Source: an optimization exercise on an open RTL-to-GDS flow (aim: small area). Production flows keep margins and buffers that such runs may drop. The RTL was checked by simulation tests, not by an equivalence proof against the original design. Not every run is shown, and edits may drop behaviour that the tests do not exercise. The clock port is modelled as an ideal driver; clocking choices that lean on that would not hold on a real chip. No activity file was given, so power comes from the tool's default toggle rates.

Run 1, cell classes on the final placement:
Fill, decap, tap and diode cells in grey.
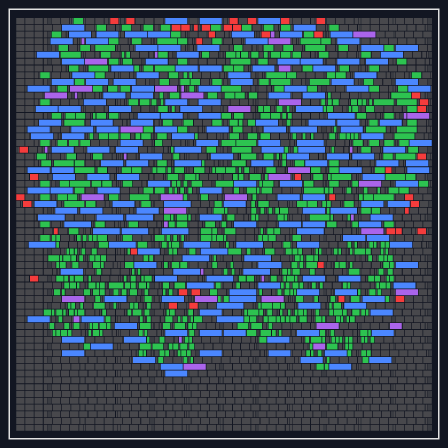
Run 1, layout detail:
Window x 61 to 111, y 26 to 76 µm. Cells in grey, sequential cells in the stronger grey; small squares are vias.
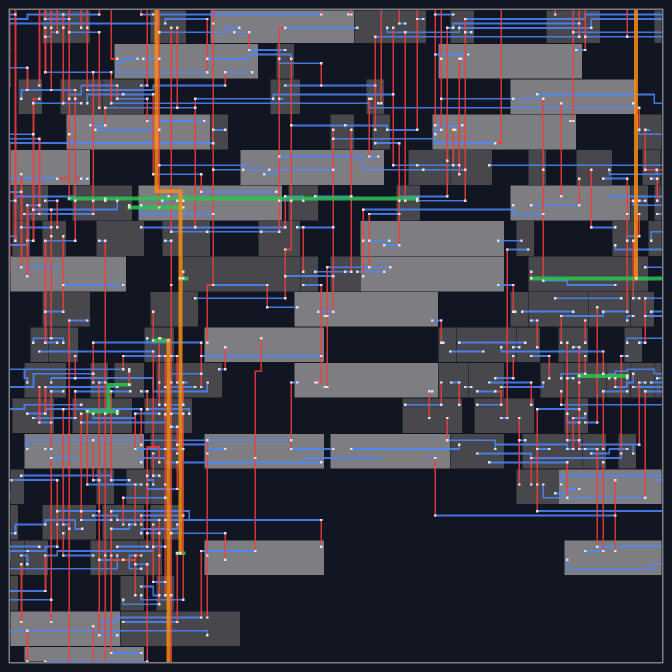
Run 1, M2 wires:
Bar = 50 µm.
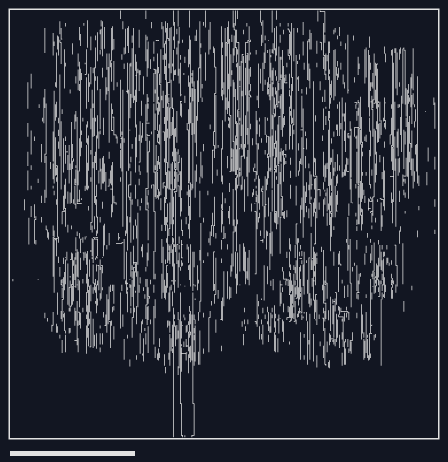
==> flow/design.v <==
module transmitter(clk, rst, d0, d1, d2, d3, d4, d5, d6, d7, row, col0, col1, action0, action1, action2, tx, busy, cell0, cell1, cell2, cell3, cell4, cell5, cell6, cell7);
input clk;
input rst;
input d0, d1, d2, d3, d4, d5, d6, d7;
input row;
input col0, col1;
input action0, action1, action2;
output tx;
output busy;
output cell0, cell1, cell2, cell3, cell4, cell5, cell6, cell7;
reg tx;
reg busy;
reg cell0, cell1, cell2, cell3, cell4, cell5, cell6, cell7;
parameter W = 8;
parameter DIV = 3;
parameter PAR = 0;
wire [7:0] d = {d7, d6, d5, d4, d3, d2, d1, d0};
wire [1:0] col = {col1, col0};
wire [2:0] action = {action2, action1, action0};
reg [7:0] M00, M01, M02, M03;
reg [7:0] M10, M11, M12, M13;
wire [7:0] cell_val;
assign cell_val = (row == 0) ? 
                  (col == 0) ? M00 :
                  (col == 1) ? M01 :
                  (col == 2) ? M02 : M03
                : (col == 0) ? M10 :
                  (col == 1) ? M11 :
                  (col == 2) ? M12 : M13;
always @(cell_val) begin
    {cell7, cell6, cell5, cell4, cell3, cell2, cell1, cell0} = cell_val;
end
reg [2:0] state;
reg [7:0] bit_counter;
reg [7:0] div_counter;
reg [7:0] shift_reg;
reg parity_bit;
reg [1:0] tx_row;
reg [1:0] tx_col;
reg [2:0] tx_action;
reg [3:0] cells_to_send;
reg [3:0] cells_sent;
wire [7:0] data_to_send;
assign data_to_send = 
    (tx_row == 0) ? 
        (tx_col == 0) ? M00 :
        (tx_col == 1) ? M01 :
        (tx_col == 2) ? M02 : M03
    : (tx_col == 0) ? M10 :
        (tx_col == 1) ? M11 :
        (tx_col == 2) ? M12 : M13;
parameter IDLE = 0;
parameter START_BIT = 1;
parameter DATA_BITS = 2;
parameter PARITY_BIT = 3;
parameter STOP_BIT = 4;
parameter NEXT_CELL = 5;
always @(posedge clk or posedge rst) begin
    if (rst) begin
        M00 <= 0; M01 <= 0; M02 <= 0; M03 <= 0;
        M10 <= 0; M11 <= 0; M12 <= 0; M13 <= 0;
        tx <= 1;
        busy <= 0;
        state <= IDLE;
        bit_counter <= 0;
        div_counter <= 0;
        cells_sent <= 0;
        tx_row <= 0;
        tx_col <= 0;
    end else begin
        case (state)
            IDLE: begin
                tx <= 1;
                busy <= 0;
                bit_counter <= 0;
                div_counter <= 0;
                cells_sent <= 0;
                if (action == 1) begin
                    case ({row, col})
                        3'b000: M00 <= d;
                        3'b001: M01 <= d;
                        3'b010: M02 <= d;
                        3'b011: M03 <= d;
                        3'b100: M10 <= d;
                        3'b101: M11 <= d;
                        3'b110: M12 <= d;
                        3'b111: M13 <= d;
                    endcase
                end else if (action >= 2 && action <= 5) begin
                    busy <= 1;
                    tx_action <= action;
                    case (action)
                        2: begin
                            cells_to_send <= 1;
                            tx_row <= row;
                            tx_col <= col;
                        end
                        3: begin
                            cells_to_send <= 4;
                            tx_row <= row;
                            tx_col <= 0;
                        end
                        4: begin
                            cells_to_send <= 2;
                            tx_row <= 0;
                            tx_col <= col;
                        end
                        5: begin
                            cells_to_send <= 8;
                            tx_row <= 0;
                            tx_col <= 0;
                        end
                    endcase
                    state <= START_BIT;
                    tx <= 0;
                end
            end
            START_BIT: begin
                if (div_counter == DIV - 1) begin
                    div_counter <= 0;
                    state <= DATA_BITS;
                    shift_reg <= data_to_send;
                end else begin
                    div_counter <= div_counter + 1;
                end
            end
            DATA_BITS: begin
                if (div_counter == DIV - 1) begin
                    div_counter <= 0;
                    tx <= shift_reg[0];
                    shift_reg <= {1'b0, shift_reg[7:1]};
                    if (bit_counter == 7) begin
                        bit_counter <= 0;
                        if (PAR == 0) begin
                            state <= STOP_BIT;
                        end else begin
                            state <= PARITY_BIT;
                            if (PAR == 1) begin
                                parity_bit <= ^data_to_send;
                            end else begin
                                parity_bit <= ~(^data_to_send);
                            end
                        end
                    end else begin
                        bit_counter <= bit_counter + 1;
                    end
                end else begin
                    div_counter <= div_counter + 1;
                end
            end
            PARITY_BIT: begin
                if (div_counter == DIV - 1) begin
                    div_counter <= 0;
                    tx <= parity_bit;
                    state <= STOP_BIT;
                end else begin
                    div_counter <= div_counter + 1;
                end
            end
            STOP_BIT: begin
                if (div_counter == DIV - 1) begin
                    div_counter <= 0;
                    tx <= 1;
                    cells_sent <= cells_sent + 1;
                    if (cells_sent + 1 >= cells_to_send) begin
                        state <= IDLE;
                    end else begin
                        state <= NEXT_CELL;
                    end
                end else begin
                    div_counter <= div_counter + 1;
                end
            end
            NEXT_CELL: begin
                case (tx_action)
                    3: begin
                        if (tx_col == 3) begin
                            tx_col <= 0;
                        end else begin
                            tx_col <= tx_col + 1;
                        end
                    end
                    4: begin
                        if (tx_row == 1) begin
                            tx_row <= 0;
                        end else begin
                            tx_row <= tx_row + 1;
                        end
                    end
                    5: begin
                        if (tx_col == 3) begin
                            tx_col <= 0;
                            if (tx_row == 1) begin
                                tx_row <= 0;
                            end else begin
                                tx_row <= tx_row + 1;
                            end
                        end else begin
                            tx_col <= tx_col + 1;
                        end
                    end
                endcase
                state <= START_BIT;
                tx <= 0;
            end
            default: begin
                state <= IDLE;
            end
        endcase
    end
end
endmodule
module receiver(clk, rst, row, col0, col1, action0, action1, action2, rx, busy, cell0, cell1, cell2, cell3, cell4, cell5, cell6, cell7);
input clk;
input rst;
input row;
input col0, col1;
input action0, action1, action2;
input rx;
output busy;
output cell0, cell1, cell2, cell3, cell4, cell5, cell6, cell7;
reg busy;
reg cell0, cell1, cell2, cell3, cell4, cell5, cell6, cell7;
parameter W = 8;
parameter DIV = 3;
parameter PAR = 0;
wire [1:0] col = {col1, col0};
wire [2:0] action = {action2, action1, action0};
reg [7:0] M00, M01, M02, M03;
reg [7:0] M10, M11, M12, M13;
wire [7:0] cell_val;
assign cell_val = (row == 0) ? 
                  (col == 0) ? M00 :
                  (col == 1) ? M01 :
                  (col == 2) ? M02 : M03
                : (col == 0) ? M10 :
                  (col == 1) ? M11 :
                  (col == 2) ? M12 : M13;
always @(cell_val) begin
    {cell7, cell6, cell5, cell4, cell3, cell2, cell1, cell0} = cell_val;
end
reg [2:0] state;
reg [7:0] bit_counter;
reg [7:0] div_counter;
reg [7:0] shift_reg;
reg [2:0] cells_received;
reg [2:0] cells_to_receive;
reg [1:0] rx_row;
reg [1:0] rx_col;
reg [2:0] rx_action;
parameter IDLE = 0;
parameter DETECT_START = 1;
parameter RECEIVE_DATA = 2;
parameter RECEIVE_PARITY = 3;
parameter RECEIVE_STOP = 4;
parameter SAVE_CELL = 5;
parameter NEXT_RX_CELL = 6;
always @(posedge clk or posedge rst) begin
    if (rst) begin
        M00 <= 0; M01 <= 0; M02 <= 0; M03 <= 0;
        M10 <= 0; M11 <= 0; M12 <= 0; M13 <= 0;
        busy <= 0;
        state <= IDLE;
        bit_counter <= 0;
        div_counter <= 0;
        cells_received <= 0;
    end else begin
        case (state)
            IDLE: begin
                busy <= 0;
                bit_counter <= 0;
                div_counter <= 0;
                if (rx == 0) begin  
                    busy <= 1;
                    state <= DETECT_START;
                    rx_row <= row;
                    rx_col <= col;
                    rx_action <= action;
                    case (action)
                        2: cells_to_receive <= 1;
                        3: cells_to_receive <= 4;
                        4: cells_to_receive <= 2;
                        5: cells_to_receive <= 8;
                        default: cells_to_receive <= 0;
                    endcase
                end
            end
            DETECT_START: begin
                if (div_counter == (DIV/2) - 1) begin
                    div_counter <= 0;
                    state <= RECEIVE_DATA;
                end else begin
                    div_counter <= div_counter + 1;
                end
            end
            RECEIVE_DATA: begin
                if (div_counter == DIV - 1) begin
                    div_counter <= 0;
                    shift_reg[bit_counter] <= rx;
                    if (bit_counter == 7) begin
                        bit_counter <= 0;
                        if (PAR == 0) begin
                            state <= RECEIVE_STOP;
                        end else begin
                            state <= RECEIVE_PARITY;
                        end
                    end else begin
                        bit_counter <= bit_counter + 1;
                    end
                end else begin
                    div_counter <= div_counter + 1;
                end
            end
            RECEIVE_PARITY: begin
                if (div_counter == DIV - 1) begin
                    div_counter <= 0;
                    state <= RECEIVE_STOP;
                end else begin
                    div_counter <= div_counter + 1;
                end
            end
            RECEIVE_STOP: begin
                if (div_counter == DIV - 1) begin
                    div_counter <= 0;
                    state <= SAVE_CELL;
                end else begin
                    div_counter <= div_counter + 1;
                end
            end
            SAVE_CELL: begin
                case ({rx_row, rx_col})
                    3'b000: M00 <= shift_reg;
                    3'b001: M01 <= shift_reg;
                    3'b010: M02 <= shift_reg;
                    3'b011: M03 <= shift_reg;
                    3'b100: M10 <= shift_reg;
                    3'b101: M11 <= shift_reg;
                    3'b110: M12 <= shift_reg;
                    3'b111: M13 <= shift_reg;
                endcase
                cells_received <= cells_received + 1;
                if (cells_received + 1 >= cells_to_receive) begin
                    state <= IDLE;
                end else begin
                    state <= NEXT_RX_CELL;
                end
            end
            NEXT_RX_CELL: begin
                case (rx_action)
                    3: begin
                        if (rx_col == 3) begin
                            rx_col <= 0;
                        end else begin
                            rx_col <= rx_col + 1;
                        end
                    end
                    4: begin
                        if (rx_row == 1) begin
                            rx_row <= 0;
                        end else begin
                            rx_row <= rx_row + 1;
                        end
                    end
                    5: begin
                        if (rx_col == 3) begin
                            rx_col <= 0;
                            if (rx_row == 1) begin
                                rx_row <= 0;
                            end else begin
                                rx_row <= rx_row + 1;
                            end
                        end else begin
                            rx_col <= rx_col + 1;
                        end
                    end
                endcase
                state <= DETECT_START;
            end
            default: begin
                state <= IDLE;
            end
        endcase
    end
end
endmodule
module main(clk, rst, d0, d1, d2, d3, d4, d5, d6, d7, row, col0, col1, action0, action1, action2, t_busy, r_busy, t_cell0, t_cell1, t_cell2, t_cell3, t_cell4, t_cell5, t_cell6, t_cell7, r_cell0, r_cell1, r_cell2, r_cell3, r_cell4, r_cell5, r_cell6, r_cell7);
input clk;
input rst;
input d0, d1, d2, d3, d4, d5, d6, d7;
input row;
input col0, col1;
input action0, action1, action2;
output t_busy, r_busy;
output t_cell0, t_cell1, t_cell2, t_cell3, t_cell4, t_cell5, t_cell6, t_cell7;
output r_cell0, r_cell1, r_cell2, r_cell3, r_cell4, r_cell5, r_cell6, r_cell7;
wire tx_wire;
transmitter tx_inst(
    clk,
    rst,
    d0, d1, d2, d3, d4, d5, d6, d7,
    row,
    col0, col1,
    action0, action1, action2,
    tx_wire,
    t_busy,
    t_cell0, t_cell1, t_cell2, t_cell3, t_cell4, t_cell5, t_cell6, t_cell7
);
receiver rx_inst(
    clk,
    rst,
    row,
    col0, col1,
    action0, action1, action2,
    tx_wire,
    r_busy,
    r_cell0, r_cell1, r_cell2, r_cell3, r_cell4, r_cell5, r_cell6, r_cell7
);
endmodule
==> flow/run.sh <==
#!/bin/bash
# synth_recipe.tcl (not shown) runs the flow's synth.tcl, then flattens the netlist and writes it again
# the make line also repeats each setting of config.mk as NAME=value (left out here)
make -C /OpenROAD-flow-scripts/flow DESIGN_CONFIG=/design/flow/config.mk WORK_HOME=/design/flow/orfs CLKGATE_MAP_FILE= SYNTH_SCRIPT=/design/flow/synth_recipe.tcl finish
==> flow/config.mk <==
export PLATFORM = sky130hd
export DESIGN_NAME = main
export DESIGN_NICKNAME = main
export VERILOG_FILES = /design/flow/design.v
export SDC_FILE = /design/flow/constraint.sdc
export NUM_CORES = 4
export LEC_CHECK = 0
export CAP_MARGIN = 20
export CORE_MARGIN = 2
export CORE_UTILIZATION = 40
export SLEW_MARGIN = 20
==> flow/constraint.sdc <==
create_clock -name core_clock -period 8.0 [get_ports {clk}]
set_input_delay 1.6000 -clock core_clock [delete_from_list [all_inputs] [get_ports {clk}]]
set_output_delay 1.6000 -clock core_clock [all_outputs]
set_load 0.01 [all_outputs]
==> summary.md, run 1 <==
| Metric | Value |
|---|---|
| Delay of the slowest cell on the worst path | between 700 and 800 ps |
| Initial Utilization | between 40 and 50% |
| Max Slew Vio Count | 0 |
| Most frequent CP cell | clkdlybuf4s50_1 |
| Sequential fraction of the synthesis area | 48.9% |
| Worst-path clk slew | ~60 ps |
| Total gr overflow | 0 |
| CTS buffer count | 25 |
| CTS tree | done |
| Slew HR | 37.5% |
| Unique masters post-synth | 70 |
| Crit path launch | col1 |
| Yosys top cell area share | 39.8% |
| RR Startpoint | tx_inst.div_counter[0]$_DFFE_PP0P_ |
| Startpoint Class | primary input |
| Crit end category | output pin |
| Top post-synthesis cells by count | 179 x dfrtp_1, 169 x mux2_2, 70 x nand2_1, 62 x o21ai_0, 42 x nand3_1 |
| Post-synth EDFFs | 33 |
| Setup WS pre-CTS | around 1900 ps |
| P&R area growth vs syn | 12.6% |
| # DRC | 0 |
| Synthesized area per cell | approximately 12 µm² |
| Period utilization | roughly three quarters |
| Post-Syn Nets | between 900 and 1000 |
| Die Area | slightly below 30000 µm² |
| Status | timing/DRC/antenna clean |
| Iteration-0 DRC Markers | 426 |
| Critical-path top delay cell | nor2b_2 |
| RSZ-0062 raised after global routing | false |
| Top cells by area, synth | dfrtp_1 40%, mux2_2 17%, edfxtp_1 8.8%, mux4_2 6.4%, ha_1 3.0% |
| Post-CTS sizing | 0 |
| Synth area leader | dfrtp_1 |
| Pleak | 5.50 nW |
| Async SR Flop Fraction | 84.5% |
| P per Cell Area | between 300 and 400 nW/µm² |
| Nets | ~1000 |
| Measured slew at the worst slew-check pin | 937 ps |
| HP Start | rx_inst.M01[2]$_DFFE_PP0P_ |
| Most common cell in the netlist | dfrtp_1 |
| Number of global-route vias before repair | between 7000 and 8000 |
| Share of cells above drive strength 1 | 28.0% |
| Comb. pwr | between 1 and 1.5 mW |
| Setup TNS Final | 0 ps |
| Die width | about 170 µm |
| I/O pin count | 34 |
| Worst Path Required | between 6000 and 7000 ps |
| Initial antenna violation count | 1 |
| CTS root buffer | clkbuf_16 |
| Sw frac | between 30% and 40% |
| WL/cell | between 15 and 20 µm |
| Seq pwr | between 1.5 and 2 mW |
| Max-cap violations | 0 |
| Endpoints failing setup | 0 |
| Flop pwr share | roughly 43% |
| Fin crit period | about 6000 ps |
| #FFs+latches synth | 213 |
| Maximum clock rate | ~0.17 GHz |
| Critical Path AT | approximately 4400 ps |
| Final Hold Viols | 0 |
| Synthesis Warnings | 3 |
| Post-CTS Hold Buffers | 0 |
| Final HPWL DP | ~16000 µm |
| Clock Sinks | between 200 and 250 |
| Die Y | between 150 and 200 µm |
| Final ANT Viol Nets | 0 |
| WP buf/inv | 3 |
| Clock skew | 7.38 ps |
| Critical path class | primary input to output pin |
| VDD IR max | ~0.16 mV |
| Psw | ~1.2 mW |
| Clock power frac | between 20 and 30% |
| Via-to-Cell Ratio | 5.52 |
| Post-route worst setup slack | ~2000 ps |
Back to the opening pictures, 'cell classes on the final placement':
| class | colour | cells | share of their area |
|---|---|---|---|
| clock drivers and dummy loads | purple | 43 | 6.0% |
| remaining buffers and delay cells | red | 43 | 3.2% |
| sequential cells | blue | 213 | 45% |
| combinational and other logic | green | 670 | 46% |
# rows: 61
final instance area: 12700 µm²
core box area: 27700 µm²
Core Util, Final: 45.7%
fraction of area in registers: 43.4%

Back to the opening pictures, 'layout detail':
| layer | colour |
|---|---|
| metal 1 | blue |
| metal 4 | orange |
| metal 3 | green |
| metal 2 | red |
cells with their middle in the window: 112
most frequent: dfrtp_1 (11), edfxtp_1 (11)
sequential cells in the window: 23
netlist names of flops here include: `rx_inst.div_counter` (5), `tx_inst.cells_sent` (4), `tx_inst.cells_to_send` (4)

Back to the opening pictures, 'M2 wires':
main direction: vertical
nets with wire on the layer: 843
wire length on this layer: 11600 µm
final wirelength: 24700 µm
M2 GR Usage: 28.3%
routed via count: 7444

-- run 1: cell usage in the layout, fill, tap and decap left out, drive strengths merged, types with 9 or more instances in the layout --
cell           instances
mux2                 169
nor2                  37
o31ai                  9
and3                   9
buf                   11
o21ai                 62
edfxtp                33
mux2i                 13
ha                    27
nand2                 72
nor2b                 10
nor4                   9
nor3                  16
nand2b                11
a31oi                  9
inv                   25
clkdlybuf4s50         31
o211ai                13
clkbuf                38
a21oi                 14
mux4                  32
xor2                  10
nand3                 43
dfrtp                179
-- run 1: kinds of logic (layout without fill, tap and decap cells) --
kind of cell	after synthesis	in the layout	share of synthesized area (%)
AND/OR/NAND/NOR	242	242	11.5
multiplexers	214	214	24.5
flip-flops	213	213	48.9
AO/OA/AOI/OAI	146	146	8.26
buffers and inverters	72	111	2.66
adder cells (fa/ha/maj)	27	27	3.00
XOR/XNOR	16	16	1.25
other	0	1	0
-- run 1: cell type report --
type / instances / area, µm²
multi-input cells: 645 / 5470
fillers: 2566 / 15000
inverters: 25 / 101
flip-flops and latches: 213 / 5500
clock inverters: 6 / 28.8
clock buffers: 37 / 701
repair buffers: 43 / 393
diodes: 1 / 2.50
well taps: 378 / 473
-- run 1: stage by stage --
stage	hold WS [ps]	utilization, %	power, mW	cells	instance area (µm²)
floorplan	468	-	2.49	930	11200
global placement	482	43.0	2.79	1303	11900
detailed placement	490	43.0	2.81	1303	11900
CTS	503	45.6	3.86	1346	12600
global route	514	45.7	4.08	1348	12700
finish	501	45.7	3.83	1348	12700
-- run 1: worst paths after layout --
check	end	cells after the start	slack [ps]
worst max-delay path	t_cell5	6	1990
worst min-delay path	rx_inst.M01[2]$_DFFE_PP0P_	1	500
worst max register to register	tx_inst.shift_reg[5]$_DFFE_PP_	6	5100
worst min register to register	rx_inst.M01[2]$_DFFE_PP0P_	1	500
max in group asynchronous	tx_inst.M03[3]$_DFFE_PP0P_	3	4520
min in group asynchronous	rx_inst.state[1]$_DFFE_PP0P_	2	2010
-- run 1: worst reg2reg max path, delay by kind of cell (launching register included) --
| family | cells | cell delay [ps] |
|---|---|---|
| buf+inv | 1 | 80 |
| simple gates | 4 | 1870 |
| fa+ha+maj | 1 | 160 |
| flops | 1 | 430 |
-- run 1: routing by layer --
layer,wire length [µm],up-vias,GRT usage [%]
li1,-,3514,-
met1,11800,3794,24.4
met2,11600,111,28.3
met3,788,25,2.21
met4,461,0,3.98
met5,0,-,0
--- run 2 (changed files replaced; the others as in run 1) ---
==> flow/design.v <==
module transmitter(clk, rst, d, row, col, action, tx, busy, cell_out);
input clk;
input rst;
input [7:0] d;
input row;
input [1:0] col;
input [2:0] action;
output tx;
output busy;
output [7:0] cell_out;
reg [7:0] M [0:7];
assign cell_out = M[{row, col}];
reg [3:0] slot;
reg [1:0] div;
reg       t_row;
reg [1:0] t_col;
reg [1:0] kind;    
localparam POST = 4'd0;
localparam IDLE = 4'd1;
localparam S0   = 4'd6;
wire [7:0] cur = M[{t_row, t_col}];
assign tx = slot[3] ? cur[slot[2:0]] : ~slot[2];
assign busy = (slot != IDLE);
wire last = (kind == 2'd0) |
            ((kind == 2'd1) & (t_col == 2'd3)) |
            ((kind == 2'd2) & t_row) |
            ((kind == 2'd3) & t_row & (t_col == 2'd3));
wire idle_like = (slot == IDLE) | ((slot == POST) & last);
wire start = (action >= 3'd2) && (action <= 3'd5);
integer i;
always @(posedge clk or posedge rst) begin
    if (rst) begin
        for (i = 0; i < 8; i = i + 1) M[i] <= 8'd0;
    end else if (idle_like && action == 3'd1) begin
        M[{row, col}] <= d;
    end
end
always @(posedge clk or posedge rst) begin
    if (rst) begin
        slot <= IDLE;
        div <= 2'd0;
    end else if (idle_like) begin
        div <= 2'd0;
        slot <= start ? S0 : IDLE;
    end else if (slot == POST) begin
        div <= 2'd0;
        slot <= S0;
    end else if (div == 2'd2) begin
        div <= 2'd0;
        slot <= slot + 4'd1;
    end else begin
        div <= div + 2'd1;
    end
end
always @(posedge clk) begin
    if (idle_like) begin
        if (start) begin
            kind <= action[1:0] + 2'd2;
            t_row <= (action == 3'd2 || action == 3'd3) ? row : 1'b0;
            t_col <= (action == 3'd2 || action == 3'd4) ? col : 2'd0;
        end
    end else if (slot == POST) begin
        if (kind[0]) begin
            t_col <= t_col + 2'd1;
            if (kind[1] && t_col == 2'd3) t_row <= ~t_row;
        end else begin
            t_row <= ~t_row;
        end
    end
end
endmodule
module receiver(clk, rst, row, col, action, rx, busy, cell_out);
input clk;
input rst;
input row;
input [1:0] col;
input [2:0] action;
input rx;
output busy;
output [7:0] cell_out;
reg [7:0] M [0:7];
assign cell_out = M[{row, col}];
reg [3:0] slot;
reg [1:0] div;
reg [7:0] shift;
reg [2:0] count;
reg       r_row;
reg [1:0] r_col;
reg [1:0] kind;    
localparam STOP = 4'd0;
localparam SAVE = 4'd1;
localparam POST = 4'd2;
localparam IDLE = 4'd3;
localparam D0   = 4'd8;
assign busy = (slot != IDLE);
wire last = (kind == 2'd0) |
            ((kind == 2'd1) & (count[2] | (count[1:0] == 2'd0))) |
            ((kind == 2'd2) & (count != 3'd1));
wire idle_like = (slot == IDLE) | ((slot == POST) & last);
integer i;
always @(posedge clk or posedge rst) begin
    if (rst) begin
        for (i = 0; i < 8; i = i + 1) M[i] <= 8'd0;
    end else if (slot == SAVE) begin
        M[{r_row, r_col}] <= shift;
    end
end
always @(posedge clk or posedge rst) begin
    if (rst) begin
        slot <= IDLE;
        div <= 2'd0;
        count <= 3'd0;
    end else begin
        if (slot == SAVE) count <= count + 3'd1;
        if (idle_like) begin
            if (!rx) begin
                slot <= D0;
                div <= 2'd3;
            end else begin
                slot <= IDLE;
            end
        end else if (slot == POST) begin
            slot <= D0;
            div <= 2'd3;
        end else if (slot == SAVE) begin
            slot <= POST;
        end else if (div == 2'd2) begin
            div <= 2'd0;
            slot <= (slot == STOP) ? SAVE : slot + 4'd1;
        end else begin
            div <= div + 2'd1;
        end
    end
end
always @(posedge clk) begin
    if (slot[3] && div == 2'd2) shift <= {rx, shift[7:1]};
end
always @(posedge clk) begin
    if (idle_like) begin
        if (!rx) begin
            r_row <= row;
            r_col <= col;
            kind <= (action == 3'd3) ? 2'd1 : (action == 3'd4) ? 2'd2 : 2'd0;
        end
    end else if (slot == POST) begin
        if (kind[0]) r_col <= r_col + 2'd1;
        else r_row <= ~r_row;
    end
end
endmodule
module main(clk, rst, d0, d1, d2, d3, d4, d5, d6, d7, row, col0, col1, action0, action1, action2, t_busy, r_busy, t_cell0, t_cell1, t_cell2, t_cell3, t_cell4, t_cell5, t_cell6, t_cell7, r_cell0, r_cell1, r_cell2, r_cell3, r_cell4, r_cell5, r_cell6, r_cell7);
input clk;
input rst;
input d0, d1, d2, d3, d4, d5, d6, d7;
input row;
input col0, col1;
input action0, action1, action2;
output t_busy, r_busy;
output t_cell0, t_cell1, t_cell2, t_cell3, t_cell4, t_cell5, t_cell6, t_cell7;
output r_cell0, r_cell1, r_cell2, r_cell3, r_cell4, r_cell5, r_cell6, r_cell7;
wire [7:0] d = {d7, d6, d5, d4, d3, d2, d1, d0};
wire [1:0] col = {col1, col0};
wire [2:0] action = {action2, action1, action0};
wire [7:0] t_cell, r_cell;
wire tx_line;
assign {t_cell7, t_cell6, t_cell5, t_cell4, t_cell3, t_cell2, t_cell1, t_cell0} = t_cell;
assign {r_cell7, r_cell6, r_cell5, r_cell4, r_cell3, r_cell2, r_cell1, r_cell0} = r_cell;
transmitter tx_inst(
    .clk(clk), .rst(rst), .d(d), .row(row), .col(col), .action(action),
    .tx(tx_line), .busy(t_busy), .cell_out(t_cell)
);
receiver rx_inst(
    .clk(clk), .rst(rst), .row(row), .col(col), .action(action),
    .rx(tx_line), .busy(r_busy), .cell_out(r_cell)
);
endmodule
==> run 2 against run 1 <==
Compared with the run above: first-iteration DRC count is 29% higher; maximum frequency is 10% higher; critical path depth stayed put; wire length is 17% lower; final area is 27% lower; largest cell class unchanged.
==> summary.md, run 2 <==
| Metric | Value |
|---|---|
| Status | timing/DRC/antenna clean (unchanged) |
| GRT Util Overall | 19.8% (was 17.3%) |
| Final ANT Viol Nets | 0 (unchanged) |
| Worst-path clk slew | 60 ps (about the same) |
| Sequential fraction of the synthesis area | 50.4% (was 48.9%) |
| Ys flop type | dfrtp_1 (unchanged) |
| Period utilization | 68.2% (was 75.1%) |
| Initial antenna violation count | 0 (was 1) |
| Commonest non-fill, non-tap cell in the layout | dfrtp_1 (unchanged) |
| CTS tree | done (unchanged) |
| Crit end category | output pin (unchanged) |
| # DRC | 0 (unchanged) |
| Synthesized area per cell | 11.9 µm² (was 12.1 µm²) |
| Top post-synthesis cells by count | 140 x dfrtp_1, 124 x mux2_2, 62 x nor2_1, 41 x nand2_1, 33 x a21oi_1 (was 179 x dfrtp_1, 169 x mux2_2, 70 x nand2_1, 62 x o21ai_0, 42 x nand3_1) |
| Post-CTS setup buffer count | 0 (unchanged) |
| I/O pin count | 34 (unchanged) |
| Crit-path cells | buf_2 > nor2_1 > nand2_1 > nor2_1 > nor2_1 > clkdlybuf4s50_1 (was clkdlybuf4s50_1 > nor2b_2 > buf_4 > mux4_2 > mux2_2 > clkdlybuf4s50_1) |
| Htree depth | 4 (was 1) |
| Fin crit period | 5460 ps (was 6010 ps) |
| RSZ-0062 raised after global routing | false (unchanged) |
| P per Cell Area | 240 nW/µm² (was 303 nW/µm²) |
| Clock skew | 6.66 ps (was 7.38 ps) |
| Clock Sinks | 161 (was 213) |
| VDD IR max | 0.160 mV (about the same) |
| First-pass GRT wire length | 33400 µm (was 40400 µm) |
| GPL Wtd Cong | 0.842 (was 0.791) |
| Via-to-Cell Ratio | 5.86 (was 5.52) |
| Pin count of the biggest net entering global routing | 86 (was 110) |
| Die width | 147 µm (was 172 µm) |
| Setup TNS Final | 0 ps (unchanged) |
| Measured slew at the worst slew-check pin | 1060 ps (was 937 ps) |
| Hold Slack | 468 ps (was 501 ps) |
| Most frequent CP cell | nor2_1 (was clkdlybuf4s50_1) |
| Max Slew Vio Count | 0 (unchanged) |
| Hold depth | 1 (unchanged) |
| WL/cell | 20.7 µm (was 18.3 µm) |
| Overall power | 2.21 mW (was 3.83 mW) |
| Biggest regs | rx_inst.M x64, tx_inst.M x64, rx_inst.shift x8 |
| Clock buffer depth | 2 (was 3) |
| Worst Path Required | 6400 ps (about the same) |
| Worst Reg-to-Reg Cells | 7 (was 6) |
| Final wirelength | 20400 µm (was 24700 µm) |
| Non-filler cells, final | 987 (was 1348) |
| Iteration-0 DRC Markers | 550 (was 426) |
| Synthesis Warnings | 4 (was 3) |
| Cell area after synthesis | 8180 µm² (was 11200 µm²) |
| Share of cells above drive strength 1 | 26.1% (was 28.0%) |
| Die Y | 147 µm (was 172 µm) |
| Most common cell in the netlist | dfrtp_1 (unchanged) |
| Critical path class | primary input to output pin (unchanged) |
| Yosys top cell area share | 42.9% (was 39.8%) |
| Post-Syn Nets | 716 (was 973) |
| Async SR Flop Fraction | 88.8% (was 84.5%) |
| Top cells by area, synth | dfrtp_1 43%, mux2_2 17%, edfxtp_1 6.6%, nor2_1 2.8%, mux2i_1 2.7% (was dfrtp_1 40%, mux2_2 17%, edfxtp_1 8.8%, mux4_2 6.4%, ha_1 3.0%) |
| Clock latency on the worst-skew pair | 430 ps (was 510 ps) |
| Endpoints failing setup | 0 (unchanged) |
| Unique masters post-synth | 56 (was 70) |
| # rows | 52 (was 61) |
| Delay of the slowest cell on the worst path | 750 ps (was 740 ps) |
| Crit path max fanout | 27 (was 11) |
| Critical-path top delay cell | nand2_1 (was nor2b_2) |
| Startpoint Class | primary input (unchanged) |
| Port bufs | 33 (unchanged) |
| Routed via count | 5781 (was 7444) |
| Met3 Usage GRT | 3.54% (was 2.21%) |
| Die Area | 21600 µm² (was 29500 µm²) |
| Final Hold Viols | 0 (unchanged) |
| Critical Path AT | 3860 ps (was 4410 ps) |
| Post-synth EDFFs | 18 (was 33) |
| Pleak | 4.15 nW (was 5.50 nW) |
| ANT cells | 0 (was 1) |
| Total gr overflow | 0 (unchanged) |
| Core box area | 20200 µm² (was 27700 µm²) |
| Synth area leader | dfrtp_1 (unchanged) |
| Number of global-route vias before repair | 6031 (was 7392) |
| CTS root buffer | clkbuf_16 (unchanged) |
| P&R area growth vs syn | 12.9% (was 12.6%) |
| Final HPWL DP | 13200 µm (was 15700 µm) |
| Post-CTS sizing | 0 (unchanged) |
| Met1 Resource Use GR | 27.8% (was 24.4%) |
| CTS buffer count | 17 (was 25) |
| Filler cells | 1865 (was 2566) |
| Nets | 735 (was 996) |
| Placed insts | 955 (was 1303) |
| DRT Pass-1 Iters | 5 (unchanged) |
| Maximum clock rate | 0.183 GHz (was 0.166 GHz) |
| Slew HR | 29.5% (was 37.5%) |
| HP Class | register to register (unchanged) |
| Max-cap violations | 0 (unchanged) |
| #FFs+latches synth | 161 (was 213) |
| Post-CTS Hold Buffers | 0 (unchanged) |
| Cells after synthesis | 685 (was 930) |
| Initial Utilization | 40.5% (was 40.6%) |
| Most frequent cells in the layout | 140 x dfrtp_1, 124 x mux2_2, 62 x nor2_1, 41 x nand2_1, 33 x a21oi_1 (was 179 x dfrtp_1, 169 x mux2_2, 70 x nand2_1, 62 x o21ai_0, 42 x nand3_1) |
## run 2: worst paths after layout
path	slack [ps]	start	to
max	2540	col0	t_cell6
min	470	tx_inst.div[0]$_DFF_PP0_	tx_inst.div[0]$_DFF_PP0_
max reg2reg	4320	tx_inst.t_col[0]$_DFFE_PP_	tx_inst.M[7][4]$_DFFE_PP0P_
min reg2reg	470	tx_inst.div[0]$_DFF_PP0_	tx_inst.div[0]$_DFF_PP0_
max in group asynchronous	5020	rst	rx_inst.slot[2]$_DFFE_PP0P_
min in group asynchronous	1700	rst	tx_inst.M[2][5]$_DFFE_PP0P_
## run 2: critical path: cells and delay by family
family,cells,cell delay (ps)
simple gates,4,1180
buf+inv,2,1050
## run 2: logic make-up (layout without fill, tap and decap cells)
kind of cell / count (synthesis) / in the layout / share of synthesized area, %
AND/OR/NAND/NOR: 161 / 161 / 9.31
multiplexers: 162 / 162 / 23.4
adder cells (fa/ha/maj): 15 / 15 / 2.30
buffers and inverters: 58 / 90 / 3.14
AO/OA/AOI/OAI: 124 / 124 / 11.0
flip-flops: 161 / 161 / 50.4
XOR/XNOR: 4 / 4 / 0.428
## run 2: report_power, final
group	internal [mW]	leakage, nW	switching, mW	total [mW]
registers	0.927	2.07	0.107	1.03
clock network	0.433	0.267	0.329	0.762
logic	0.178	1.81	0.237	0.416
## run 2: layer usage
layer | vias up | part of all wire, %
met4 | 0 | 2.0
met5 | - | 0
met2 | 193 | 47
met3 | 33 | 5.2
met1 | 2988 | 46
li1 | 2567 | -
## run 2: stage by stage
stage                     setup slack (ps)  instance area [µm²]
after floorplan                       2570                 8180
after global placement                2610                 8690
after detailed placement              2580                 8690
after CTS                             2570                 9230
after global routing                  2410                 9230
final                                 2540                 9230
## run 2: layout make-up
class                           count  area (µm²)  area share [%]
Sequential cell                   161        4120            44.7
Multi-Input combinational cell    466        3800            41.1
Clock buffer                       21         450            4.88
Timing Repair Buffer               37         345            3.74
Tap cell                          270         338            3.66
Clock inverter                     11        90.1           0.976
Inverter                           21        83.8           0.909
Run 2, sequential cells grouped by signal name:
Bar = 50 µm. Other sequential cells in the stronger grey, the rest of the logic in the fainter grey.
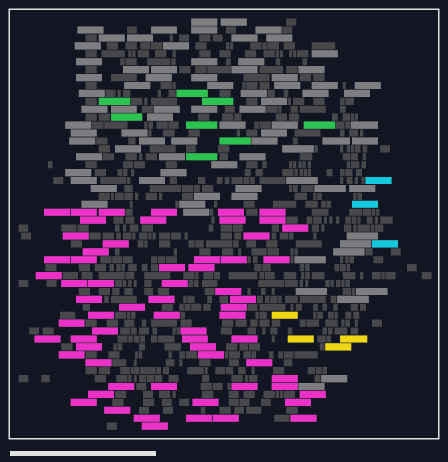
| netlist name | colour | flops |
|---|---|---|
| `rx_inst.shift` | green | 8 |
| `tx_inst.slot` | yellow | 4 |
| `rx_inst.count` | cyan | 3 |
| `tx_inst.M` | magenta | 64 |
fraction of area in registers: 44.7%
register area: 4120 µm²

Run 2, metal layers overlaid:
Bar = 50 µm. Two of the layers only.
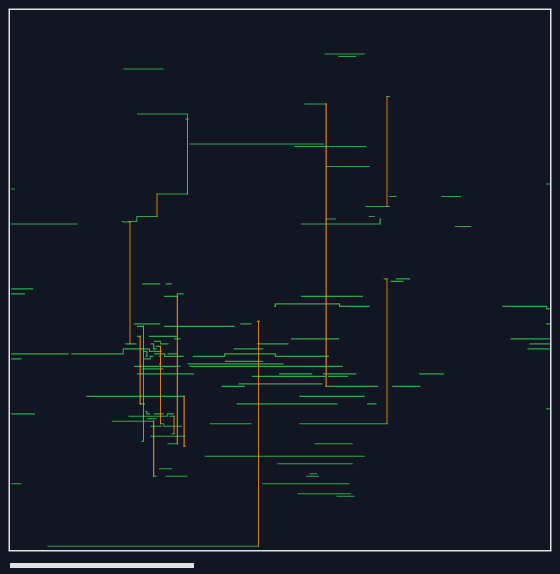
| layer | colour | wire length |
|---|---|---|
| metal 3 | green | 1050 µm |
| metal 4 | orange | 411 µm |

Run 2, track usage over the die:
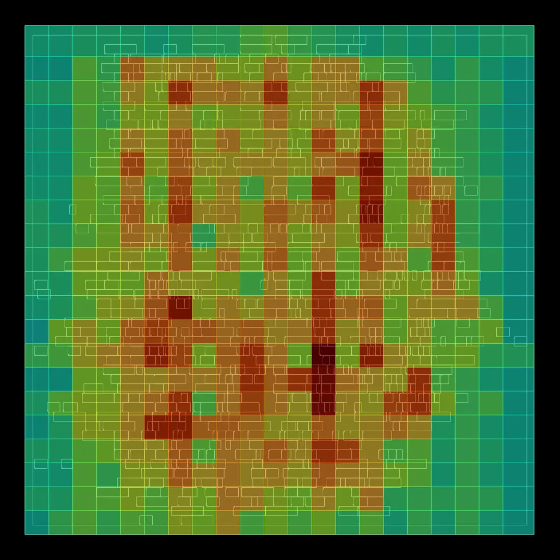
most used routing layer: met2
M2 GR Usage: 31.1%
Core Util, Final: 45.7%

Run 2, layout detail:
Window x 48 to 98, y 19 to 69 µm. Cells in grey, sequential cells in the stronger grey; small squares are vias.
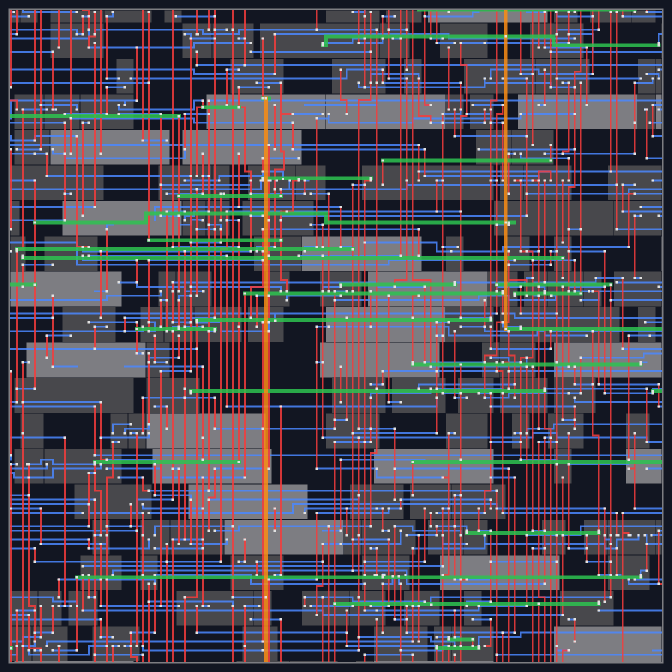
| layer | colour |
|---|---|
| metal 3 | green |
| metal 2 | red |
| metal 4 | orange |
| metal 1 | blue |
netlist names of flops here include: `tx_inst.M` (19), `tx_inst.slot` (1)
most frequent: mux2_2 (20), dfrtp_1 (20), nor2_1 (10)
cells with their middle in the window: 135
sequential cells in the window: 20

==> run 3, diff against run 2 <==
--- a/flow/design.v
+++ b/flow/design.v
@@ -11,3 +11,3 @@
 reg [7:0] M [0:7];
-assign cell_out = M[{row, col}];
+reg [7:0] valid;
 reg [3:0] slot;
@@ -20,4 +20,19 @@
 localparam S0   = 4'd6;
-wire [7:0] cur = M[{t_row, t_col}];
-assign tx = slot[3] ? cur[slot[2:0]] : ~slot[2];
+wire [7:0] sel  = 8'd1 << {row, col};
+wire [7:0] tsel = 8'd1 << {t_row, t_col};
+wire [7:0] bsel = 8'd1 << slot[2:0];
+reg [7:0] cell_or;
+reg       tx_or;
+integer c, b;
+always @(*) begin
+    cell_or = 8'd0;
+    tx_or = 1'b0;
+    for (c = 0; c < 8; c = c + 1) begin
+        cell_or = cell_or | ({8{sel[c] & valid[c]}} & M[c]);
+        for (b = 0; b < 8; b = b + 1)
+            tx_or = tx_or | (tsel[c] & valid[c] & bsel[b] & M[c][b]);
+    end
+end
+assign cell_out = cell_or;
+assign tx = slot[3] ? tx_or : ~slot[2];
 assign busy = (slot != IDLE);
@@ -29,9 +44,11 @@
 wire start = (action >= 3'd2) && (action <= 3'd5);
+wire write = idle_like && action == 3'd1;
 integer i;
-always @(posedge clk or posedge rst) begin
-    if (rst) begin
-        for (i = 0; i < 8; i = i + 1) M[i] <= 8'd0;
-    end else if (idle_like && action == 3'd1) begin
-        M[{row, col}] <= d;
-    end
+always @(posedge clk) begin
+    for (i = 0; i < 8; i = i + 1)
+        if (write && sel[i]) M[i] <= d;
+end
+always @(posedge clk or posedge rst) begin
+    if (rst) valid <= 8'd0;
+    else if (write) valid <= valid | sel;
 end
@@ -81,3 +98,3 @@
 reg [7:0] M [0:7];
-assign cell_out = M[{row, col}];
+reg [7:0] valid;
 reg [3:0] slot;
@@ -94,2 +111,12 @@
 localparam D0   = 4'd8;
+wire [7:0] sel  = 8'd1 << {row, col};
+wire [7:0] wsel = 8'd1 << {r_row, r_col};
+reg [7:0] cell_or;
+integer c;
+always @(*) begin
+    cell_or = 8'd0;
+    for (c = 0; c < 8; c = c + 1)
+        cell_or = cell_or | ({8{sel[c] & valid[c]}} & M[c]);
+end
+assign cell_out = cell_or;
 assign busy = (slot != IDLE);
@@ -99,9 +126,11 @@
 wire idle_like = (slot == IDLE) | ((slot == POST) & last);
+wire save = (slot == SAVE);
 integer i;
-always @(posedge clk or posedge rst) begin
-    if (rst) begin
-        for (i = 0; i < 8; i = i + 1) M[i] <= 8'd0;
-    end else if (slot == SAVE) begin
-        M[{r_row, r_col}] <= shift;
-    end
+always @(posedge clk) begin
+    for (i = 0; i < 8; i = i + 1)
+        if (save && wsel[i]) M[i] <= shift;
+end
+always @(posedge clk or posedge rst) begin
+    if (rst) valid <= 8'd0;
+    else if (save) valid <= valid | wsel;
 end
@@ -113,3 +142,3 @@
     end else begin
-        if (slot == SAVE) count <= count + 3'd1;
+        if (save) count <= count + 3'd1;
         if (idle_like) begin
@@ -124,3 +153,3 @@
             div <= 2'd3;
-        end else if (slot == SAVE) begin
+        end else if (save) begin
             slot <= POST;
==> run 3 against run 2 <==
Compared with the run above: hold slack worse by 5.7 ps; count of clock-buffer cells in the layout decreased by 4; via count fell by 17%; final area decreased by 6.6%; clock skew is 4.3 ps higher; highest routed layer unchanged.
==> summary.md, run 3 <==
| Metric | Value |
|---|---|
| Final HPWL DP | 11900 µm (was 13200 µm) |
| RSZ-0062 raised after global routing | false (unchanged) |
| Max-cap violations | 0 (unchanged) |
| Setup TNS Final | 0 ps (unchanged) |
| P&R area growth vs syn | 15.0% (was 12.9%) |
| Clock buffer depth | 2 (unchanged) |
| CTS root buffer | clkbuf_16 (unchanged) |
| Die width | 141 µm (was 147 µm) |
| XOR/XNOR share of the synthesized area | 0.584% (was 0.429%) |
| CTS buffer count | 17 (unchanged) |
| Die Area | 19900 µm² (was 21600 µm²) |
| Period utilization | 72.5% (was 68.2%) |
| Htree depth | 4 (unchanged) |
| Die Y | 141 µm (was 147 µm) |
| Largest family of logic cells by synthesized area | compound AO/OA/AOI/OAI gates (was multiplexers) |
| Fin crit period | 5800 ps (was 5460 ps) |
| CTS tree | done (unchanged) |
| Number of global-route vias before repair | 4789 (was 6031) |
| Non-filler cells, final | 807 (was 987) |
| Synthesized area per cell | 14.1 µm² (was 11.9 µm²) |
| Synthesis Warnings | 4 (unchanged) |
| Initial antenna violation count | 0 (unchanged) |
| Placed insts | 776 (was 955) |
| First-pass GRT wire length | 27900 µm (was 33400 µm) |
| Biggest regs | rx_inst.M x64, tx_inst.M x64 (was rx_inst.M x64, tx_inst.M x64, rx_inst.shift x8) |
| Initial Utilization | 40.5% (about the same) |
| Slew HR | 27.9% (was 29.5%) |
| Sequential fraction of the synthesis area | 68.9% (was 50.4%) |
| Critical path class | primary input to output pin (unchanged) |
| Routed via count | 4822 (was 5781) |
| Synth Area in Compound Gates | 13.4% (was 11.0%) |
| ANT cells | 0 (unchanged) |
| WL/cell | 22.4 µm (was 20.7 µm) |
| Overall power | 2.46 mW (was 2.21 mW) |
| Share of cells above drive strength 1 | 11.2% (was 26.1%) |
| Worst Path Required | 6400 ps (about the same) |
| Post-CTS sizing | 0 (unchanged) |
| Multiplexer area fraction after synthesis | 0.484% (was 23.4%) |
| Commonest non-fill, non-tap cell in the layout | edfxtp_1 (was dfrtp_1) |
| Clock skew | 11.0 ps (was 6.66 ps) |
| Post-Syn Nets | 565 (was 716) |
| Most common cell in the netlist | edfxtp_1 (was dfrtp_1) |
| Final Hold Viols | 0 (unchanged) |
| #FFs+latches synth | 177 (was 161) |
| Final ANT Viol Nets | 0 (unchanged) |
| Iteration-0 DRC Markers | 575 (was 550) |
| Clock latency on the worst-skew pair | 430 ps (about the same) |
| Post-synth EDFFs | 146 (was 18) |
| Status | timing/DRC/antenna clean (unchanged) |
| Core box area | 18500 µm² (was 20200 µm²) |
| M2 GR Usage | 29.1% (was 31.1%) |
| Adder and majority gate portion of the synthesized area | 3.00% (was 2.30%) |
| Worst-path clk slew | 60 ps (about the same) |
| Critical Path AT | 4200 ps (was 3860 ps) |
| Clock Sinks | 177 (was 161) |
| Total gr overflow | 0 (unchanged) |
| Maximum clock rate | 0.172 GHz (was 0.183 GHz) |
| Max Slew Vio Count | 0 (unchanged) |
| Top cells by area, synth | edfxtp_1 58%, dfrtp_1 9.3%, a222oi_1 4.3%, a22oi_1 3.6%, ha_1 3.0% (was dfrtp_1 43%, mux2_2 17%, edfxtp_1 6.6%, nor2_1 2.8%, mux2i_1 2.7%) |
| Final wirelength | 18000 µm (was 20400 µm) |
| Ys flop type | edfxtp_1 (was dfrtp_1) |
| Cells after synthesis | 531 (was 685) |
| Crit end category | output pin (unchanged) |
| VDD IR max | 0.154 mV (was 0.160 mV) |
| Post-CTS setup buffer count | 0 (unchanged) |
| Filler cells | 1631 (was 1865) |
| Yosys top cell area share | 58.5% (was 42.9%) |
| Most used routing layer | met2 (unchanged) |
| # DRC | 0 (unchanged) |
| Crit path max fanout | 16 (was 27) |
| # rows | 50 (was 52) |
| HP Class | register to register (unchanged) |
| Synth area leader | edfxtp_1 (was dfrtp_1) |
| I/O pin count | 34 (unchanged) |
| Post-CTS Hold Buffers | 0 (unchanged) |
| Startpoint Class | primary input (unchanged) |
| Endpoints failing setup | 0 (unchanged) |
| P per Cell Area | 286 nW/µm² (was 240 nW/µm²) |
| Synth Area in Simple Gates | 10.9% (was 9.31%) |
| Pleak | 3.07 nW (was 4.15 nW) |
| Nets | 595 (was 735) |
| Port bufs | 33 (unchanged) |
| Top post-synthesis cells by count | 146 x edfxtp_1, 36 x a22oi_1, 33 x nand2_1, 32 x a222oi_1, 32 x nand3_1 (was 140 x dfrtp_1, 124 x mux2_2, 62 x nor2_1, 41 x nand2_1, 33 x a21oi_1) |
[run 3: cell type report]
type                       count  area (µm²)  area share [%]
tap                          234         293            3.40
inverter                      16        60.1           0.697
sequential                   177        5160            59.9
multi-input combinational    308        2130            24.7
clock inverter                14         154            1.79
timing repair buffer          41         390            4.53
clock buffer                  17         425            4.94
[run 3: kinds of logic after synthesis]
| group | Yosys count |
|---|---|
| DFF | 177 |
| and+or+nand+nor | 156 |
| AOI/OAI and AO/OA | 126 |
| buffers and inverters | 46 |
| adders and majority gates | 18 |
| xor gates and xnor gates | 5 |
| muxes | 3 |
[run 3: worst paths after layout]
kind                       depth (start not counted)                         start                           end  slack (ps)
setup / recovery                                   6                           row                       t_cell4        2200
hold / removal                                     1  rx_inst.valid[5]$_DFFE_PP0P_  rx_inst.valid[5]$_DFFE_PP0P_         460
setup reg to reg                                   5   tx_inst.slot[0]$_DFFE_PP1P_     tx_inst.M[2][4]$_DFFE_PP_        4440
hold reg to reg                                    1  rx_inst.valid[5]$_DFFE_PP0P_  rx_inst.valid[5]$_DFFE_PP0P_         460
max in group asynchronous                          3                           rst   rx_inst.slot[1]$_DFFE_PP1P_        6090
min in group asynchronous                          3                           rst      tx_inst.div[0]$_DFF_PP0_        1570
[run 3: where the power goes]
part | internal, mW | leakage, nW | switching (mW)
sequential | 1.09 | 1.70 | 0.0908
clock | 0.464 | 0.278 | 0.358
combinational | 0.178 | 1.09 | 0.276
total | 1.74 | 3.07 | 0.725
[run 3: critical path, stage by stage]
cell	delay, ps
clkdlybuf4s50_1	880
nor2b_1	300
and3b_1	500
a22oi_1	190
nand3_1	170
clkdlybuf4s50_1	560
[run 3: per-stage QoR]
step                hold WS [ps]  setup WS [ps]
global placement             444           2370
CTS                          462           2260
detailed placement           446           2310
finish                       463           2200
floorplan                    430           3540
global route                 480           2110
[run 3: layer usage]
layer  up-vias  wire (µm)
li1       2158          -
met1      2407       7820
met2       236       8590
met3        21       1370
met4         0        262
met5         -          0
Run 3, cell classes on the final placement:
Fill, decap, tap and diode cells in grey.
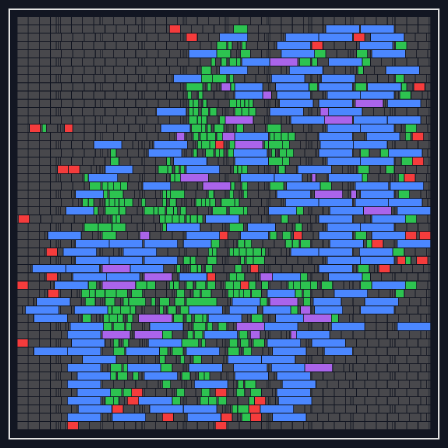
| class | colour | cells | share of their area |
|---|---|---|---|
| remaining buffers and delay cells | red | 41 | 4.7% |
| sequential cells | blue | 177 | 62% |
| combinational and other logic | green | 324 | 26% |
| clock drivers and dummy loads | purple | 31 | 7.0% |
fraction of area in registers: 59.9%
final instance area: 8620 µm²

Run 3, sequential cells grouped by signal name:
Bar = 50 µm. Other sequential cells in the stronger grey, the rest of the logic in the fainter grey.
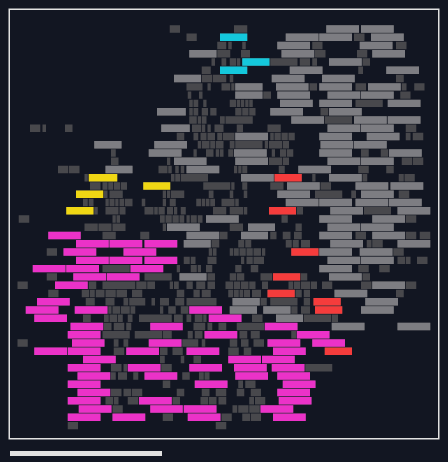
register area: 5160 µm²
Core Util, Final: 46.5%
seq pwr: 1.18 mW

Run 3, layout detail:
Window x 45 to 95, y 17 to 67 µm. Cells in grey, sequential cells in the stronger grey; small squares are vias.
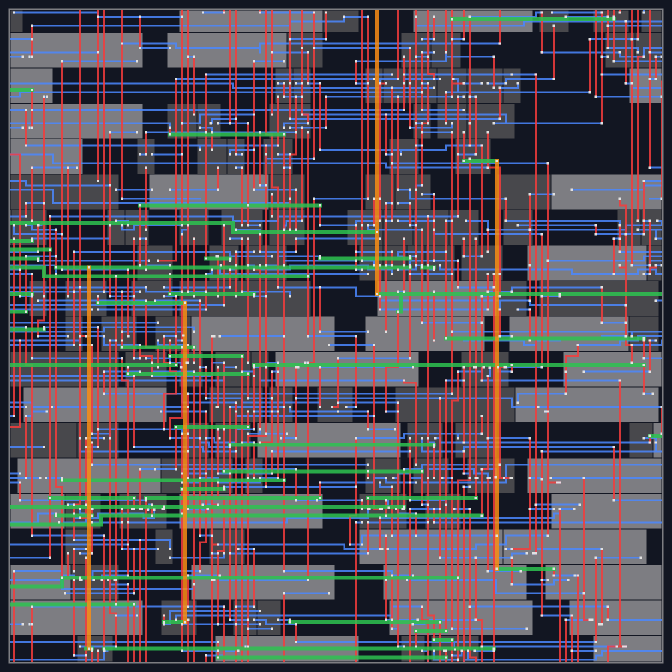
| layer | colour |
|---|---|
| metal 3 | green |
| metal 2 | red |
| metal 4 | orange |
| metal 1 | blue |
sequential cells in the window: 31
netlist names of flops here include: `tx_inst.M` (21), `tx_inst.valid` (7), `rx_inst.valid` (2)
most frequent: edfxtp_1 (22), a22oi_1 (12)
cells with their middle in the window: 133

Run 3, track usage over the die:
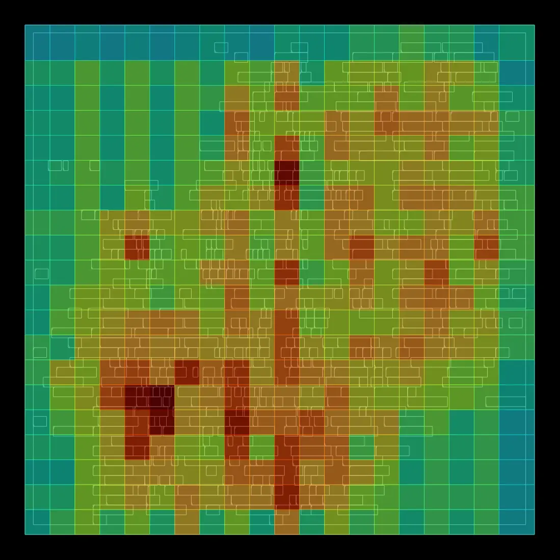
met3 Usage GRT: 4.52%
met1 Resource Use GR: 25.9%
GRT Util Overall: 18.8%

## Run 4: files that changed since run 3, shown whole
removed: flow/run.sh
==> flow/design.v <==
module transmitter(clk, rst, d, row, col, action, tx, busy, cell_out);
input clk;
input rst;
input [7:0] d;
input row;
input [1:0] col;
input [2:0] action;
output tx;
output busy;
output [7:0] cell_out;
reg [7:0] M [0:7];
reg [7:0] valid;
reg       busy;
reg [3:0] slot;
reg [1:0] div;
reg       t_row;
reg [1:0] t_col;
reg [1:0] kind;    
localparam S0 = 4'd6;
localparam D7 = 4'd15;
wire [7:0] sel  = 8'd1 << {row, col};
wire [7:0] tsel = 8'd1 << {t_row, t_col};
wire [7:0] bsel = 8'd1 << slot[2:0];
reg [7:0] cell_or;
reg [7:0] cur;
integer c;
always @(*) begin
    cell_or = 8'd0;
    cur = 8'd0;
    for (c = 0; c < 8; c = c + 1) begin
        cell_or = cell_or | ({8{sel[c] & valid[c]}} & M[c]);
        cur = cur | ({8{tsel[c] & valid[c]}} & M[c]);
    end
end
assign cell_out = cell_or;
wire post = busy & (div == 2'd3);
assign tx = ~busy | post | (slot[3] & |(cur & bsel));
wire last = (kind == 2'd0) |
            ((kind == 2'd1) & (t_col == 2'd3)) |
            ((kind == 2'd2) & t_row) |
            ((kind == 2'd3) & t_row & (t_col == 2'd3));
wire idle_like = ~busy | (post & last);
wire start = (action >= 3'd2) && (action <= 3'd5);
wire write = idle_like && action == 3'd1;
integer i;
always @(posedge clk) begin
    for (i = 0; i < 8; i = i + 1)
        if (write && sel[i]) M[i] <= d;
end
always @(posedge clk or posedge rst) begin
    if (rst) valid <= 8'd0;
    else if (write) valid <= valid | sel;
end
always @(posedge clk or posedge rst) begin
    if (rst) busy <= 1'b0;
    else if (idle_like) busy <= start;
end
always @(posedge clk) begin
    if (idle_like || post) begin
        slot <= S0;
        div <= 2'd0;
    end else if (div == 2'd2) begin
        if (slot == D7) begin
            slot <= S0;
            div <= 2'd3;
        end else begin
            slot <= slot + 4'd1;
            div <= 2'd0;
        end
    end else begin
        div <= div + 2'd1;
    end
end
always @(posedge clk) begin
    if (idle_like) begin
        if (start) begin
            kind <= {action[2], action[0]};
            t_row <= (action == 3'd2 || action == 3'd3) ? row : 1'b0;
            t_col <= (action == 3'd2 || action == 3'd4) ? col : 2'd0;
        end
    end else if (post) begin
        if (kind[0]) begin
            t_col <= t_col + 2'd1;
            if (kind[1] && t_col == 2'd3) t_row <= ~t_row;
        end else begin
            t_row <= ~t_row;
        end
    end
end
endmodule
module receiver(clk, rst, row, col, action, rx, busy, cell_out);
input clk;
input rst;
input row;
input [1:0] col;
input [2:0] action;
input rx;
output busy;
output [7:0] cell_out;
reg [7:0] M [0:7];
reg [7:0] valid;
reg       busy;
reg [3:0] slot;
reg [1:0] div;
reg [7:0] shift;
reg [2:0] count;
reg       r_row;
reg [1:0] r_col;
reg [1:0] kind;    
localparam D0   = 4'd0;
localparam STOP = 4'd8;
localparam SPD  = 4'd9;
wire [7:0] sel  = 8'd1 << {row, col};
wire [7:0] wsel = 8'd1 << {r_row, r_col};
reg [7:0] cell_or;
integer c;
always @(*) begin
    cell_or = 8'd0;
    for (c = 0; c < 8; c = c + 1)
        cell_or = cell_or | ({8{sel[c] & valid[c]}} & M[c]);
end
assign cell_out = cell_or;
wire spd  = (slot == SPD);
wire save = busy & spd & (div == 2'd0);
wire post = busy & spd & (div == 2'd1);
wire last = (kind == 2'd0) |
            ((kind == 2'd1) & (count[2] | (count[1:0] == 2'd0))) |
            ((kind == 2'd2) & (count != 3'd1));
wire idle_like = ~busy | (post & last);
integer i;
always @(posedge clk) begin
    for (i = 0; i < 8; i = i + 1)
        if (save && wsel[i]) M[i] <= shift;
end
always @(posedge clk or posedge rst) begin
    if (rst) valid <= 8'd0;
    else if (save) valid <= valid | wsel;
end
always @(posedge clk or posedge rst) begin
    if (rst) count <= 3'd0;
    else if (save) count <= count + 3'd1;
end
always @(posedge clk or posedge rst) begin
    if (rst) busy <= 1'b0;
    else if (idle_like) busy <= ~rx;
end
always @(posedge clk) begin
    if (~busy) begin
        slot <= SPD;
        div <= 2'd2;
    end else if (div == 2'd2) begin
        div <= 2'd0;
        slot <= spd ? D0 : slot + 4'd1;
    end else begin
        div <= div + 2'd1;
    end
end
always @(posedge clk) begin
    if (busy && !slot[3] && div == 2'd2) shift <= {rx, shift[7:1]};
end
always @(posedge clk) begin
    if (idle_like) begin
        if (!rx) begin
            r_row <= row;
            r_col <= col;
            kind <= (action == 3'd3) ? 2'd1 : (action == 3'd4) ? 2'd2 : 2'd0;
        end
    end else if (post) begin
        if (kind[0]) r_col <= r_col + 2'd1;
        else r_row <= ~r_row;
    end
end
endmodule
module main(clk, rst, d0, d1, d2, d3, d4, d5, d6, d7, row, col0, col1, action0, action1, action2, t_busy, r_busy, t_cell0, t_cell1, t_cell2, t_cell3, t_cell4, t_cell5, t_cell6, t_cell7, r_cell0, r_cell1, r_cell2, r_cell3, r_cell4, r_cell5, r_cell6, r_cell7);
input clk;
input rst;
input d0, d1, d2, d3, d4, d5, d6, d7;
input row;
input col0, col1;
input action0, action1, action2;
output t_busy, r_busy;
output t_cell0, t_cell1, t_cell2, t_cell3, t_cell4, t_cell5, t_cell6, t_cell7;
output r_cell0, r_cell1, r_cell2, r_cell3, r_cell4, r_cell5, r_cell6, r_cell7;
wire [7:0] d = {d7, d6, d5, d4, d3, d2, d1, d0};
wire [1:0] col = {col1, col0};
wire [2:0] action = {action2, action1, action0};
wire [7:0] t_cell, r_cell;
wire tx_line;
assign {t_cell7, t_cell6, t_cell5, t_cell4, t_cell3, t_cell2, t_cell1, t_cell0} = t_cell;
assign {r_cell7, r_cell6, r_cell5, r_cell4, r_cell3, r_cell2, r_cell1, r_cell0} = r_cell;
transmitter tx_inst(
    .clk(clk), .rst(rst), .d(d), .row(row), .col(col), .action(action),
    .tx(tx_line), .busy(t_busy), .cell_out(t_cell)
);
receiver rx_inst(
    .clk(clk), .rst(rst), .row(row), .col(col), .action(action),
    .rx(tx_line), .busy(r_busy), .cell_out(r_cell)
);
endmodule
==> flow/flow/run.sh <==
#!/bin/bash
# Own layout flow: the standard flow (standard.sh), with
#  - synthesis re-mapped by an area-oriented ABC script (flow/area.abc) and
#    without the adder mapping step; registers are mapped before ABC runs,
#    so they are the standard synthesis's own;
#  - input/output port buffers of the smallest buffer cell (buf_1);
#  - a clock tree of clkbuf_4 cells without dummy loads, where clock
#    buffers with slow sinks are upsized afterwards (flow/post_cts.tcl).
# Each step's output goes to its own log file in the work folder.
set -euo pipefail
W="$(cd "$(dirname "${BASH_SOURCE[0]}")/.." && pwd)"
F="$W/flow"
cd "$W"

# ORFS synth.tcl with the ABC script replaced after the preamble sets it.
sed 's#^source \$::env(SCRIPTS_DIR)/synth_preamble.tcl$#&\nset abc_args [lreplace $abc_args 1 1 '"$F"'/area.abc]#' \
  "$FLOW_HOME/scripts/synth.tcl" > "$W/own_synth_body.tcl"
grep -q "area.abc" "$W/own_synth_body.tcl"
sed "s#source \$::env(SCRIPTS_DIR)/synth.tcl#source $W/own_synth_body.tcl#" \
  "$W/synth_recipe.tcl" > "$W/own_synth.tcl"
grep -q "own_synth_body.tcl" "$W/own_synth.tcl"

bash standard.sh SYNTH_SCRIPT="$W/own_synth.tcl" ADDER_MAP_FILE= synth > "$W/synth.log" 2>&1

export BUFFER_PORTS_ARGS="-buffer_cell sky130_fd_sc_hd__buf_1"
export CTS_ARGS="-sink_clustering_enable -repair_clock_nets -dont_use_dummy_load -buf_list sky130_fd_sc_hd__clkbuf_4"
export POST_CTS_TCL="$F/post_cts.tcl"
bash standard.sh finish > "$W/layout.log" 2>&1
==> flow/flow/area.abc <==
strash
dc2
dch -f
map -a
strash
dch -f
map -a
topo
==> flow/flow/post_cts.tcl <==
estimate_parasitics -placement
set_propagated_clock [all_clocks]
set limit 115
set n 0
foreach inst [get_cells *] {
  if {[get_property $inst ref_name] ne "sky130_fd_sc_hd__clkbuf_4"} { continue }
  set out [get_pins [get_property $inst full_name]/X]
  set worst 0
  foreach p [get_pins -of_objects [get_nets -of_objects $out] -filter "direction==input"] {
    foreach e {rise fall} {
      set worst [expr {max($worst, 1000.0 * [get_property $p slew_max_$e])}]
    }
  }
  puts "clock buffer [get_property $inst full_name]: worst sink slew $worst ps"
  if {$worst > $limit} {
    replace_cell $inst sky130_fd_sc_hd__clkbuf_8
    incr n
  }
}
puts "upsized $n clock buffers"
if {$n > 0} {
  detailed_placement
  estimate_parasitics -placement
}
==> flow/standard.sh <==
#!/bin/bash
# synth_recipe.tcl (not shown) runs the flow's synth.tcl, then flattens the netlist and writes it again
# the make line also repeats each setting of config.mk as NAME=value (left out here)
make -C /OpenROAD-flow-scripts/flow DESIGN_CONFIG=/design/flow/config.mk WORK_HOME=/design/flow/orfs CLKGATE_MAP_FILE= SYNTH_SCRIPT=/design/flow/synth_recipe.tcl "${@:-finish}"
Run 4, metal layers overlaid:
Bar = 50 µm. Two of the layers only.
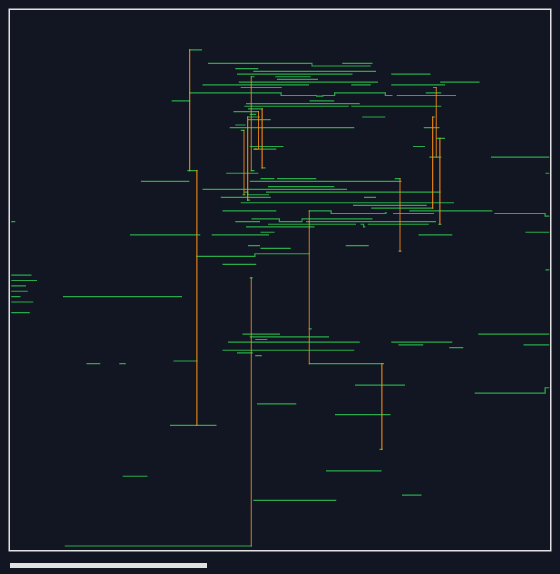
| layer | colour | wire length |
|---|---|---|
| metal 4 | orange | 391 µm |
| metal 3 | green | 1500 µm |
routed via count: 4771
GRT Util Overall: 19.0%
final wirelength: 17000 µm
WL/cell: 20.7 µm

Run 4, cell classes on the final placement:
Fill, decap, tap and diode cells in grey.
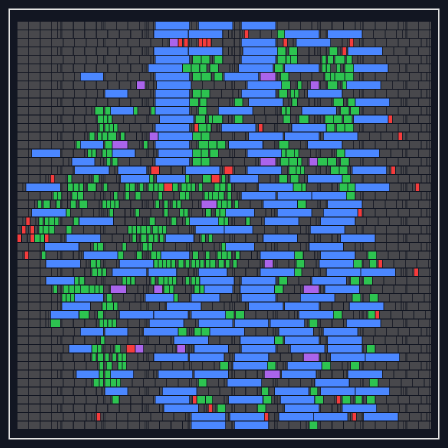
| class | colour | cells | share of their area |
|---|---|---|---|
| clock drivers | purple | 17 | 2.4% |
| remaining buffers and delay cells | red | 38 | 2.2% |
| combinational and other logic | green | 362 | 26% |
| sequential cells | blue | 179 | 70% |

Run 4, track usage over the die:
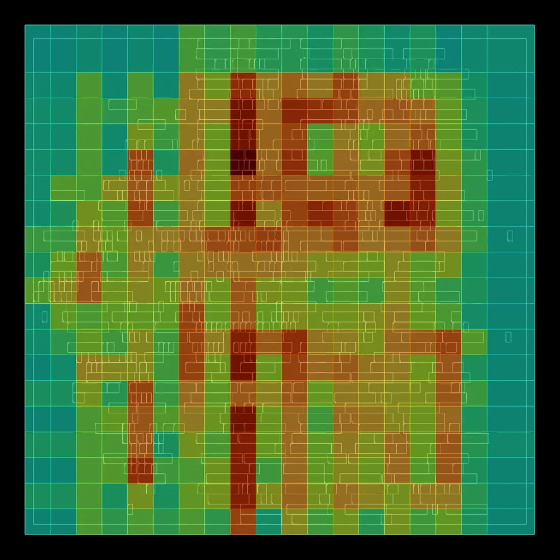
met1 Resource Use GR: 26.3%
Core Util, Final: 44.5%
M2 GR Usage: 28.2%
met3 Usage GRT: 5.33%

Run 4, layout detail:
Window x 43 to 93, y 16 to 66 µm. Cells in grey, sequential cells in the stronger grey; small squares are vias.
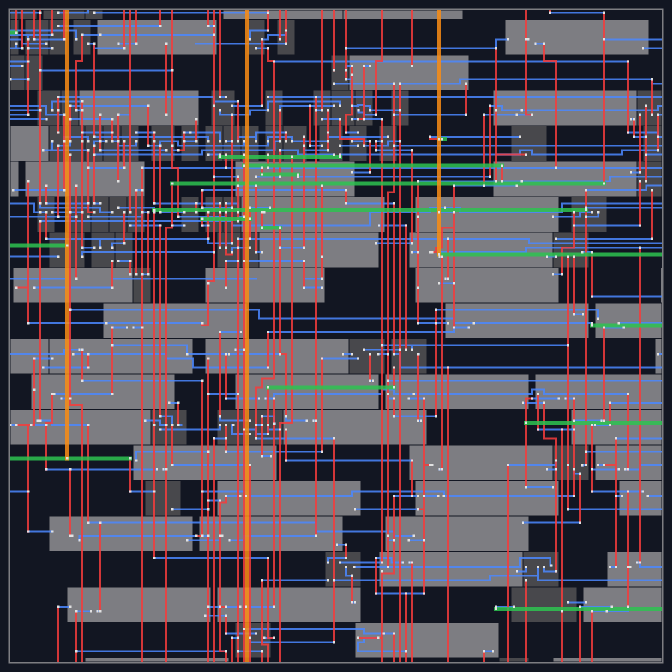
| layer | colour |
|---|---|
| metal 3 | green |
| metal 1 | blue |
| metal 2 | red |
| metal 4 | orange |
most frequent: edfxtp_1 (30), nor2_1 (16), clkinv_1 (13)
sequential cells in the window: 38
cells with their middle in the window: 100
netlist names of flops here include: `rx_inst.M` (24), `rx_inst.valid` (7), `rx_inst.shift` (6)

==> run 4 against run 3 <==
Compared with the run above: final cell count up 1.7%; synthesized area down 5.7%; combinational power down 34%; clock power down 51%; via count down 1.1%; non-clock buffer count down 3; wire length down 5.7%; synthesized cell count up 1.9%; setup slack better by 470 ps; hold slack better by 16 ps; maximum frequency up 8.8%; sequential share of layout area up 7.0 points; critical path type unchanged; critical endpoint unchanged; highest routed layer unchanged.
==> summary.md, run 4 <==
| Metric | Value |
|---|---|
| Die Area | 18800 µm² (was 19900 µm²) |
| Initial antenna violation count | 0 (unchanged) |
| Setup TNS Final | 0 ps (unchanged) |
| Die Y | 137 µm (was 141 µm) |
| Final instance area | 7690 µm² (was 8620 µm²) |
| Most common cell in the netlist | edfxtp_1 (unchanged) |
| Startpoint Class | primary input (unchanged) |
| Top cells by area, synth | edfxtp_1 62%, a22oi_1 9.4%, dfrtp_1 7.4%, nor2_1 3.5%, dfxtp_1 3.4% (was edfxtp_1 58%, dfrtp_1 9.3%, a222oi_1 4.3%, a22oi_1 3.6%, ha_1 3.0%) |
| Synthesized area per cell | 13.1 µm² (was 14.1 µm²) |
| Most frequent cells in the layout | 146 x edfxtp_1, 89 x a22oi_1, 65 x nor2_1, 63 x clkinv_1, 34 x o21ai_0 (was 146 x edfxtp_1, 36 x a22oi_1, 33 x nand2_1, 33 x clkdlybuf4s50_1) |
| RSZ-0062 raised after global routing | false (unchanged) |
| Sequential fraction of the synthesis area | 72.8% (was 68.9%) |
| Core box area | 17300 µm² (was 18500 µm²) |
| Synth area leader | edfxtp_1 (unchanged) |
| # DRC | 0 (unchanged) |
| Met3 WL post-DR | 1500 µm (was 1370 µm) |
| Via-to-Cell Ratio | 5.81 (was 5.98) |
| Endpoints failing setup | 0 (unchanged) |
| Routed wl met2 | 7670 µm (was 8590 µm) |
| I/O pin count | 34 (unchanged) |
| Hold depth | 1 (unchanged) |
| RR Startpoint | tx_inst.t_row$_DFFE_PP_ (was tx_inst.slot[0]$_DFFE_PP1P_) |
| Yosys top cell area share | 62.0% (was 58.5%) |
| Status | timing/DRC/antenna clean (unchanged) |
| Worst Path Required | 6400 ps (about the same) |
| Clock latency on the worst-skew pair | 460 ps (was 430 ps) |
| Iteration-0 DRC Markers | 564 (was 575) |
| GPL Wtd Cong | 0.847 (was 0.865) |
| Clock skew | 34.2 ps (was 11.0 ps) |
| Maximum clock rate | 0.187 GHz (was 0.172 GHz) |
| Final ANT Viol Nets | 0 (unchanged) |
| Clock Sinks | 179 (was 177) |
| Final Hold Viols | 0 (unchanged) |
| Worst r2r dst | rx_inst.r_col[0]$_DFFE_PP_ (was tx_inst.M[2][4]$_DFFE_PP_) |
| Ys flop type | edfxtp_1 (unchanged) |
| VDD IR max | 0.0967 mV (was 0.154 mV) |
| HP Class | register to register (unchanged) |
| First-pass GRT wire length | 25700 µm (was 27900 µm) |
| Period utilization | 66.7% (was 72.5%) |
| Post-synth EDFFs | 146 (unchanged) |
| Worst Reg-to-Reg Cells | 12 (was 5) |
| P per Cell Area | 243 nW/µm² (was 286 nW/µm²) |
| Wire length on met1 | 7460 µm (was 7820 µm) |
| Final HPWL DP | 10900 µm (was 11900 µm) |
| Nets | 614 (was 595) |
| Max Slew Vio Count | 0 (unchanged) |
| Crit path max fanout | 8 (was 16) |
| # rows | 48 (was 50) |
| Slew HR | 25.1% (was 27.9%) |
| #FFs+latches synth | 179 (was 177) |
| Pleak | 2.38 nW (was 3.07 nW) |
| Port bufs | 33 (unchanged) |
| Worst-path clk slew | 80 ps (was 60 ps) |
| Synthesis Warnings | 4 (unchanged) |
| Commonest non-fill, non-tap cell in the layout | edfxtp_1 (unchanged) |
| Pin count of the biggest net entering global routing | 22 (was 32) |
| Cells after synthesis | 541 (was 531) |
| Fin crit period | 5340 ps (was 5800 ps) |
| Post-Syn Nets | 557 (was 565) |
| Initial Utilization | 40.9% (was 40.5%) |
| Measured slew at the worst slew-check pin | 1120 ps (was 1080 ps) |
| Biggest regs | rx_inst.M x64, tx_inst.M x64 (unchanged) |
| Async SR Flop Fraction | 11.7% (was 17.5%) |
| Filler cells | 1600 (was 1631) |
| ANT cells | 0 (unchanged) |
| Critical Path AT | 3740 ps (was 4200 ps) |
| Total gr overflow | 0 (unchanged) |
| Share of cells above drive strength 1 | 4.03% (was 11.2%) |
| P&R area growth vs syn | 8.78% (was 15.0%) |
| Unique masters post-synth | 26 (was 56) |
| Hold Path End | rx_inst.div[0]$_SDFF_PP0_ (was rx_inst.valid[5]$_DFFE_PP0P_) |
| Top post-synthesis cells by count | 146 x edfxtp_1, 89 x a22oi_1, 65 x nor2_1, 63 x clkinv_1, 34 x o21ai_0 (was 146 x edfxtp_1, 36 x a22oi_1, 33 x nand2_1, 32 x a222oi_1, 32 x nand3_1) |
| Crit end category | output pin (unchanged) |
| DRT Pass-1 Iters | 5 (was 6) |
| CTS tree | done (unchanged) |
| Cell area after synthesis | 7070 µm² (was 7500 µm²) |
| Die width | 137 µm (was 141 µm) |
| Top Layer Used | met4 (unchanged) |
| HP Start | rx_inst.div[1]$_SDFF_PN1_ (was rx_inst.valid[5]$_DFFE_PP0P_) |
| Critical path class | primary input to output pin (unchanged) |
| Dpl cell area | 7510 µm² (was 8040 µm²) |
| Number of global-route vias before repair | 4577 (was 4789) |
| Reg2reg setup slack | 4470 ps (was 4440 ps) |
| Max-cap violations | 0 (unchanged) |
## run 4: cell types whose count changed after synthesis, sizes merged, moves of 11 or more
cell and change:
nor3 +11, nand4 +16, o21ai +22, a22oi +53, a222oi -32, buf -18
or2 -16, ha -18, dfxtp +12, nor2 +42, nand3 -22, clkbuf -12
inv -16, clkinv +63
## run 4: cell type report
class                   instances  area, µm²  share of cell area [%]
flip-flops and latches        179       5150                    67.0
multi-input cells             299       1680                    21.9
well taps                     225        282                    3.66
inverters                      63        236                    3.07
clock buffers                  17        178                    2.31
repair buffers                 38        161                    2.10
## run 4: worst max-delay path: stages
cell and delay, ps:
buf_1 270, clkinv_1 180, nor3_1 220, clkinv_1 160, nor2_1 650, clkinv_1 150
o21ai_0 170, a221oi_1 60, nand3_1 110, buf_1 160
## run 4: metal layers
metal	global-route usage, %	vias to the layer above
li1	-	2162
met2	28.2	232
met5	0	-
met4	7.79	0
met1	26.3	2342
met3	5.33	35
## run 4: cells by family after synthesis
logic type	count (synthesis)	synth area share (%)
compound gates	151	14.6
buf+inv	63	3.34
simple gates	146	9.01
flops	179	72.8
xor+xnor	2	0.248
## run 4: how the worst max path moves through the flow
stage	to	slack, ps	depth (start not counted)	from
after global routing	t_cell4	2480	10	col0
final	t_cell4	2660	10	col0
after detailed placement	t_cell4	2700	10	col0
after floorplan	t_cell4	3640	8	col1
after global placement	t_cell4	2730	10	col0
## run 4: per-stage QoR
stage                     worst slack [ps]  total power, mW  hold slack, ps  std cells  util (%)
after floorplan                       3640             1.37             429        541         -
after global placement                2730             1.47             438        804      43.4
after global routing                  2480             1.96             497        821      44.5
final                                 2660             1.87             479        821      44.5
after detailed placement              2700             1.48             462        804      43.4
## run 4: power by group
part / switching (mW) / leakage, nW / internal, mW / total (mW)
Sequential: 0.0601 / 1.65 / 1.10 / 1.16
Combinational: 0.203 / 0.629 / 0.0977 / 0.300
Clock: 0.264 / 0.0989 / 0.141 / 0.405
Total: 0.526 / 2.38 / 1.34 / 1.87
==> run 5, diff against run 4 <==
--- a/flow/flow/run.sh
+++ b/flow/flow/run.sh
@@ -5,2 +5,5 @@
 #    so they are the standard synthesis's own;
+#  - 8-input AND-OR trees that ABC maps as nand4 of four a22oi re-mapped
+#    as nand3(a222oi, a222oi, a22oi) (flow/aoi_merge.py), smaller cells of
+#    the same function;
 #  - input/output port buffers of the smallest buffer cell (buf_1);
@@ -24,2 +27,16 @@
 
+# Re-map the AND-OR trees in the netlist; make then rebuilds 1_synth.odb
+# from the newer netlist.
+NETLIST="$W/orfs/results/$FLOW_PLATFORM/main/base/1_2_yosys.v"
+cp "$NETLIST" "$W/1_2_yosys_abc.v"
+python3 "$F/aoi_merge.py" "$NETLIST" > "$W/aoi_merge.log" 2>&1
+LIB="$(ls "$FLOW_HOME"/platforms/$FLOW_PLATFORM/lib/sky130_fd_sc_hd__tt_025C_1v80.lib)"
+sed -e "s#LIBERTY#$LIB#" -e "s#BEFORE#$W/1_2_yosys_abc.v#" -e "s#AFTER#$NETLIST#" "$F/equiv.ys" > "$W/equiv.ys"
+if ! yosys -q -l "$W/equiv.log" "$W/equiv.ys" > /dev/null 2>&1; then
+  echo "re-mapped netlist not proven equal; keeping ABC's" >> "$W/aoi_merge.log"
+  cp "$W/1_2_yosys_abc.v" "$NETLIST"
+fi
+sleep 1
+touch "$NETLIST"
+
 export BUFFER_PORTS_ARGS="-buffer_cell sky130_fd_sc_hd__buf_1"
==> flow/flow/aoi_merge.py (new file) <==
#!/usr/bin/env python3
"""Re-map 8-input AND-OR trees in a mapped netlist: a nand4 whose four inputs
are each driven by an a22oi that drives nothing else computes
OR of 8 AND2 terms; it is rewritten as nand3(a222oi, a222oi, a22oi), the same
function in less area. Nets keep their names; usage: aoi_merge.py NETLIST."""
import re
import sys

path = sys.argv[1]
text = open(path).read()
inst_re = re.compile(r'^  (sky130_fd_sc_hd__\w+) (\S+) \((.*?)\n  \);\n', re.S | re.M)
pin_re = re.compile(r'\.(\w+)\((.*?)\)(?:,\s*\n|\s*\n|$)', re.S)

insts = []
for m in inst_re.finditer(text):
    pins = {p: n.strip() for p, n in pin_re.findall(m.group(3) + '\n')}
    insts.append((m.start(), m.end(), m.group(1), m.group(2), pins))

# fanout of each net over instance pins, plus module port use
use = {}
for _, _, cell, name, pins in insts:
    for p, n in pins.items():
        use[n] = use.get(n, 0) + 1
drv = {}
for i, (_, _, cell, name, pins) in enumerate(insts):
    if cell == 'sky130_fd_sc_hd__a22oi_1':
        drv[pins['Y']] = i
ports = set()
hdr = text[:text.index(');')]
for w in re.findall(r'\b(\w+)\b', hdr):
    ports.add(w)

def fmt(cell, name, pins):
    body = ',\n'.join('    .%s(%s%s)' % (p, n, ' ' if n.startswith('\\') else '') for p, n in pins)
    return '  %s %s (\n%s\n  );\n' % (cell, name, body)

edits = {}
newwires = []
removed = set()
count = 0
for i, (s, e, cell, name, pins) in enumerate(insts):
    if cell != 'sky130_fd_sc_hd__nand4_1':
        continue
    ins = [pins[p] for p in 'ABCD']
    if len(set(ins)) != 4:
        continue
    srcs = [drv.get(n) for n in ins]
    if any(x is None or x in removed for x in srcs):
        continue
    if any(use.get(n, 0) != 2 or n in ports for n in ins):
        continue
    terms = []
    for x in srcs:
        p = insts[x][4]
        terms += [(p['A1'], p['A2']), (p['B1'], p['B2'])]
    n1, n2, n3 = ['aoim_%d_%d' % (count, k) for k in range(3)]
    newwires += [n1, n2, n3]
    names = ['aoim_%d_g%d' % (count, k) for k in range(3)]
    new = fmt('sky130_fd_sc_hd__a222oi_1', names[0],
              [('A1', terms[0][0]), ('A2', terms[0][1]), ('B1', terms[1][0]), ('B2', terms[1][1]),
               ('C1', terms[2][0]), ('C2', terms[2][1]), ('Y', n1)])
    new += fmt('sky130_fd_sc_hd__a222oi_1', names[1],
               [('A1', terms[3][0]), ('A2', terms[3][1]), ('B1', terms[4][0]), ('B2', terms[4][1]),
                ('C1', terms[5][0]), ('C2', terms[5][1]), ('Y', n2)])
    new += fmt('sky130_fd_sc_hd__a22oi_1', names[2],
               [('A1', terms[6][0]), ('A2', terms[6][1]), ('B1', terms[7][0]), ('B2', terms[7][1]),
                ('Y', n3)])
    new += fmt('sky130_fd_sc_hd__nand3_1', 'aoim_%d_g3' % count,
               [('A', n1), ('B', n2), ('C', n3), ('Y', pins['Y'])])
    edits[i] = new
    for x in srcs:
        edits[x] = ''
        removed.add(x)
    count += 1

out = []
last = 0
for i, (s, e, cell, name, pins) in enumerate(insts):
    if i in edits:
        out.append(text[last:s])
        out.append(edits[i])
        last = e
out.append(text[last:])
res = ''.join(out)
if newwires:
    k = res.index(');') + 3
    res = res[:k] + ''.join('  wire %s;\n' % w for w in newwires) + res[k:]
open(path, 'w').write(res)
print('aoi_merge: rewrote %d AND-OR trees' % count)
==> flow/flow/equiv.ys (new file) <==
# Prove the re-mapped netlist equal to ABC's: every net and register pin
# that both netlists share must carry the same function.
read_liberty -ignore_miss_func LIBERTY
read_verilog BEFORE
rename main gold
read_verilog AFTER
rename main gate
flatten
async2sync
equiv_make gold gate eq
hierarchy -top eq
equiv_simple
equiv_status -assert
Run 5, metal layers overlaid:
Bar = 50 µm. Two of the layers only.
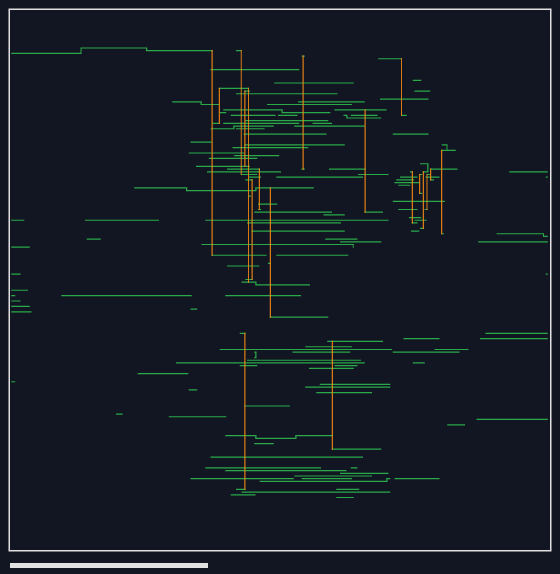
| layer | colour | wire length |
|---|---|---|
| metal 3 | green | 1760 µm |
| metal 4 | orange | 428 µm |

Run 5, sequential cells grouped by signal name:
Bar = 50 µm. Other sequential cells in the stronger grey, the rest of the logic in the fainter grey.
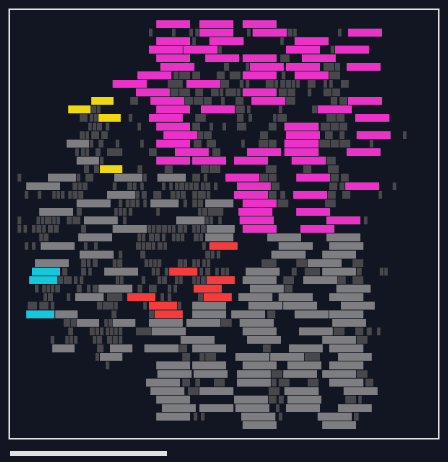
| netlist name | colour | flops |
|---|---|---|
| `rx_inst.count` | cyan | 3 |
| `tx_inst.slot` | yellow | 4 |
| `tx_inst.M` | magenta | 64 |
| `rx_inst.valid` | red | 8 |

Run 5, layout detail:
Window x 43 to 93, y 16 to 66 µm. Cells in grey, sequential cells in the stronger grey; small squares are vias.
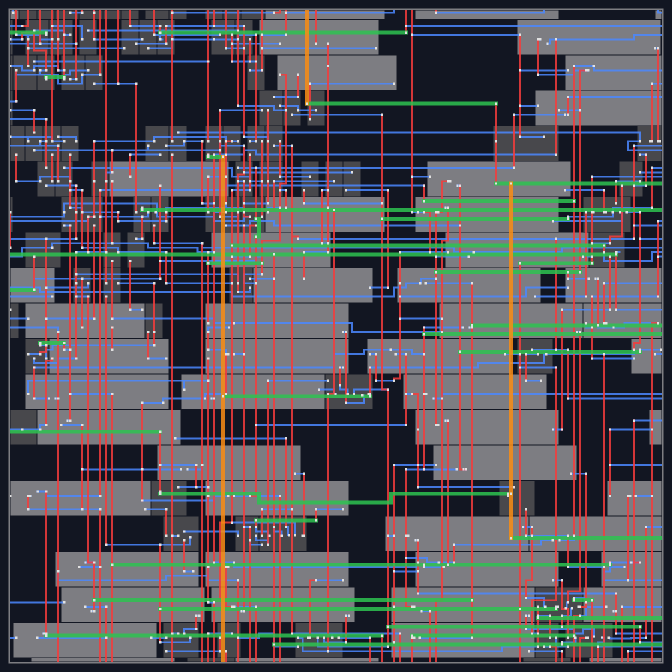

Run 5, track usage over the die:
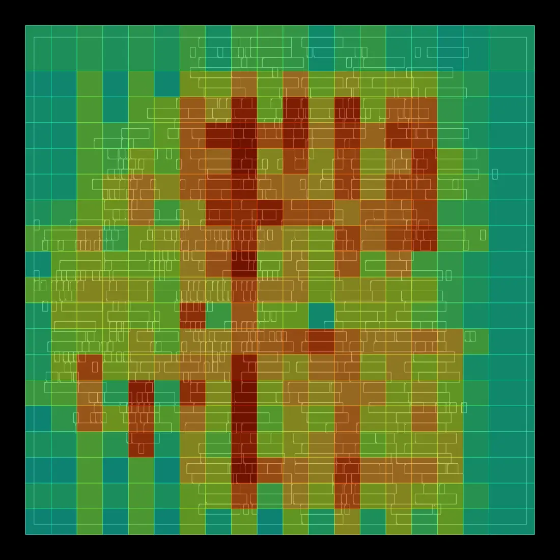
GRT Util Overall: 19.1%
Core Util, Final: 44.3%

==> run 5 against run 4 <==
Compared with the run above: wire length fell by 0.56%; clock power is 1% lower; sequential power is essentially flat; synthesized cell count decreased by 2.8%; critical path depth is the same; still clean; largest power group unchanged; non-clock buffer count decreased by 1; final area fell by 0.76%; via count is 0.50% lower; combinational power about the same; critical endpoint unchanged.
==> summary.md, run 5 <==
| Metric | Value |
|---|---|
| Iteration-0 DRC Markers | 708 (was 564) |
| I/O pin count | 34 (unchanged) |
| Slew HR | 28.1% (was 25.1%) |
| Flop pwr share | 62.5% (was 62.2%) |
| Biggest regs | rx_inst.M x64, tx_inst.M x64 (unchanged) |
| Worst Path Required | 6400 ps (about the same) |
| # DRC | 0 (unchanged) |
| Nets | 598 (was 614) |
| Critical Path AT | 3860 ps (was 3740 ps) |
| Period utilization | 68.2% (was 66.7%) |
| Die Y | 136 µm (was 137 µm) |
| Crit path max fanout | 8 (unchanged) |
| First-pass GRT wire length | 25600 µm (was 25700 µm) |
| Final Hold Viols | 0 (unchanged) |
| Total gr overflow | 0 (unchanged) |
| Pleak | 2.40 nW (was 2.38 nW) |
| HP Start | rx_inst.div[1]$_SDFF_PN1_ (unchanged) |
| Commonest non-fill, non-tap cell in the layout | edfxtp_1 (unchanged) |
| Worst r2r dst | rx_inst.r_col[0]$_DFFE_PP_ (unchanged) |
| Endpoints failing setup | 0 (unchanged) |
| Register area | 5150 µm² (unchanged) |
| DRT Pass-1 Iters | 7 (was 5) |
| Final wirelength | 16900 µm (was 17000 µm) |
| Initial Utilization | 40.7% (was 40.9%) |
| Initial antenna violation count | 0 (unchanged) |
| Reg2reg setup slack | 4400 ps (was 4470 ps) |
| Die width | 136 µm (was 137 µm) |
| Setup TNS Final | 0 ps (unchanged) |
| Hold depth | 1 (unchanged) |
| Share of cells above drive strength 1 | 4.14% (was 4.03%) |
| VDD IR max | 0.123 mV (was 0.0967 mV) |
| Sw frac | 28.0% (was 28.2%) |
| RR Startpoint | tx_inst.t_row$_DFFE_PP_ (unchanged) |
| Clock skew | 40.9 ps (was 34.2 ps) |
| P&R area growth vs syn | 8.81% (was 8.78%) |
| # rows | 48 (unchanged) |
| Synthesis Warnings | 4 (unchanged) |
| Status | timing/DRC/antenna clean (unchanged) |
| GPL Wtd Cong | 0.830 (was 0.847) |
| Max-cap violations | 0 (unchanged) |
| Hold Path End | rx_inst.div[0]$_SDFF_PP0_ (unchanged) |
| P per Cell Area | 244 nW/µm² (was 243 nW/µm²) |
| Max Slew Vio Count | 0 (unchanged) |
| Crit end category | output pin (unchanged) |
| Core box area | 17200 µm² (was 17300 µm²) |
| Filler cells | 1541 (was 1600) |
| Overall power | 1.86 mW (was 1.87 mW) |
| Critical path class | primary input to output pin (unchanged) |
| Fin crit period | 5460 ps (was 5340 ps) |
| Cell area after synthesis | 7010 µm² (was 7070 µm²) |
| RSZ-0062 raised after global routing | false (unchanged) |
| Cells after synthesis | 526 (was 541) |
| Post-Syn Nets | 542 (was 557) |
| Clock latency on the worst-skew pair | 450 ps (was 460 ps) |
| Multi-input gate area | 1630 µm² (was 1680 µm²) |
| ANT cells | 0 (unchanged) |
| Maximum clock rate | 0.183 GHz (was 0.187 GHz) |
| Clock power frac | 21.5% (was 21.7%) |
| Routed via count | 4747 (was 4771) |
| Final ANT Viol Nets | 0 (unchanged) |
| Via-to-Cell Ratio | 5.90 (was 5.81) |
| Synthesized area per cell | 13.3 µm² (was 13.1 µm²) |
| Port bufs | 33 (unchanged) |
| Startpoint Class | primary input (unchanged) |
| Worst-path clk slew | 80 ps (about the same) |
| Clock Sinks | 179 (unchanged) |
| Final HPWL DP | 10800 µm (was 10900 µm) |
| Number of global-route vias before repair | 4576 (was 4577) |
| Comb pwr share | 16.0% (was 16.1%) |
| HP Class | register to register (unchanged) |
| Die Area | 18600 µm² (was 18800 µm²) |
| WL/cell | 21.0 µm (was 20.7 µm) |
| Psw | 0.521 mW (was 0.526 mW) |
| Internal power | 1.34 mW (about the same) |
| Pin count of the biggest net entering global routing | 22 (unchanged) |
| Most frequent cells in the layout | 146 x edfxtp_1, 65 x nor2_1, 63 x clkinv_1, 44 x a22oi_1, 34 x o21ai_0 (was 146 x edfxtp_1, 89 x a22oi_1, 65 x nor2_1, 63 x clkinv_1, 34 x o21ai_0) |
| Worst Reg-to-Reg Cells | 12 (unchanged) |
| CTS tree | done (unchanged) |
| Measured slew at the worst slew-check pin | 1070 ps (was 1120 ps) |
[run 5: worst max-delay path by stage]
stage,from,end,slack [ps]
after floorplan,col1,t_cell4,3650
after global placement,col0,t_cell4,2760
after detailed placement,col0,t_cell4,2680
after global routing,col0,t_cell4,2400
final,col0,t_cell4,2540
[run 5: layer usage]
layer | GRT usage, % | part of all wire, % | vias to the layer above
met2 | 27.7 | 45 | 281
met5 | 0 | 0 | -
li1 | - | - | 2143
met3 | 5.78 | 10 | 45
met4 | 7.41 | 2.5 | 0
met1 | 26.9 | 42 | 2278
[run 5: through the flow]
step / setup WS [ps] / std cells / hold WS, ps / instance area [µm²]
after global placement: 2760 / 788 / 441 / 7450
final: 2540 / 805 / 455 / 7630
after detailed placement: 2680 / 788 / 455 / 7450
after floorplan: 3650 / 526 / 429 / 7010
after global routing: 2400 / 805 / 470 / 7630
[run 5: layout make-up]
class                   instances  area share (%)
flip-flops and latches        179            67.5
multi-input cells             284            21.4
well taps                     225            3.69
inverters                      63            3.10
clock buffers                  17            2.33
repair buffers                 37            2.02
[run 5: power by group through the flow]
| stage | logic [mW] | registers, mW | clock network, mW |
|---|---|---|---|
| floorplan | 0.201 | 1.17 | 0 |
| global placement | 0.288 | 1.18 | 0 |
| detailed placement | 0.296 | 1.18 | 0 |
| finish | 0.298 | 1.16 | 0.400 |
| global route | 0.338 | 1.17 | 0.444 |
[run 5: critical path, cell delays in order]
cell and delay, ps:
buf_1 280, clkinv_1 180, nor3_1 230, clkinv_1 170, nor2_1 720, clkinv_1 140
o21ai_0 210, a221oi_1 70, nand3_1 100, buf_1 160
Run 5, cell classes on the final placement:
Fill, decap, tap and diode cells in grey.
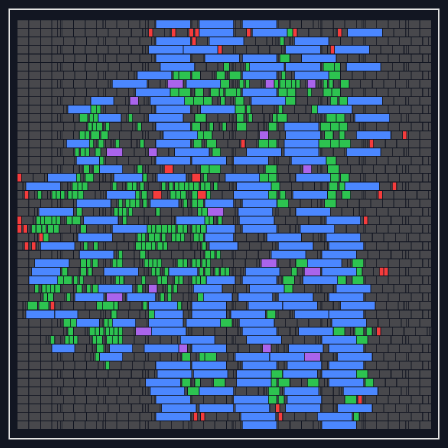

==> run 6, diff against run 5 <==
--- a/flow/flow/run.sh
+++ b/flow/flow/run.sh
@@ -5,8 +5,10 @@
 #    so they are the standard synthesis's own;
-#  - 8-input AND-OR trees that ABC maps as nand4 of four a22oi re-mapped
-#    as nand3(a222oi, a222oi, a22oi) (flow/aoi_merge.py), smaller cells of
-#    the same function;
+#  - 8-input AND-OR trees that ABC maps with four a22oi re-mapped with
+#    two a222oi and one a22oi, and inverters after a NAND/NOR gate merged
+#    into an AND/OR cell (flow/aoi_merge.py): smaller cells of the same
+#    function, checked equal by Yosys (flow/equiv.ys);
 #  - input/output port buffers of the smallest buffer cell (buf_1);
-#  - a clock tree of clkbuf_4 cells without dummy loads, where clock
-#    buffers with slow sinks are upsized afterwards (flow/post_cts.tcl).
+#  - a clock tree of clkbuf_4 cells without dummy loads, whose root and
+#    whose leaf buffers with slow sinks are upsized afterwards
+#    (flow/post_cts.tcl).
 # Each step's output goes to its own log file in the work folder.
--- a/flow/flow/aoi_merge.py
+++ b/flow/flow/aoi_merge.py
@@ -1,6 +1,8 @@
 #!/usr/bin/env python3
-"""Re-map 8-input AND-OR trees in a mapped netlist: a nand4 whose four inputs
-are each driven by an a22oi that drives nothing else computes
-OR of 8 AND2 terms; it is rewritten as nand3(a222oi, a222oi, a22oi), the same
-function in less area. Nets keep their names; usage: aoi_merge.py NETLIST."""
+"""Re-map 8-input AND-OR trees in a mapped netlist. A nand4 whose four inputs
+are each driven by an a22oi that drives nothing else computes the OR of 8 AND2
+terms; it is rewritten as nand3(a222oi, a222oi, a22oi), the same function in
+less area. Likewise a41oi(four such a22oi, B1) becomes
+a31oi(a222oi, a222oi, a22oi, B1). Existing nets keep their names; the new
+cells and nets get new names. Usage: aoi_merge.py NETLIST."""
 import re
@@ -41,5 +43,8 @@
 for i, (s, e, cell, name, pins) in enumerate(insts):
-    if cell != 'sky130_fd_sc_hd__nand4_1':
+    if cell == 'sky130_fd_sc_hd__nand4_1':
+        ins = [pins[p] for p in 'ABCD']
+    elif cell == 'sky130_fd_sc_hd__a41oi_1':
+        ins = [pins[p] for p in ('A1', 'A2', 'A3', 'A4')]
+    else:
         continue
-    ins = [pins[p] for p in 'ABCD']
     if len(set(ins)) != 4:
@@ -67,4 +72,8 @@
                 ('Y', n3)])
-    new += fmt('sky130_fd_sc_hd__nand3_1', 'aoim_%d_g3' % count,
-               [('A', n1), ('B', n2), ('C', n3), ('Y', pins['Y'])])
+    if cell == 'sky130_fd_sc_hd__nand4_1':
+        new += fmt('sky130_fd_sc_hd__nand3_1', 'aoim_%d_g3' % count,
+                   [('A', n1), ('B', n2), ('C', n3), ('Y', pins['Y'])])
+    else:
+        new += fmt('sky130_fd_sc_hd__a31oi_1', 'aoim_%d_g3' % count,
+                   [('A1', n1), ('A2', n2), ('A3', n3), ('B1', pins['B1']), ('Y', pins['Y'])])
     edits[i] = new
@@ -87,3 +96,52 @@
     res = res[:k] + ''.join('  wire %s;\n' % w for w in newwires) + res[k:]
+
+# Second pass: an inverter whose input comes from a NAND/NOR gate that drives
+# nothing else is merged with that gate into the AND/OR cell of the same
+# inputs (or3 for inv(nor3), and3 for inv(nand3), ...), which is smaller.
+MERGE = {
+    'sky130_fd_sc_hd__nor2_1': 'sky130_fd_sc_hd__or2_1',
+    'sky130_fd_sc_hd__nor3_1': 'sky130_fd_sc_hd__or3_1',
+    'sky130_fd_sc_hd__nor4_1': 'sky130_fd_sc_hd__or4_1',
+    'sky130_fd_sc_hd__nand2_1': 'sky130_fd_sc_hd__and2_1',
+    'sky130_fd_sc_hd__nand3_1': 'sky130_fd_sc_hd__and3_1',
+    'sky130_fd_sc_hd__nand4_1': 'sky130_fd_sc_hd__and4_1',
+}
+INV = ('sky130_fd_sc_hd__inv_1', 'sky130_fd_sc_hd__clkinv_1')
+text = res
+insts = []
+for m in inst_re.finditer(text):
+    pins = {p: n.strip() for p, n in pin_re.findall(m.group(3) + '\n')}
+    insts.append((m.start(), m.end(), m.group(1), m.group(2), pins))
+use = {}
+for _, _, cell, name, pins in insts:
+    for p, n in pins.items():
+        use[n] = use.get(n, 0) + 1
+drv = {}
+for i, (_, _, cell, name, pins) in enumerate(insts):
+    if cell in MERGE:
+        drv[pins['Y']] = i
+edits = {}
+merged = 0
+for i, (s0, e0, cell, name, pins) in enumerate(insts):
+    if cell not in INV:
+        continue
+    n = pins['A']
+    j = drv.get(n)
+    if j is None or j in edits or use.get(n, 0) != 2 or n in ports:
+        continue
+    g = insts[j]
+    gp = [(p, v) for p, v in g[4].items() if p != 'Y'] + [('X', pins['Y'])]
+    edits[j] = fmt(MERGE[g[2]], g[3], gp)
+    edits[i] = ''
+    merged += 1
+out = []
+last = 0
+for i, (s0, e0, cell, name, pins) in enumerate(insts):
+    if i in edits:
+        out.append(text[last:s0])
+        out.append(edits[i])
+        last = e0
+out.append(text[last:])
+res = ''.join(out)
 open(path, 'w').write(res)
-print('aoi_merge: rewrote %d AND-OR trees' % count)
+print('aoi_merge: rewrote %d AND-OR trees, merged %d inverters' % (count, merged))
--- a/flow/flow/post_cts.tcl
+++ b/flow/flow/post_cts.tcl
@@ -1,7 +1,2 @@
-estimate_parasitics -placement
-set_propagated_clock [all_clocks]
-set limit 115
-set n 0
-foreach inst [get_cells *] {
-  if {[get_property $inst ref_name] ne "sky130_fd_sc_hd__clkbuf_4"} { continue }
+proc sink_slew_ps {inst} {
   set out [get_pins [get_property $inst full_name]/X]
@@ -13,2 +8,30 @@
   }
+  return $worst
+}
+proc clock_buffers {} {
+  set bufs {}
+  foreach inst [get_cells *] {
+    if {[get_property $inst ref_name] eq "sky130_fd_sc_hd__clkbuf_4"} { lappend bufs $inst }
+  }
+  return $bufs
+}
+set_propagated_clock [all_clocks]
+set n 0
+foreach inst [clock_buffers] {
+  set leaves 0
+  set out [get_pins [get_property $inst full_name]/X]
+  foreach p [get_pins -of_objects [get_nets -of_objects $out] -filter "direction==input"] {
+    set c [get_cells -of_objects $p]
+    if {[llength $c] == 1 && [get_property $c ref_name] eq "sky130_fd_sc_hd__clkbuf_4"} { incr leaves }
+  }
+  if {$leaves > 0} {
+    puts "root clock buffer [get_property $inst full_name] drives $leaves buffers"
+    replace_cell $inst sky130_fd_sc_hd__clkbuf_8
+    incr n
+  }
+}
+estimate_parasitics -placement
+set limit 110
+foreach inst [clock_buffers] {
+  set worst [sink_slew_ps $inst]
   puts "clock buffer [get_property $inst full_name]: worst sink slew $worst ps"
--- a/flow/config.mk
+++ b/flow/config.mk
@@ -9,3 +9,5 @@
 export CORE_MARGIN = 2
-export CORE_UTILIZATION = 40
+export CORE_UTILIZATION = 65
+export GPL_TIMING_DRIVEN = 0
+export PLACE_DENSITY = 0.75
 export SLEW_MARGIN = 20
Run 6, cell classes on the final placement:
Fill, decap, tap and diode cells in grey.
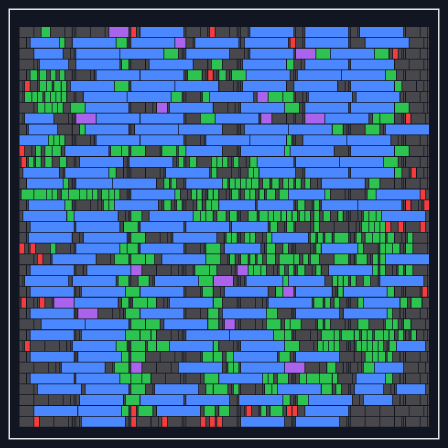
| class | colour | cells | share of their area |
|---|---|---|---|
| remaining buffers and delay cells | red | 33 | 1.7% |
| combinational and other logic | green | 333 | 25% |
| sequential cells | blue | 179 | 71% |
| clock drivers | purple | 17 | 2.4% |
core box area: 10400 µm²
Core Util, Final: 71.9%
final instance area: 7460 µm²
# rows: 37
fraction of area in registers: 69.0%

Run 6, sequential cells grouped by signal name:
Bar = 20 µm. Other sequential cells in the stronger grey, the rest of the logic in the fainter grey.
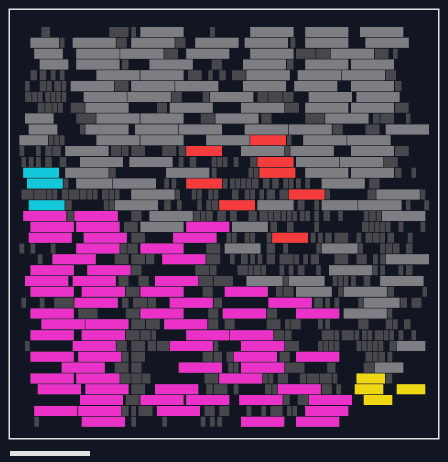
seq pwr: 1.16 mW
register area: 5150 µm²

==> run 6 against run 5 <==
Compared with the run above: setup slack improved by 29 ps; register-to-register slack lost 310 ps; via count down 0.72%; sequential share of layout area up 1.6 points; non-clock buffer count fell by 4; still clean; final area decreased by 2.3%; first-iteration DRC count is 18% higher; largest power group unchanged; total power is 0.27% lower; synthesized area fell by 0.68%.
==> summary.md, run 6 <==
| Metric | Value |
|---|---|
| Final wirelength | 16200 µm (was 16900 µm) |
| Max-cap violations | 0 (unchanged) |
| Cells after synthesis | 512 (was 526) |
| I/O pin count | 34 (unchanged) |
| Clock Sinks | 179 (unchanged) |
| Crit-path cells | buf_1 > clkinv_1 > or3_1 > nor2_1 > clkinv_1 > o21ai_0 > a221oi_1 > nand3_1 > buf_1 (was buf_1 > clkinv_1 > nor3_1 > clkinv_1 > nor2_1 > clkinv_1 > o21ai_0 > a221oi_1 > nand3_1 > buf_1) |
| Comb pwr share | 16.3% (was 16.0%) |
| Maximum clock rate | 0.184 GHz (was 0.183 GHz) |
| Sw frac | 27.9% (was 28.0%) |
| Setup TNS Final | 0 ps (unchanged) |
| Pleak | 2.39 nW (was 2.40 nW) |
| Clock power frac | 21.1% (was 21.5%) |
| GRT Util Overall | 29.8% (was 19.1%) |
| Die Y | 108 µm (was 136 µm) |
| Pin count of the biggest net entering global routing | 22 (unchanged) |
| Die Area | 11600 µm² (was 18600 µm²) |
| # DRC | 0 (unchanged) |
| Period utilization | 67.9% (was 68.2%) |
| Biggest regs | rx_inst.M x64, tx_inst.M x64 (unchanged) |
| Slew HR | 22.5% (was 28.1%) |
| GPL Wtd Cong | 0.877 (was 0.830) |
| Nets | 580 (was 598) |
| CP top delay family | simple AND/OR/NAND/NOR gates (unchanged) |
| Clock latency on the worst-skew pair | 440 ps (was 450 ps) |
| Flop pwr share | 62.7% (was 62.5%) |
| Critical Path AT | 3830 ps (was 3860 ps) |
| Total gr overflow | 0 (unchanged) |
| Worst Path Required | 6400 ps (about the same) |
| Critical-path top delay cell | nor2_1 (unchanged) |
| Initial Utilization | 67.2% (was 40.7%) |
| Iteration-0 DRC Markers | 837 (was 708) |
| RSZ-0062 raised after global routing | false (unchanged) |
| WP buf/inv | 4 (was 5) |
| Critical path class | primary input to output pin (unchanged) |
| Synthesized area per cell | 13.6 µm² (was 13.3 µm²) |
| Max Slew Vio Count | 0 (unchanged) |
| First-pass GRT wire length | 24600 µm (was 25600 µm) |
| Filler cells | 737 (was 1541) |
| P&R area growth vs syn | 7.06% (was 8.81%) |
| Share of cells above drive strength 1 | 4.09% (was 4.14%) |
| Crit path max fanout | 8 (unchanged) |
| Crit end category | output pin (unchanged) |
| Final Hold Viols | 0 (unchanged) |
| Measured slew at the worst slew-check pin | 1150 ps (was 1070 ps) |
| Endpoints failing setup | 0 (unchanged) |
| ANT cells | 0 (unchanged) |
| CTS tree | done (unchanged) |
| Die width | 108 µm (was 136 µm) |
| Delay of the slowest cell on the worst path | 630 ps (was 720 ps) |
| Via-to-Cell Ratio | 6.75 (was 5.90) |
| Psw | 0.519 mW (was 0.521 mW) |
| Initial antenna violation count | 0 (unchanged) |
| VDD IR max | 0.198 mV (was 0.123 mV) |
| Status | timing/DRC/antenna clean (unchanged) |
| Cell area after synthesis | 6970 µm² (was 7010 µm²) |
| P per Cell Area | 249 nW/µm² (was 244 nW/µm²) |
| Internal power | 1.34 mW (about the same) |
| HP Class | register to register (unchanged) |
| Most frequent cells in the layout | 146 x edfxtp_1, 65 x nor2_1, 54 x clkinv_1, 40 x a222oi_1, 34 x o21ai_0 (was 146 x edfxtp_1, 65 x nor2_1, 63 x clkinv_1, 44 x a22oi_1, 34 x o21ai_0) |
| DRT Pass-1 Iters | 9 (was 7) |
| Commonest non-fill, non-tap cell in the layout | edfxtp_1 (unchanged) |
| Final HPWL DP | 10600 µm (was 10800 µm) |
| Final ANT Viol Nets | 0 (unchanged) |
| Fin crit period | 5430 ps (was 5460 ps) |
| Worst-path clk slew | 70 ps (was 80 ps) |
| Synthesis Warnings | 4 (unchanged) |
| Number of global-route vias before repair | 4566 (was 4576) |
| Port bufs | 33 (unchanged) |
| Startpoint Class | primary input (unchanged) |
| Clock skew | 36.5 ps (was 40.9 ps) |
| Post-Syn Nets | 528 (was 542) |
| Overall power | 1.86 mW (about the same) |
Run 6, layout detail:
Window x 29 to 79, y 7 to 57 µm. Cells in grey, sequential cells in the stronger grey; small squares are vias.
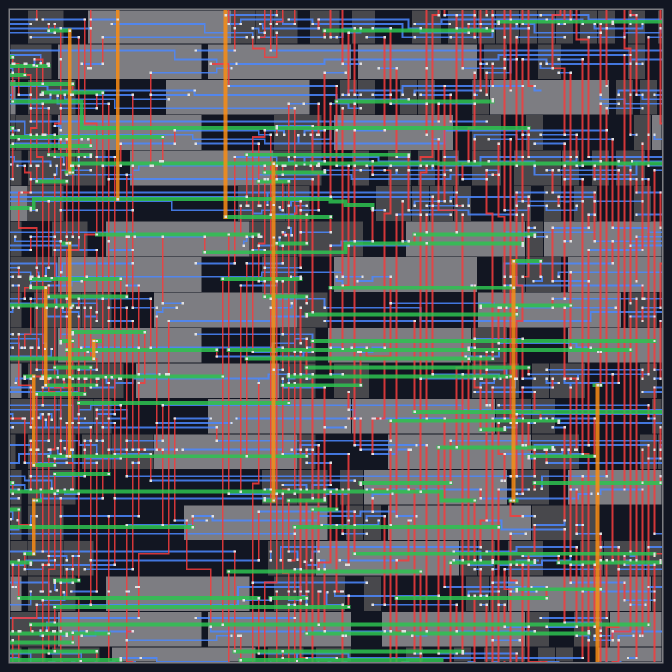
| layer | colour |
|---|---|
| metal 4 | orange |
| metal 1 | blue |
| metal 3 | green |
| metal 2 | red |
cells with their middle in the window: 151
sequential cells in the window: 35
most frequent: edfxtp_1 (29), a222oi_1 (21), nor2_1 (20)
netlist names of flops here include: `tx_inst.M` (27), `tx_inst.valid` (5), `rx_inst.r_col` (2)

Run 6, metal layers overlaid:
Bar = 20 µm. Two of the layers only.
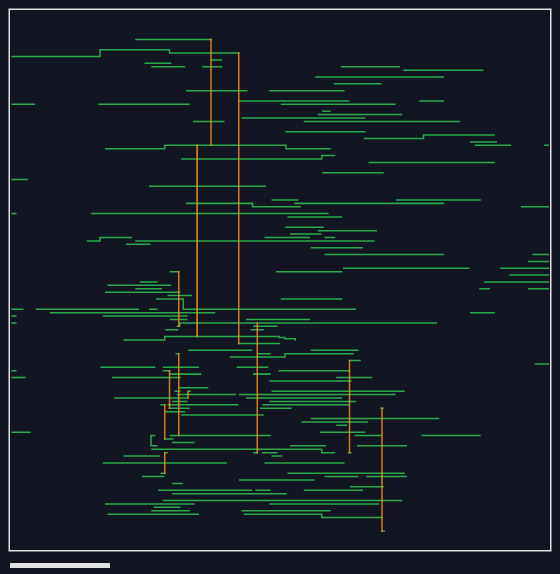
WL/cell: 23.2 µm
routed via count: 4713

## run 6: changes by cell type in the layout (fill, tap and decap cells not counted), sizes merged, moves of 5 or more
| cell | delta |
|---|---|
| nor3 | -5 |
| or3 | +5 |
| a222oi | +10 |
| clkinv | -9 |
| a31oi | +5 |
| a22oi | -15 |
| a41oi | -5 |
## run 6: final timing paths
kind / from / to / slack [ps] / cells past startpoint
worst max register to register: tx_inst.t_col[0]$_DFFE_PP_ / rx_inst.r_col[0]$_DFFE_PP_ / 4090 / 14
worst max-delay path: row / t_cell4 / 2570 / 9
worst min register to register: rx_inst.div[1]$_SDFF_PN1_ / rx_inst.div[0]$_SDFF_PP0_ / 460 / 1
max in group asynchronous: rst / rx_inst.busy$_DFFE_PP0P_ / 6400 / 2
min in group asynchronous: rst / rx_inst.valid[5]$_DFFE_PP0P_ / 1190 / 2
worst min-delay path: rx_inst.div[1]$_SDFF_PN1_ / rx_inst.div[0]$_SDFF_PP0_ / 460 / 1
## run 6: worst reg2reg max path, stage by stage (launching register included)
cell,delay (ps)
edfxtp_1,410
clkinv_1,110
nor2_1,250
clkinv_1,190
nor3_1,910
clkinv_1,280
o21ai_0,250
a221oi_1,70
a41oi_1,160
or2_2,130
o32ai_1,70
o21bai_1,440
nor2_1,160
a21oi_1,160
nor2_1,90
## run 6: power by group through the flow
stage               logic, mW  clock network (mW)  registers (mW)
finish                  0.302               0.391            1.16
global route            0.333               0.432            1.17
detailed placement      0.294                   0            1.18
global placement        0.277                   0            1.18
floorplan               0.200                   0            1.17
## run 6: through the flow
step / utilization (%) / setup slack, ps / hold slack (ps) / cells / instance area [µm²]
after floorplan: - / 3590 / 429 / 512 / 6970
after global placement: 70.0 / 2720 / 437 / 681 / 7260
after detailed placement: 70.2 / 2680 / 451 / 681 / 7280
after global routing: 71.9 / 2440 / 477 / 698 / 7460
final: 71.9 / 2570 / 462 / 698 / 7460
## run 6: metal layers
metal / track usage (%) / up-vias / wire length (µm)
li1: - / 2096 / -
met1: 44.9 / 2262 / 6510
met2: 43.5 / 328 / 7510
met3: 6.96 / 27 / 1970
met4: 10.2 / 0 / 232
met5: 0 / - / 0
## run 6: final cells by class
cell class / count / area, µm² / area share, %
well taps: 136 / 170 / 2.28
multi-input cells: 279 / 1630 / 21.9
inverters: 54 / 203 / 2.72
repair buffers: 33 / 124 / 1.66
flip-flops and latches: 179 / 5150 / 69.0
clock buffers: 17 / 178 / 2.38

## afterwards: timing with drivers on the ports
No port has a modelled driver above. Below, the same layouts with a new extraction and two added sets of constraints.
Step 1: set_driving_cell puts a clkbuf_16 on clk and a buf_2 on each other input, an assumption about the parent block.
Step 2 times the ports against the registers' clock, not the clock port: input delays grow and output delays shrink by t, the midpoint of the rising clock arrivals with the driver on.
a / b / c = ideal / step 1 / step 2; a / b = the first two.
| run | shift t [ns] | setup WS [ns] | hold slack, ns | latest minus earliest clock arrival (ns) | slew at the worst register clock pin (ns) |
|---|---|---|---|---|---|
| run 1 | 0.558 | 1.990 / 1.966 / 1.966 | 0.501 / 0.501 / 0.501 | 0.010 / 0.009 | 0.06 / 0.06 |
| run 2 | 0.466 | 2.542 / 2.511 / 2.511 | 0.468 / 0.468 / 0.468 | 0.007 / 0.006 | 0.06 / 0.06 |
| run 3 | 0.468 | 2.197 / 2.171 / 2.171 | 0.463 / 0.463 / 0.463 | 0.011 / 0.011 | 0.07 / 0.07 |
| run 4 | 0.484 | 2.665 / 2.644 / 2.644 | 0.479 / 0.479 / 0.479 | 0.035 / 0.035 | 0.11 / 0.11 |
| run 5 | 0.471 | 2.542 / 2.520 / 2.520 | 0.455 / 0.455 / 0.455 | 0.042 / 0.042 | 0.12 / 0.12 |
| run 6 | 0.461 | 2.571 / 2.549 / 2.549 | 0.462 / 0.462 / 0.462 | 0.038 / 0.037 | 0.11 / 0.11 |
After both steps every run listed still meets setup and hold. For run 2, which loses most, drivers alone change the setup slack by -0.031 ns; drivers and shift together by -0.031 ns.
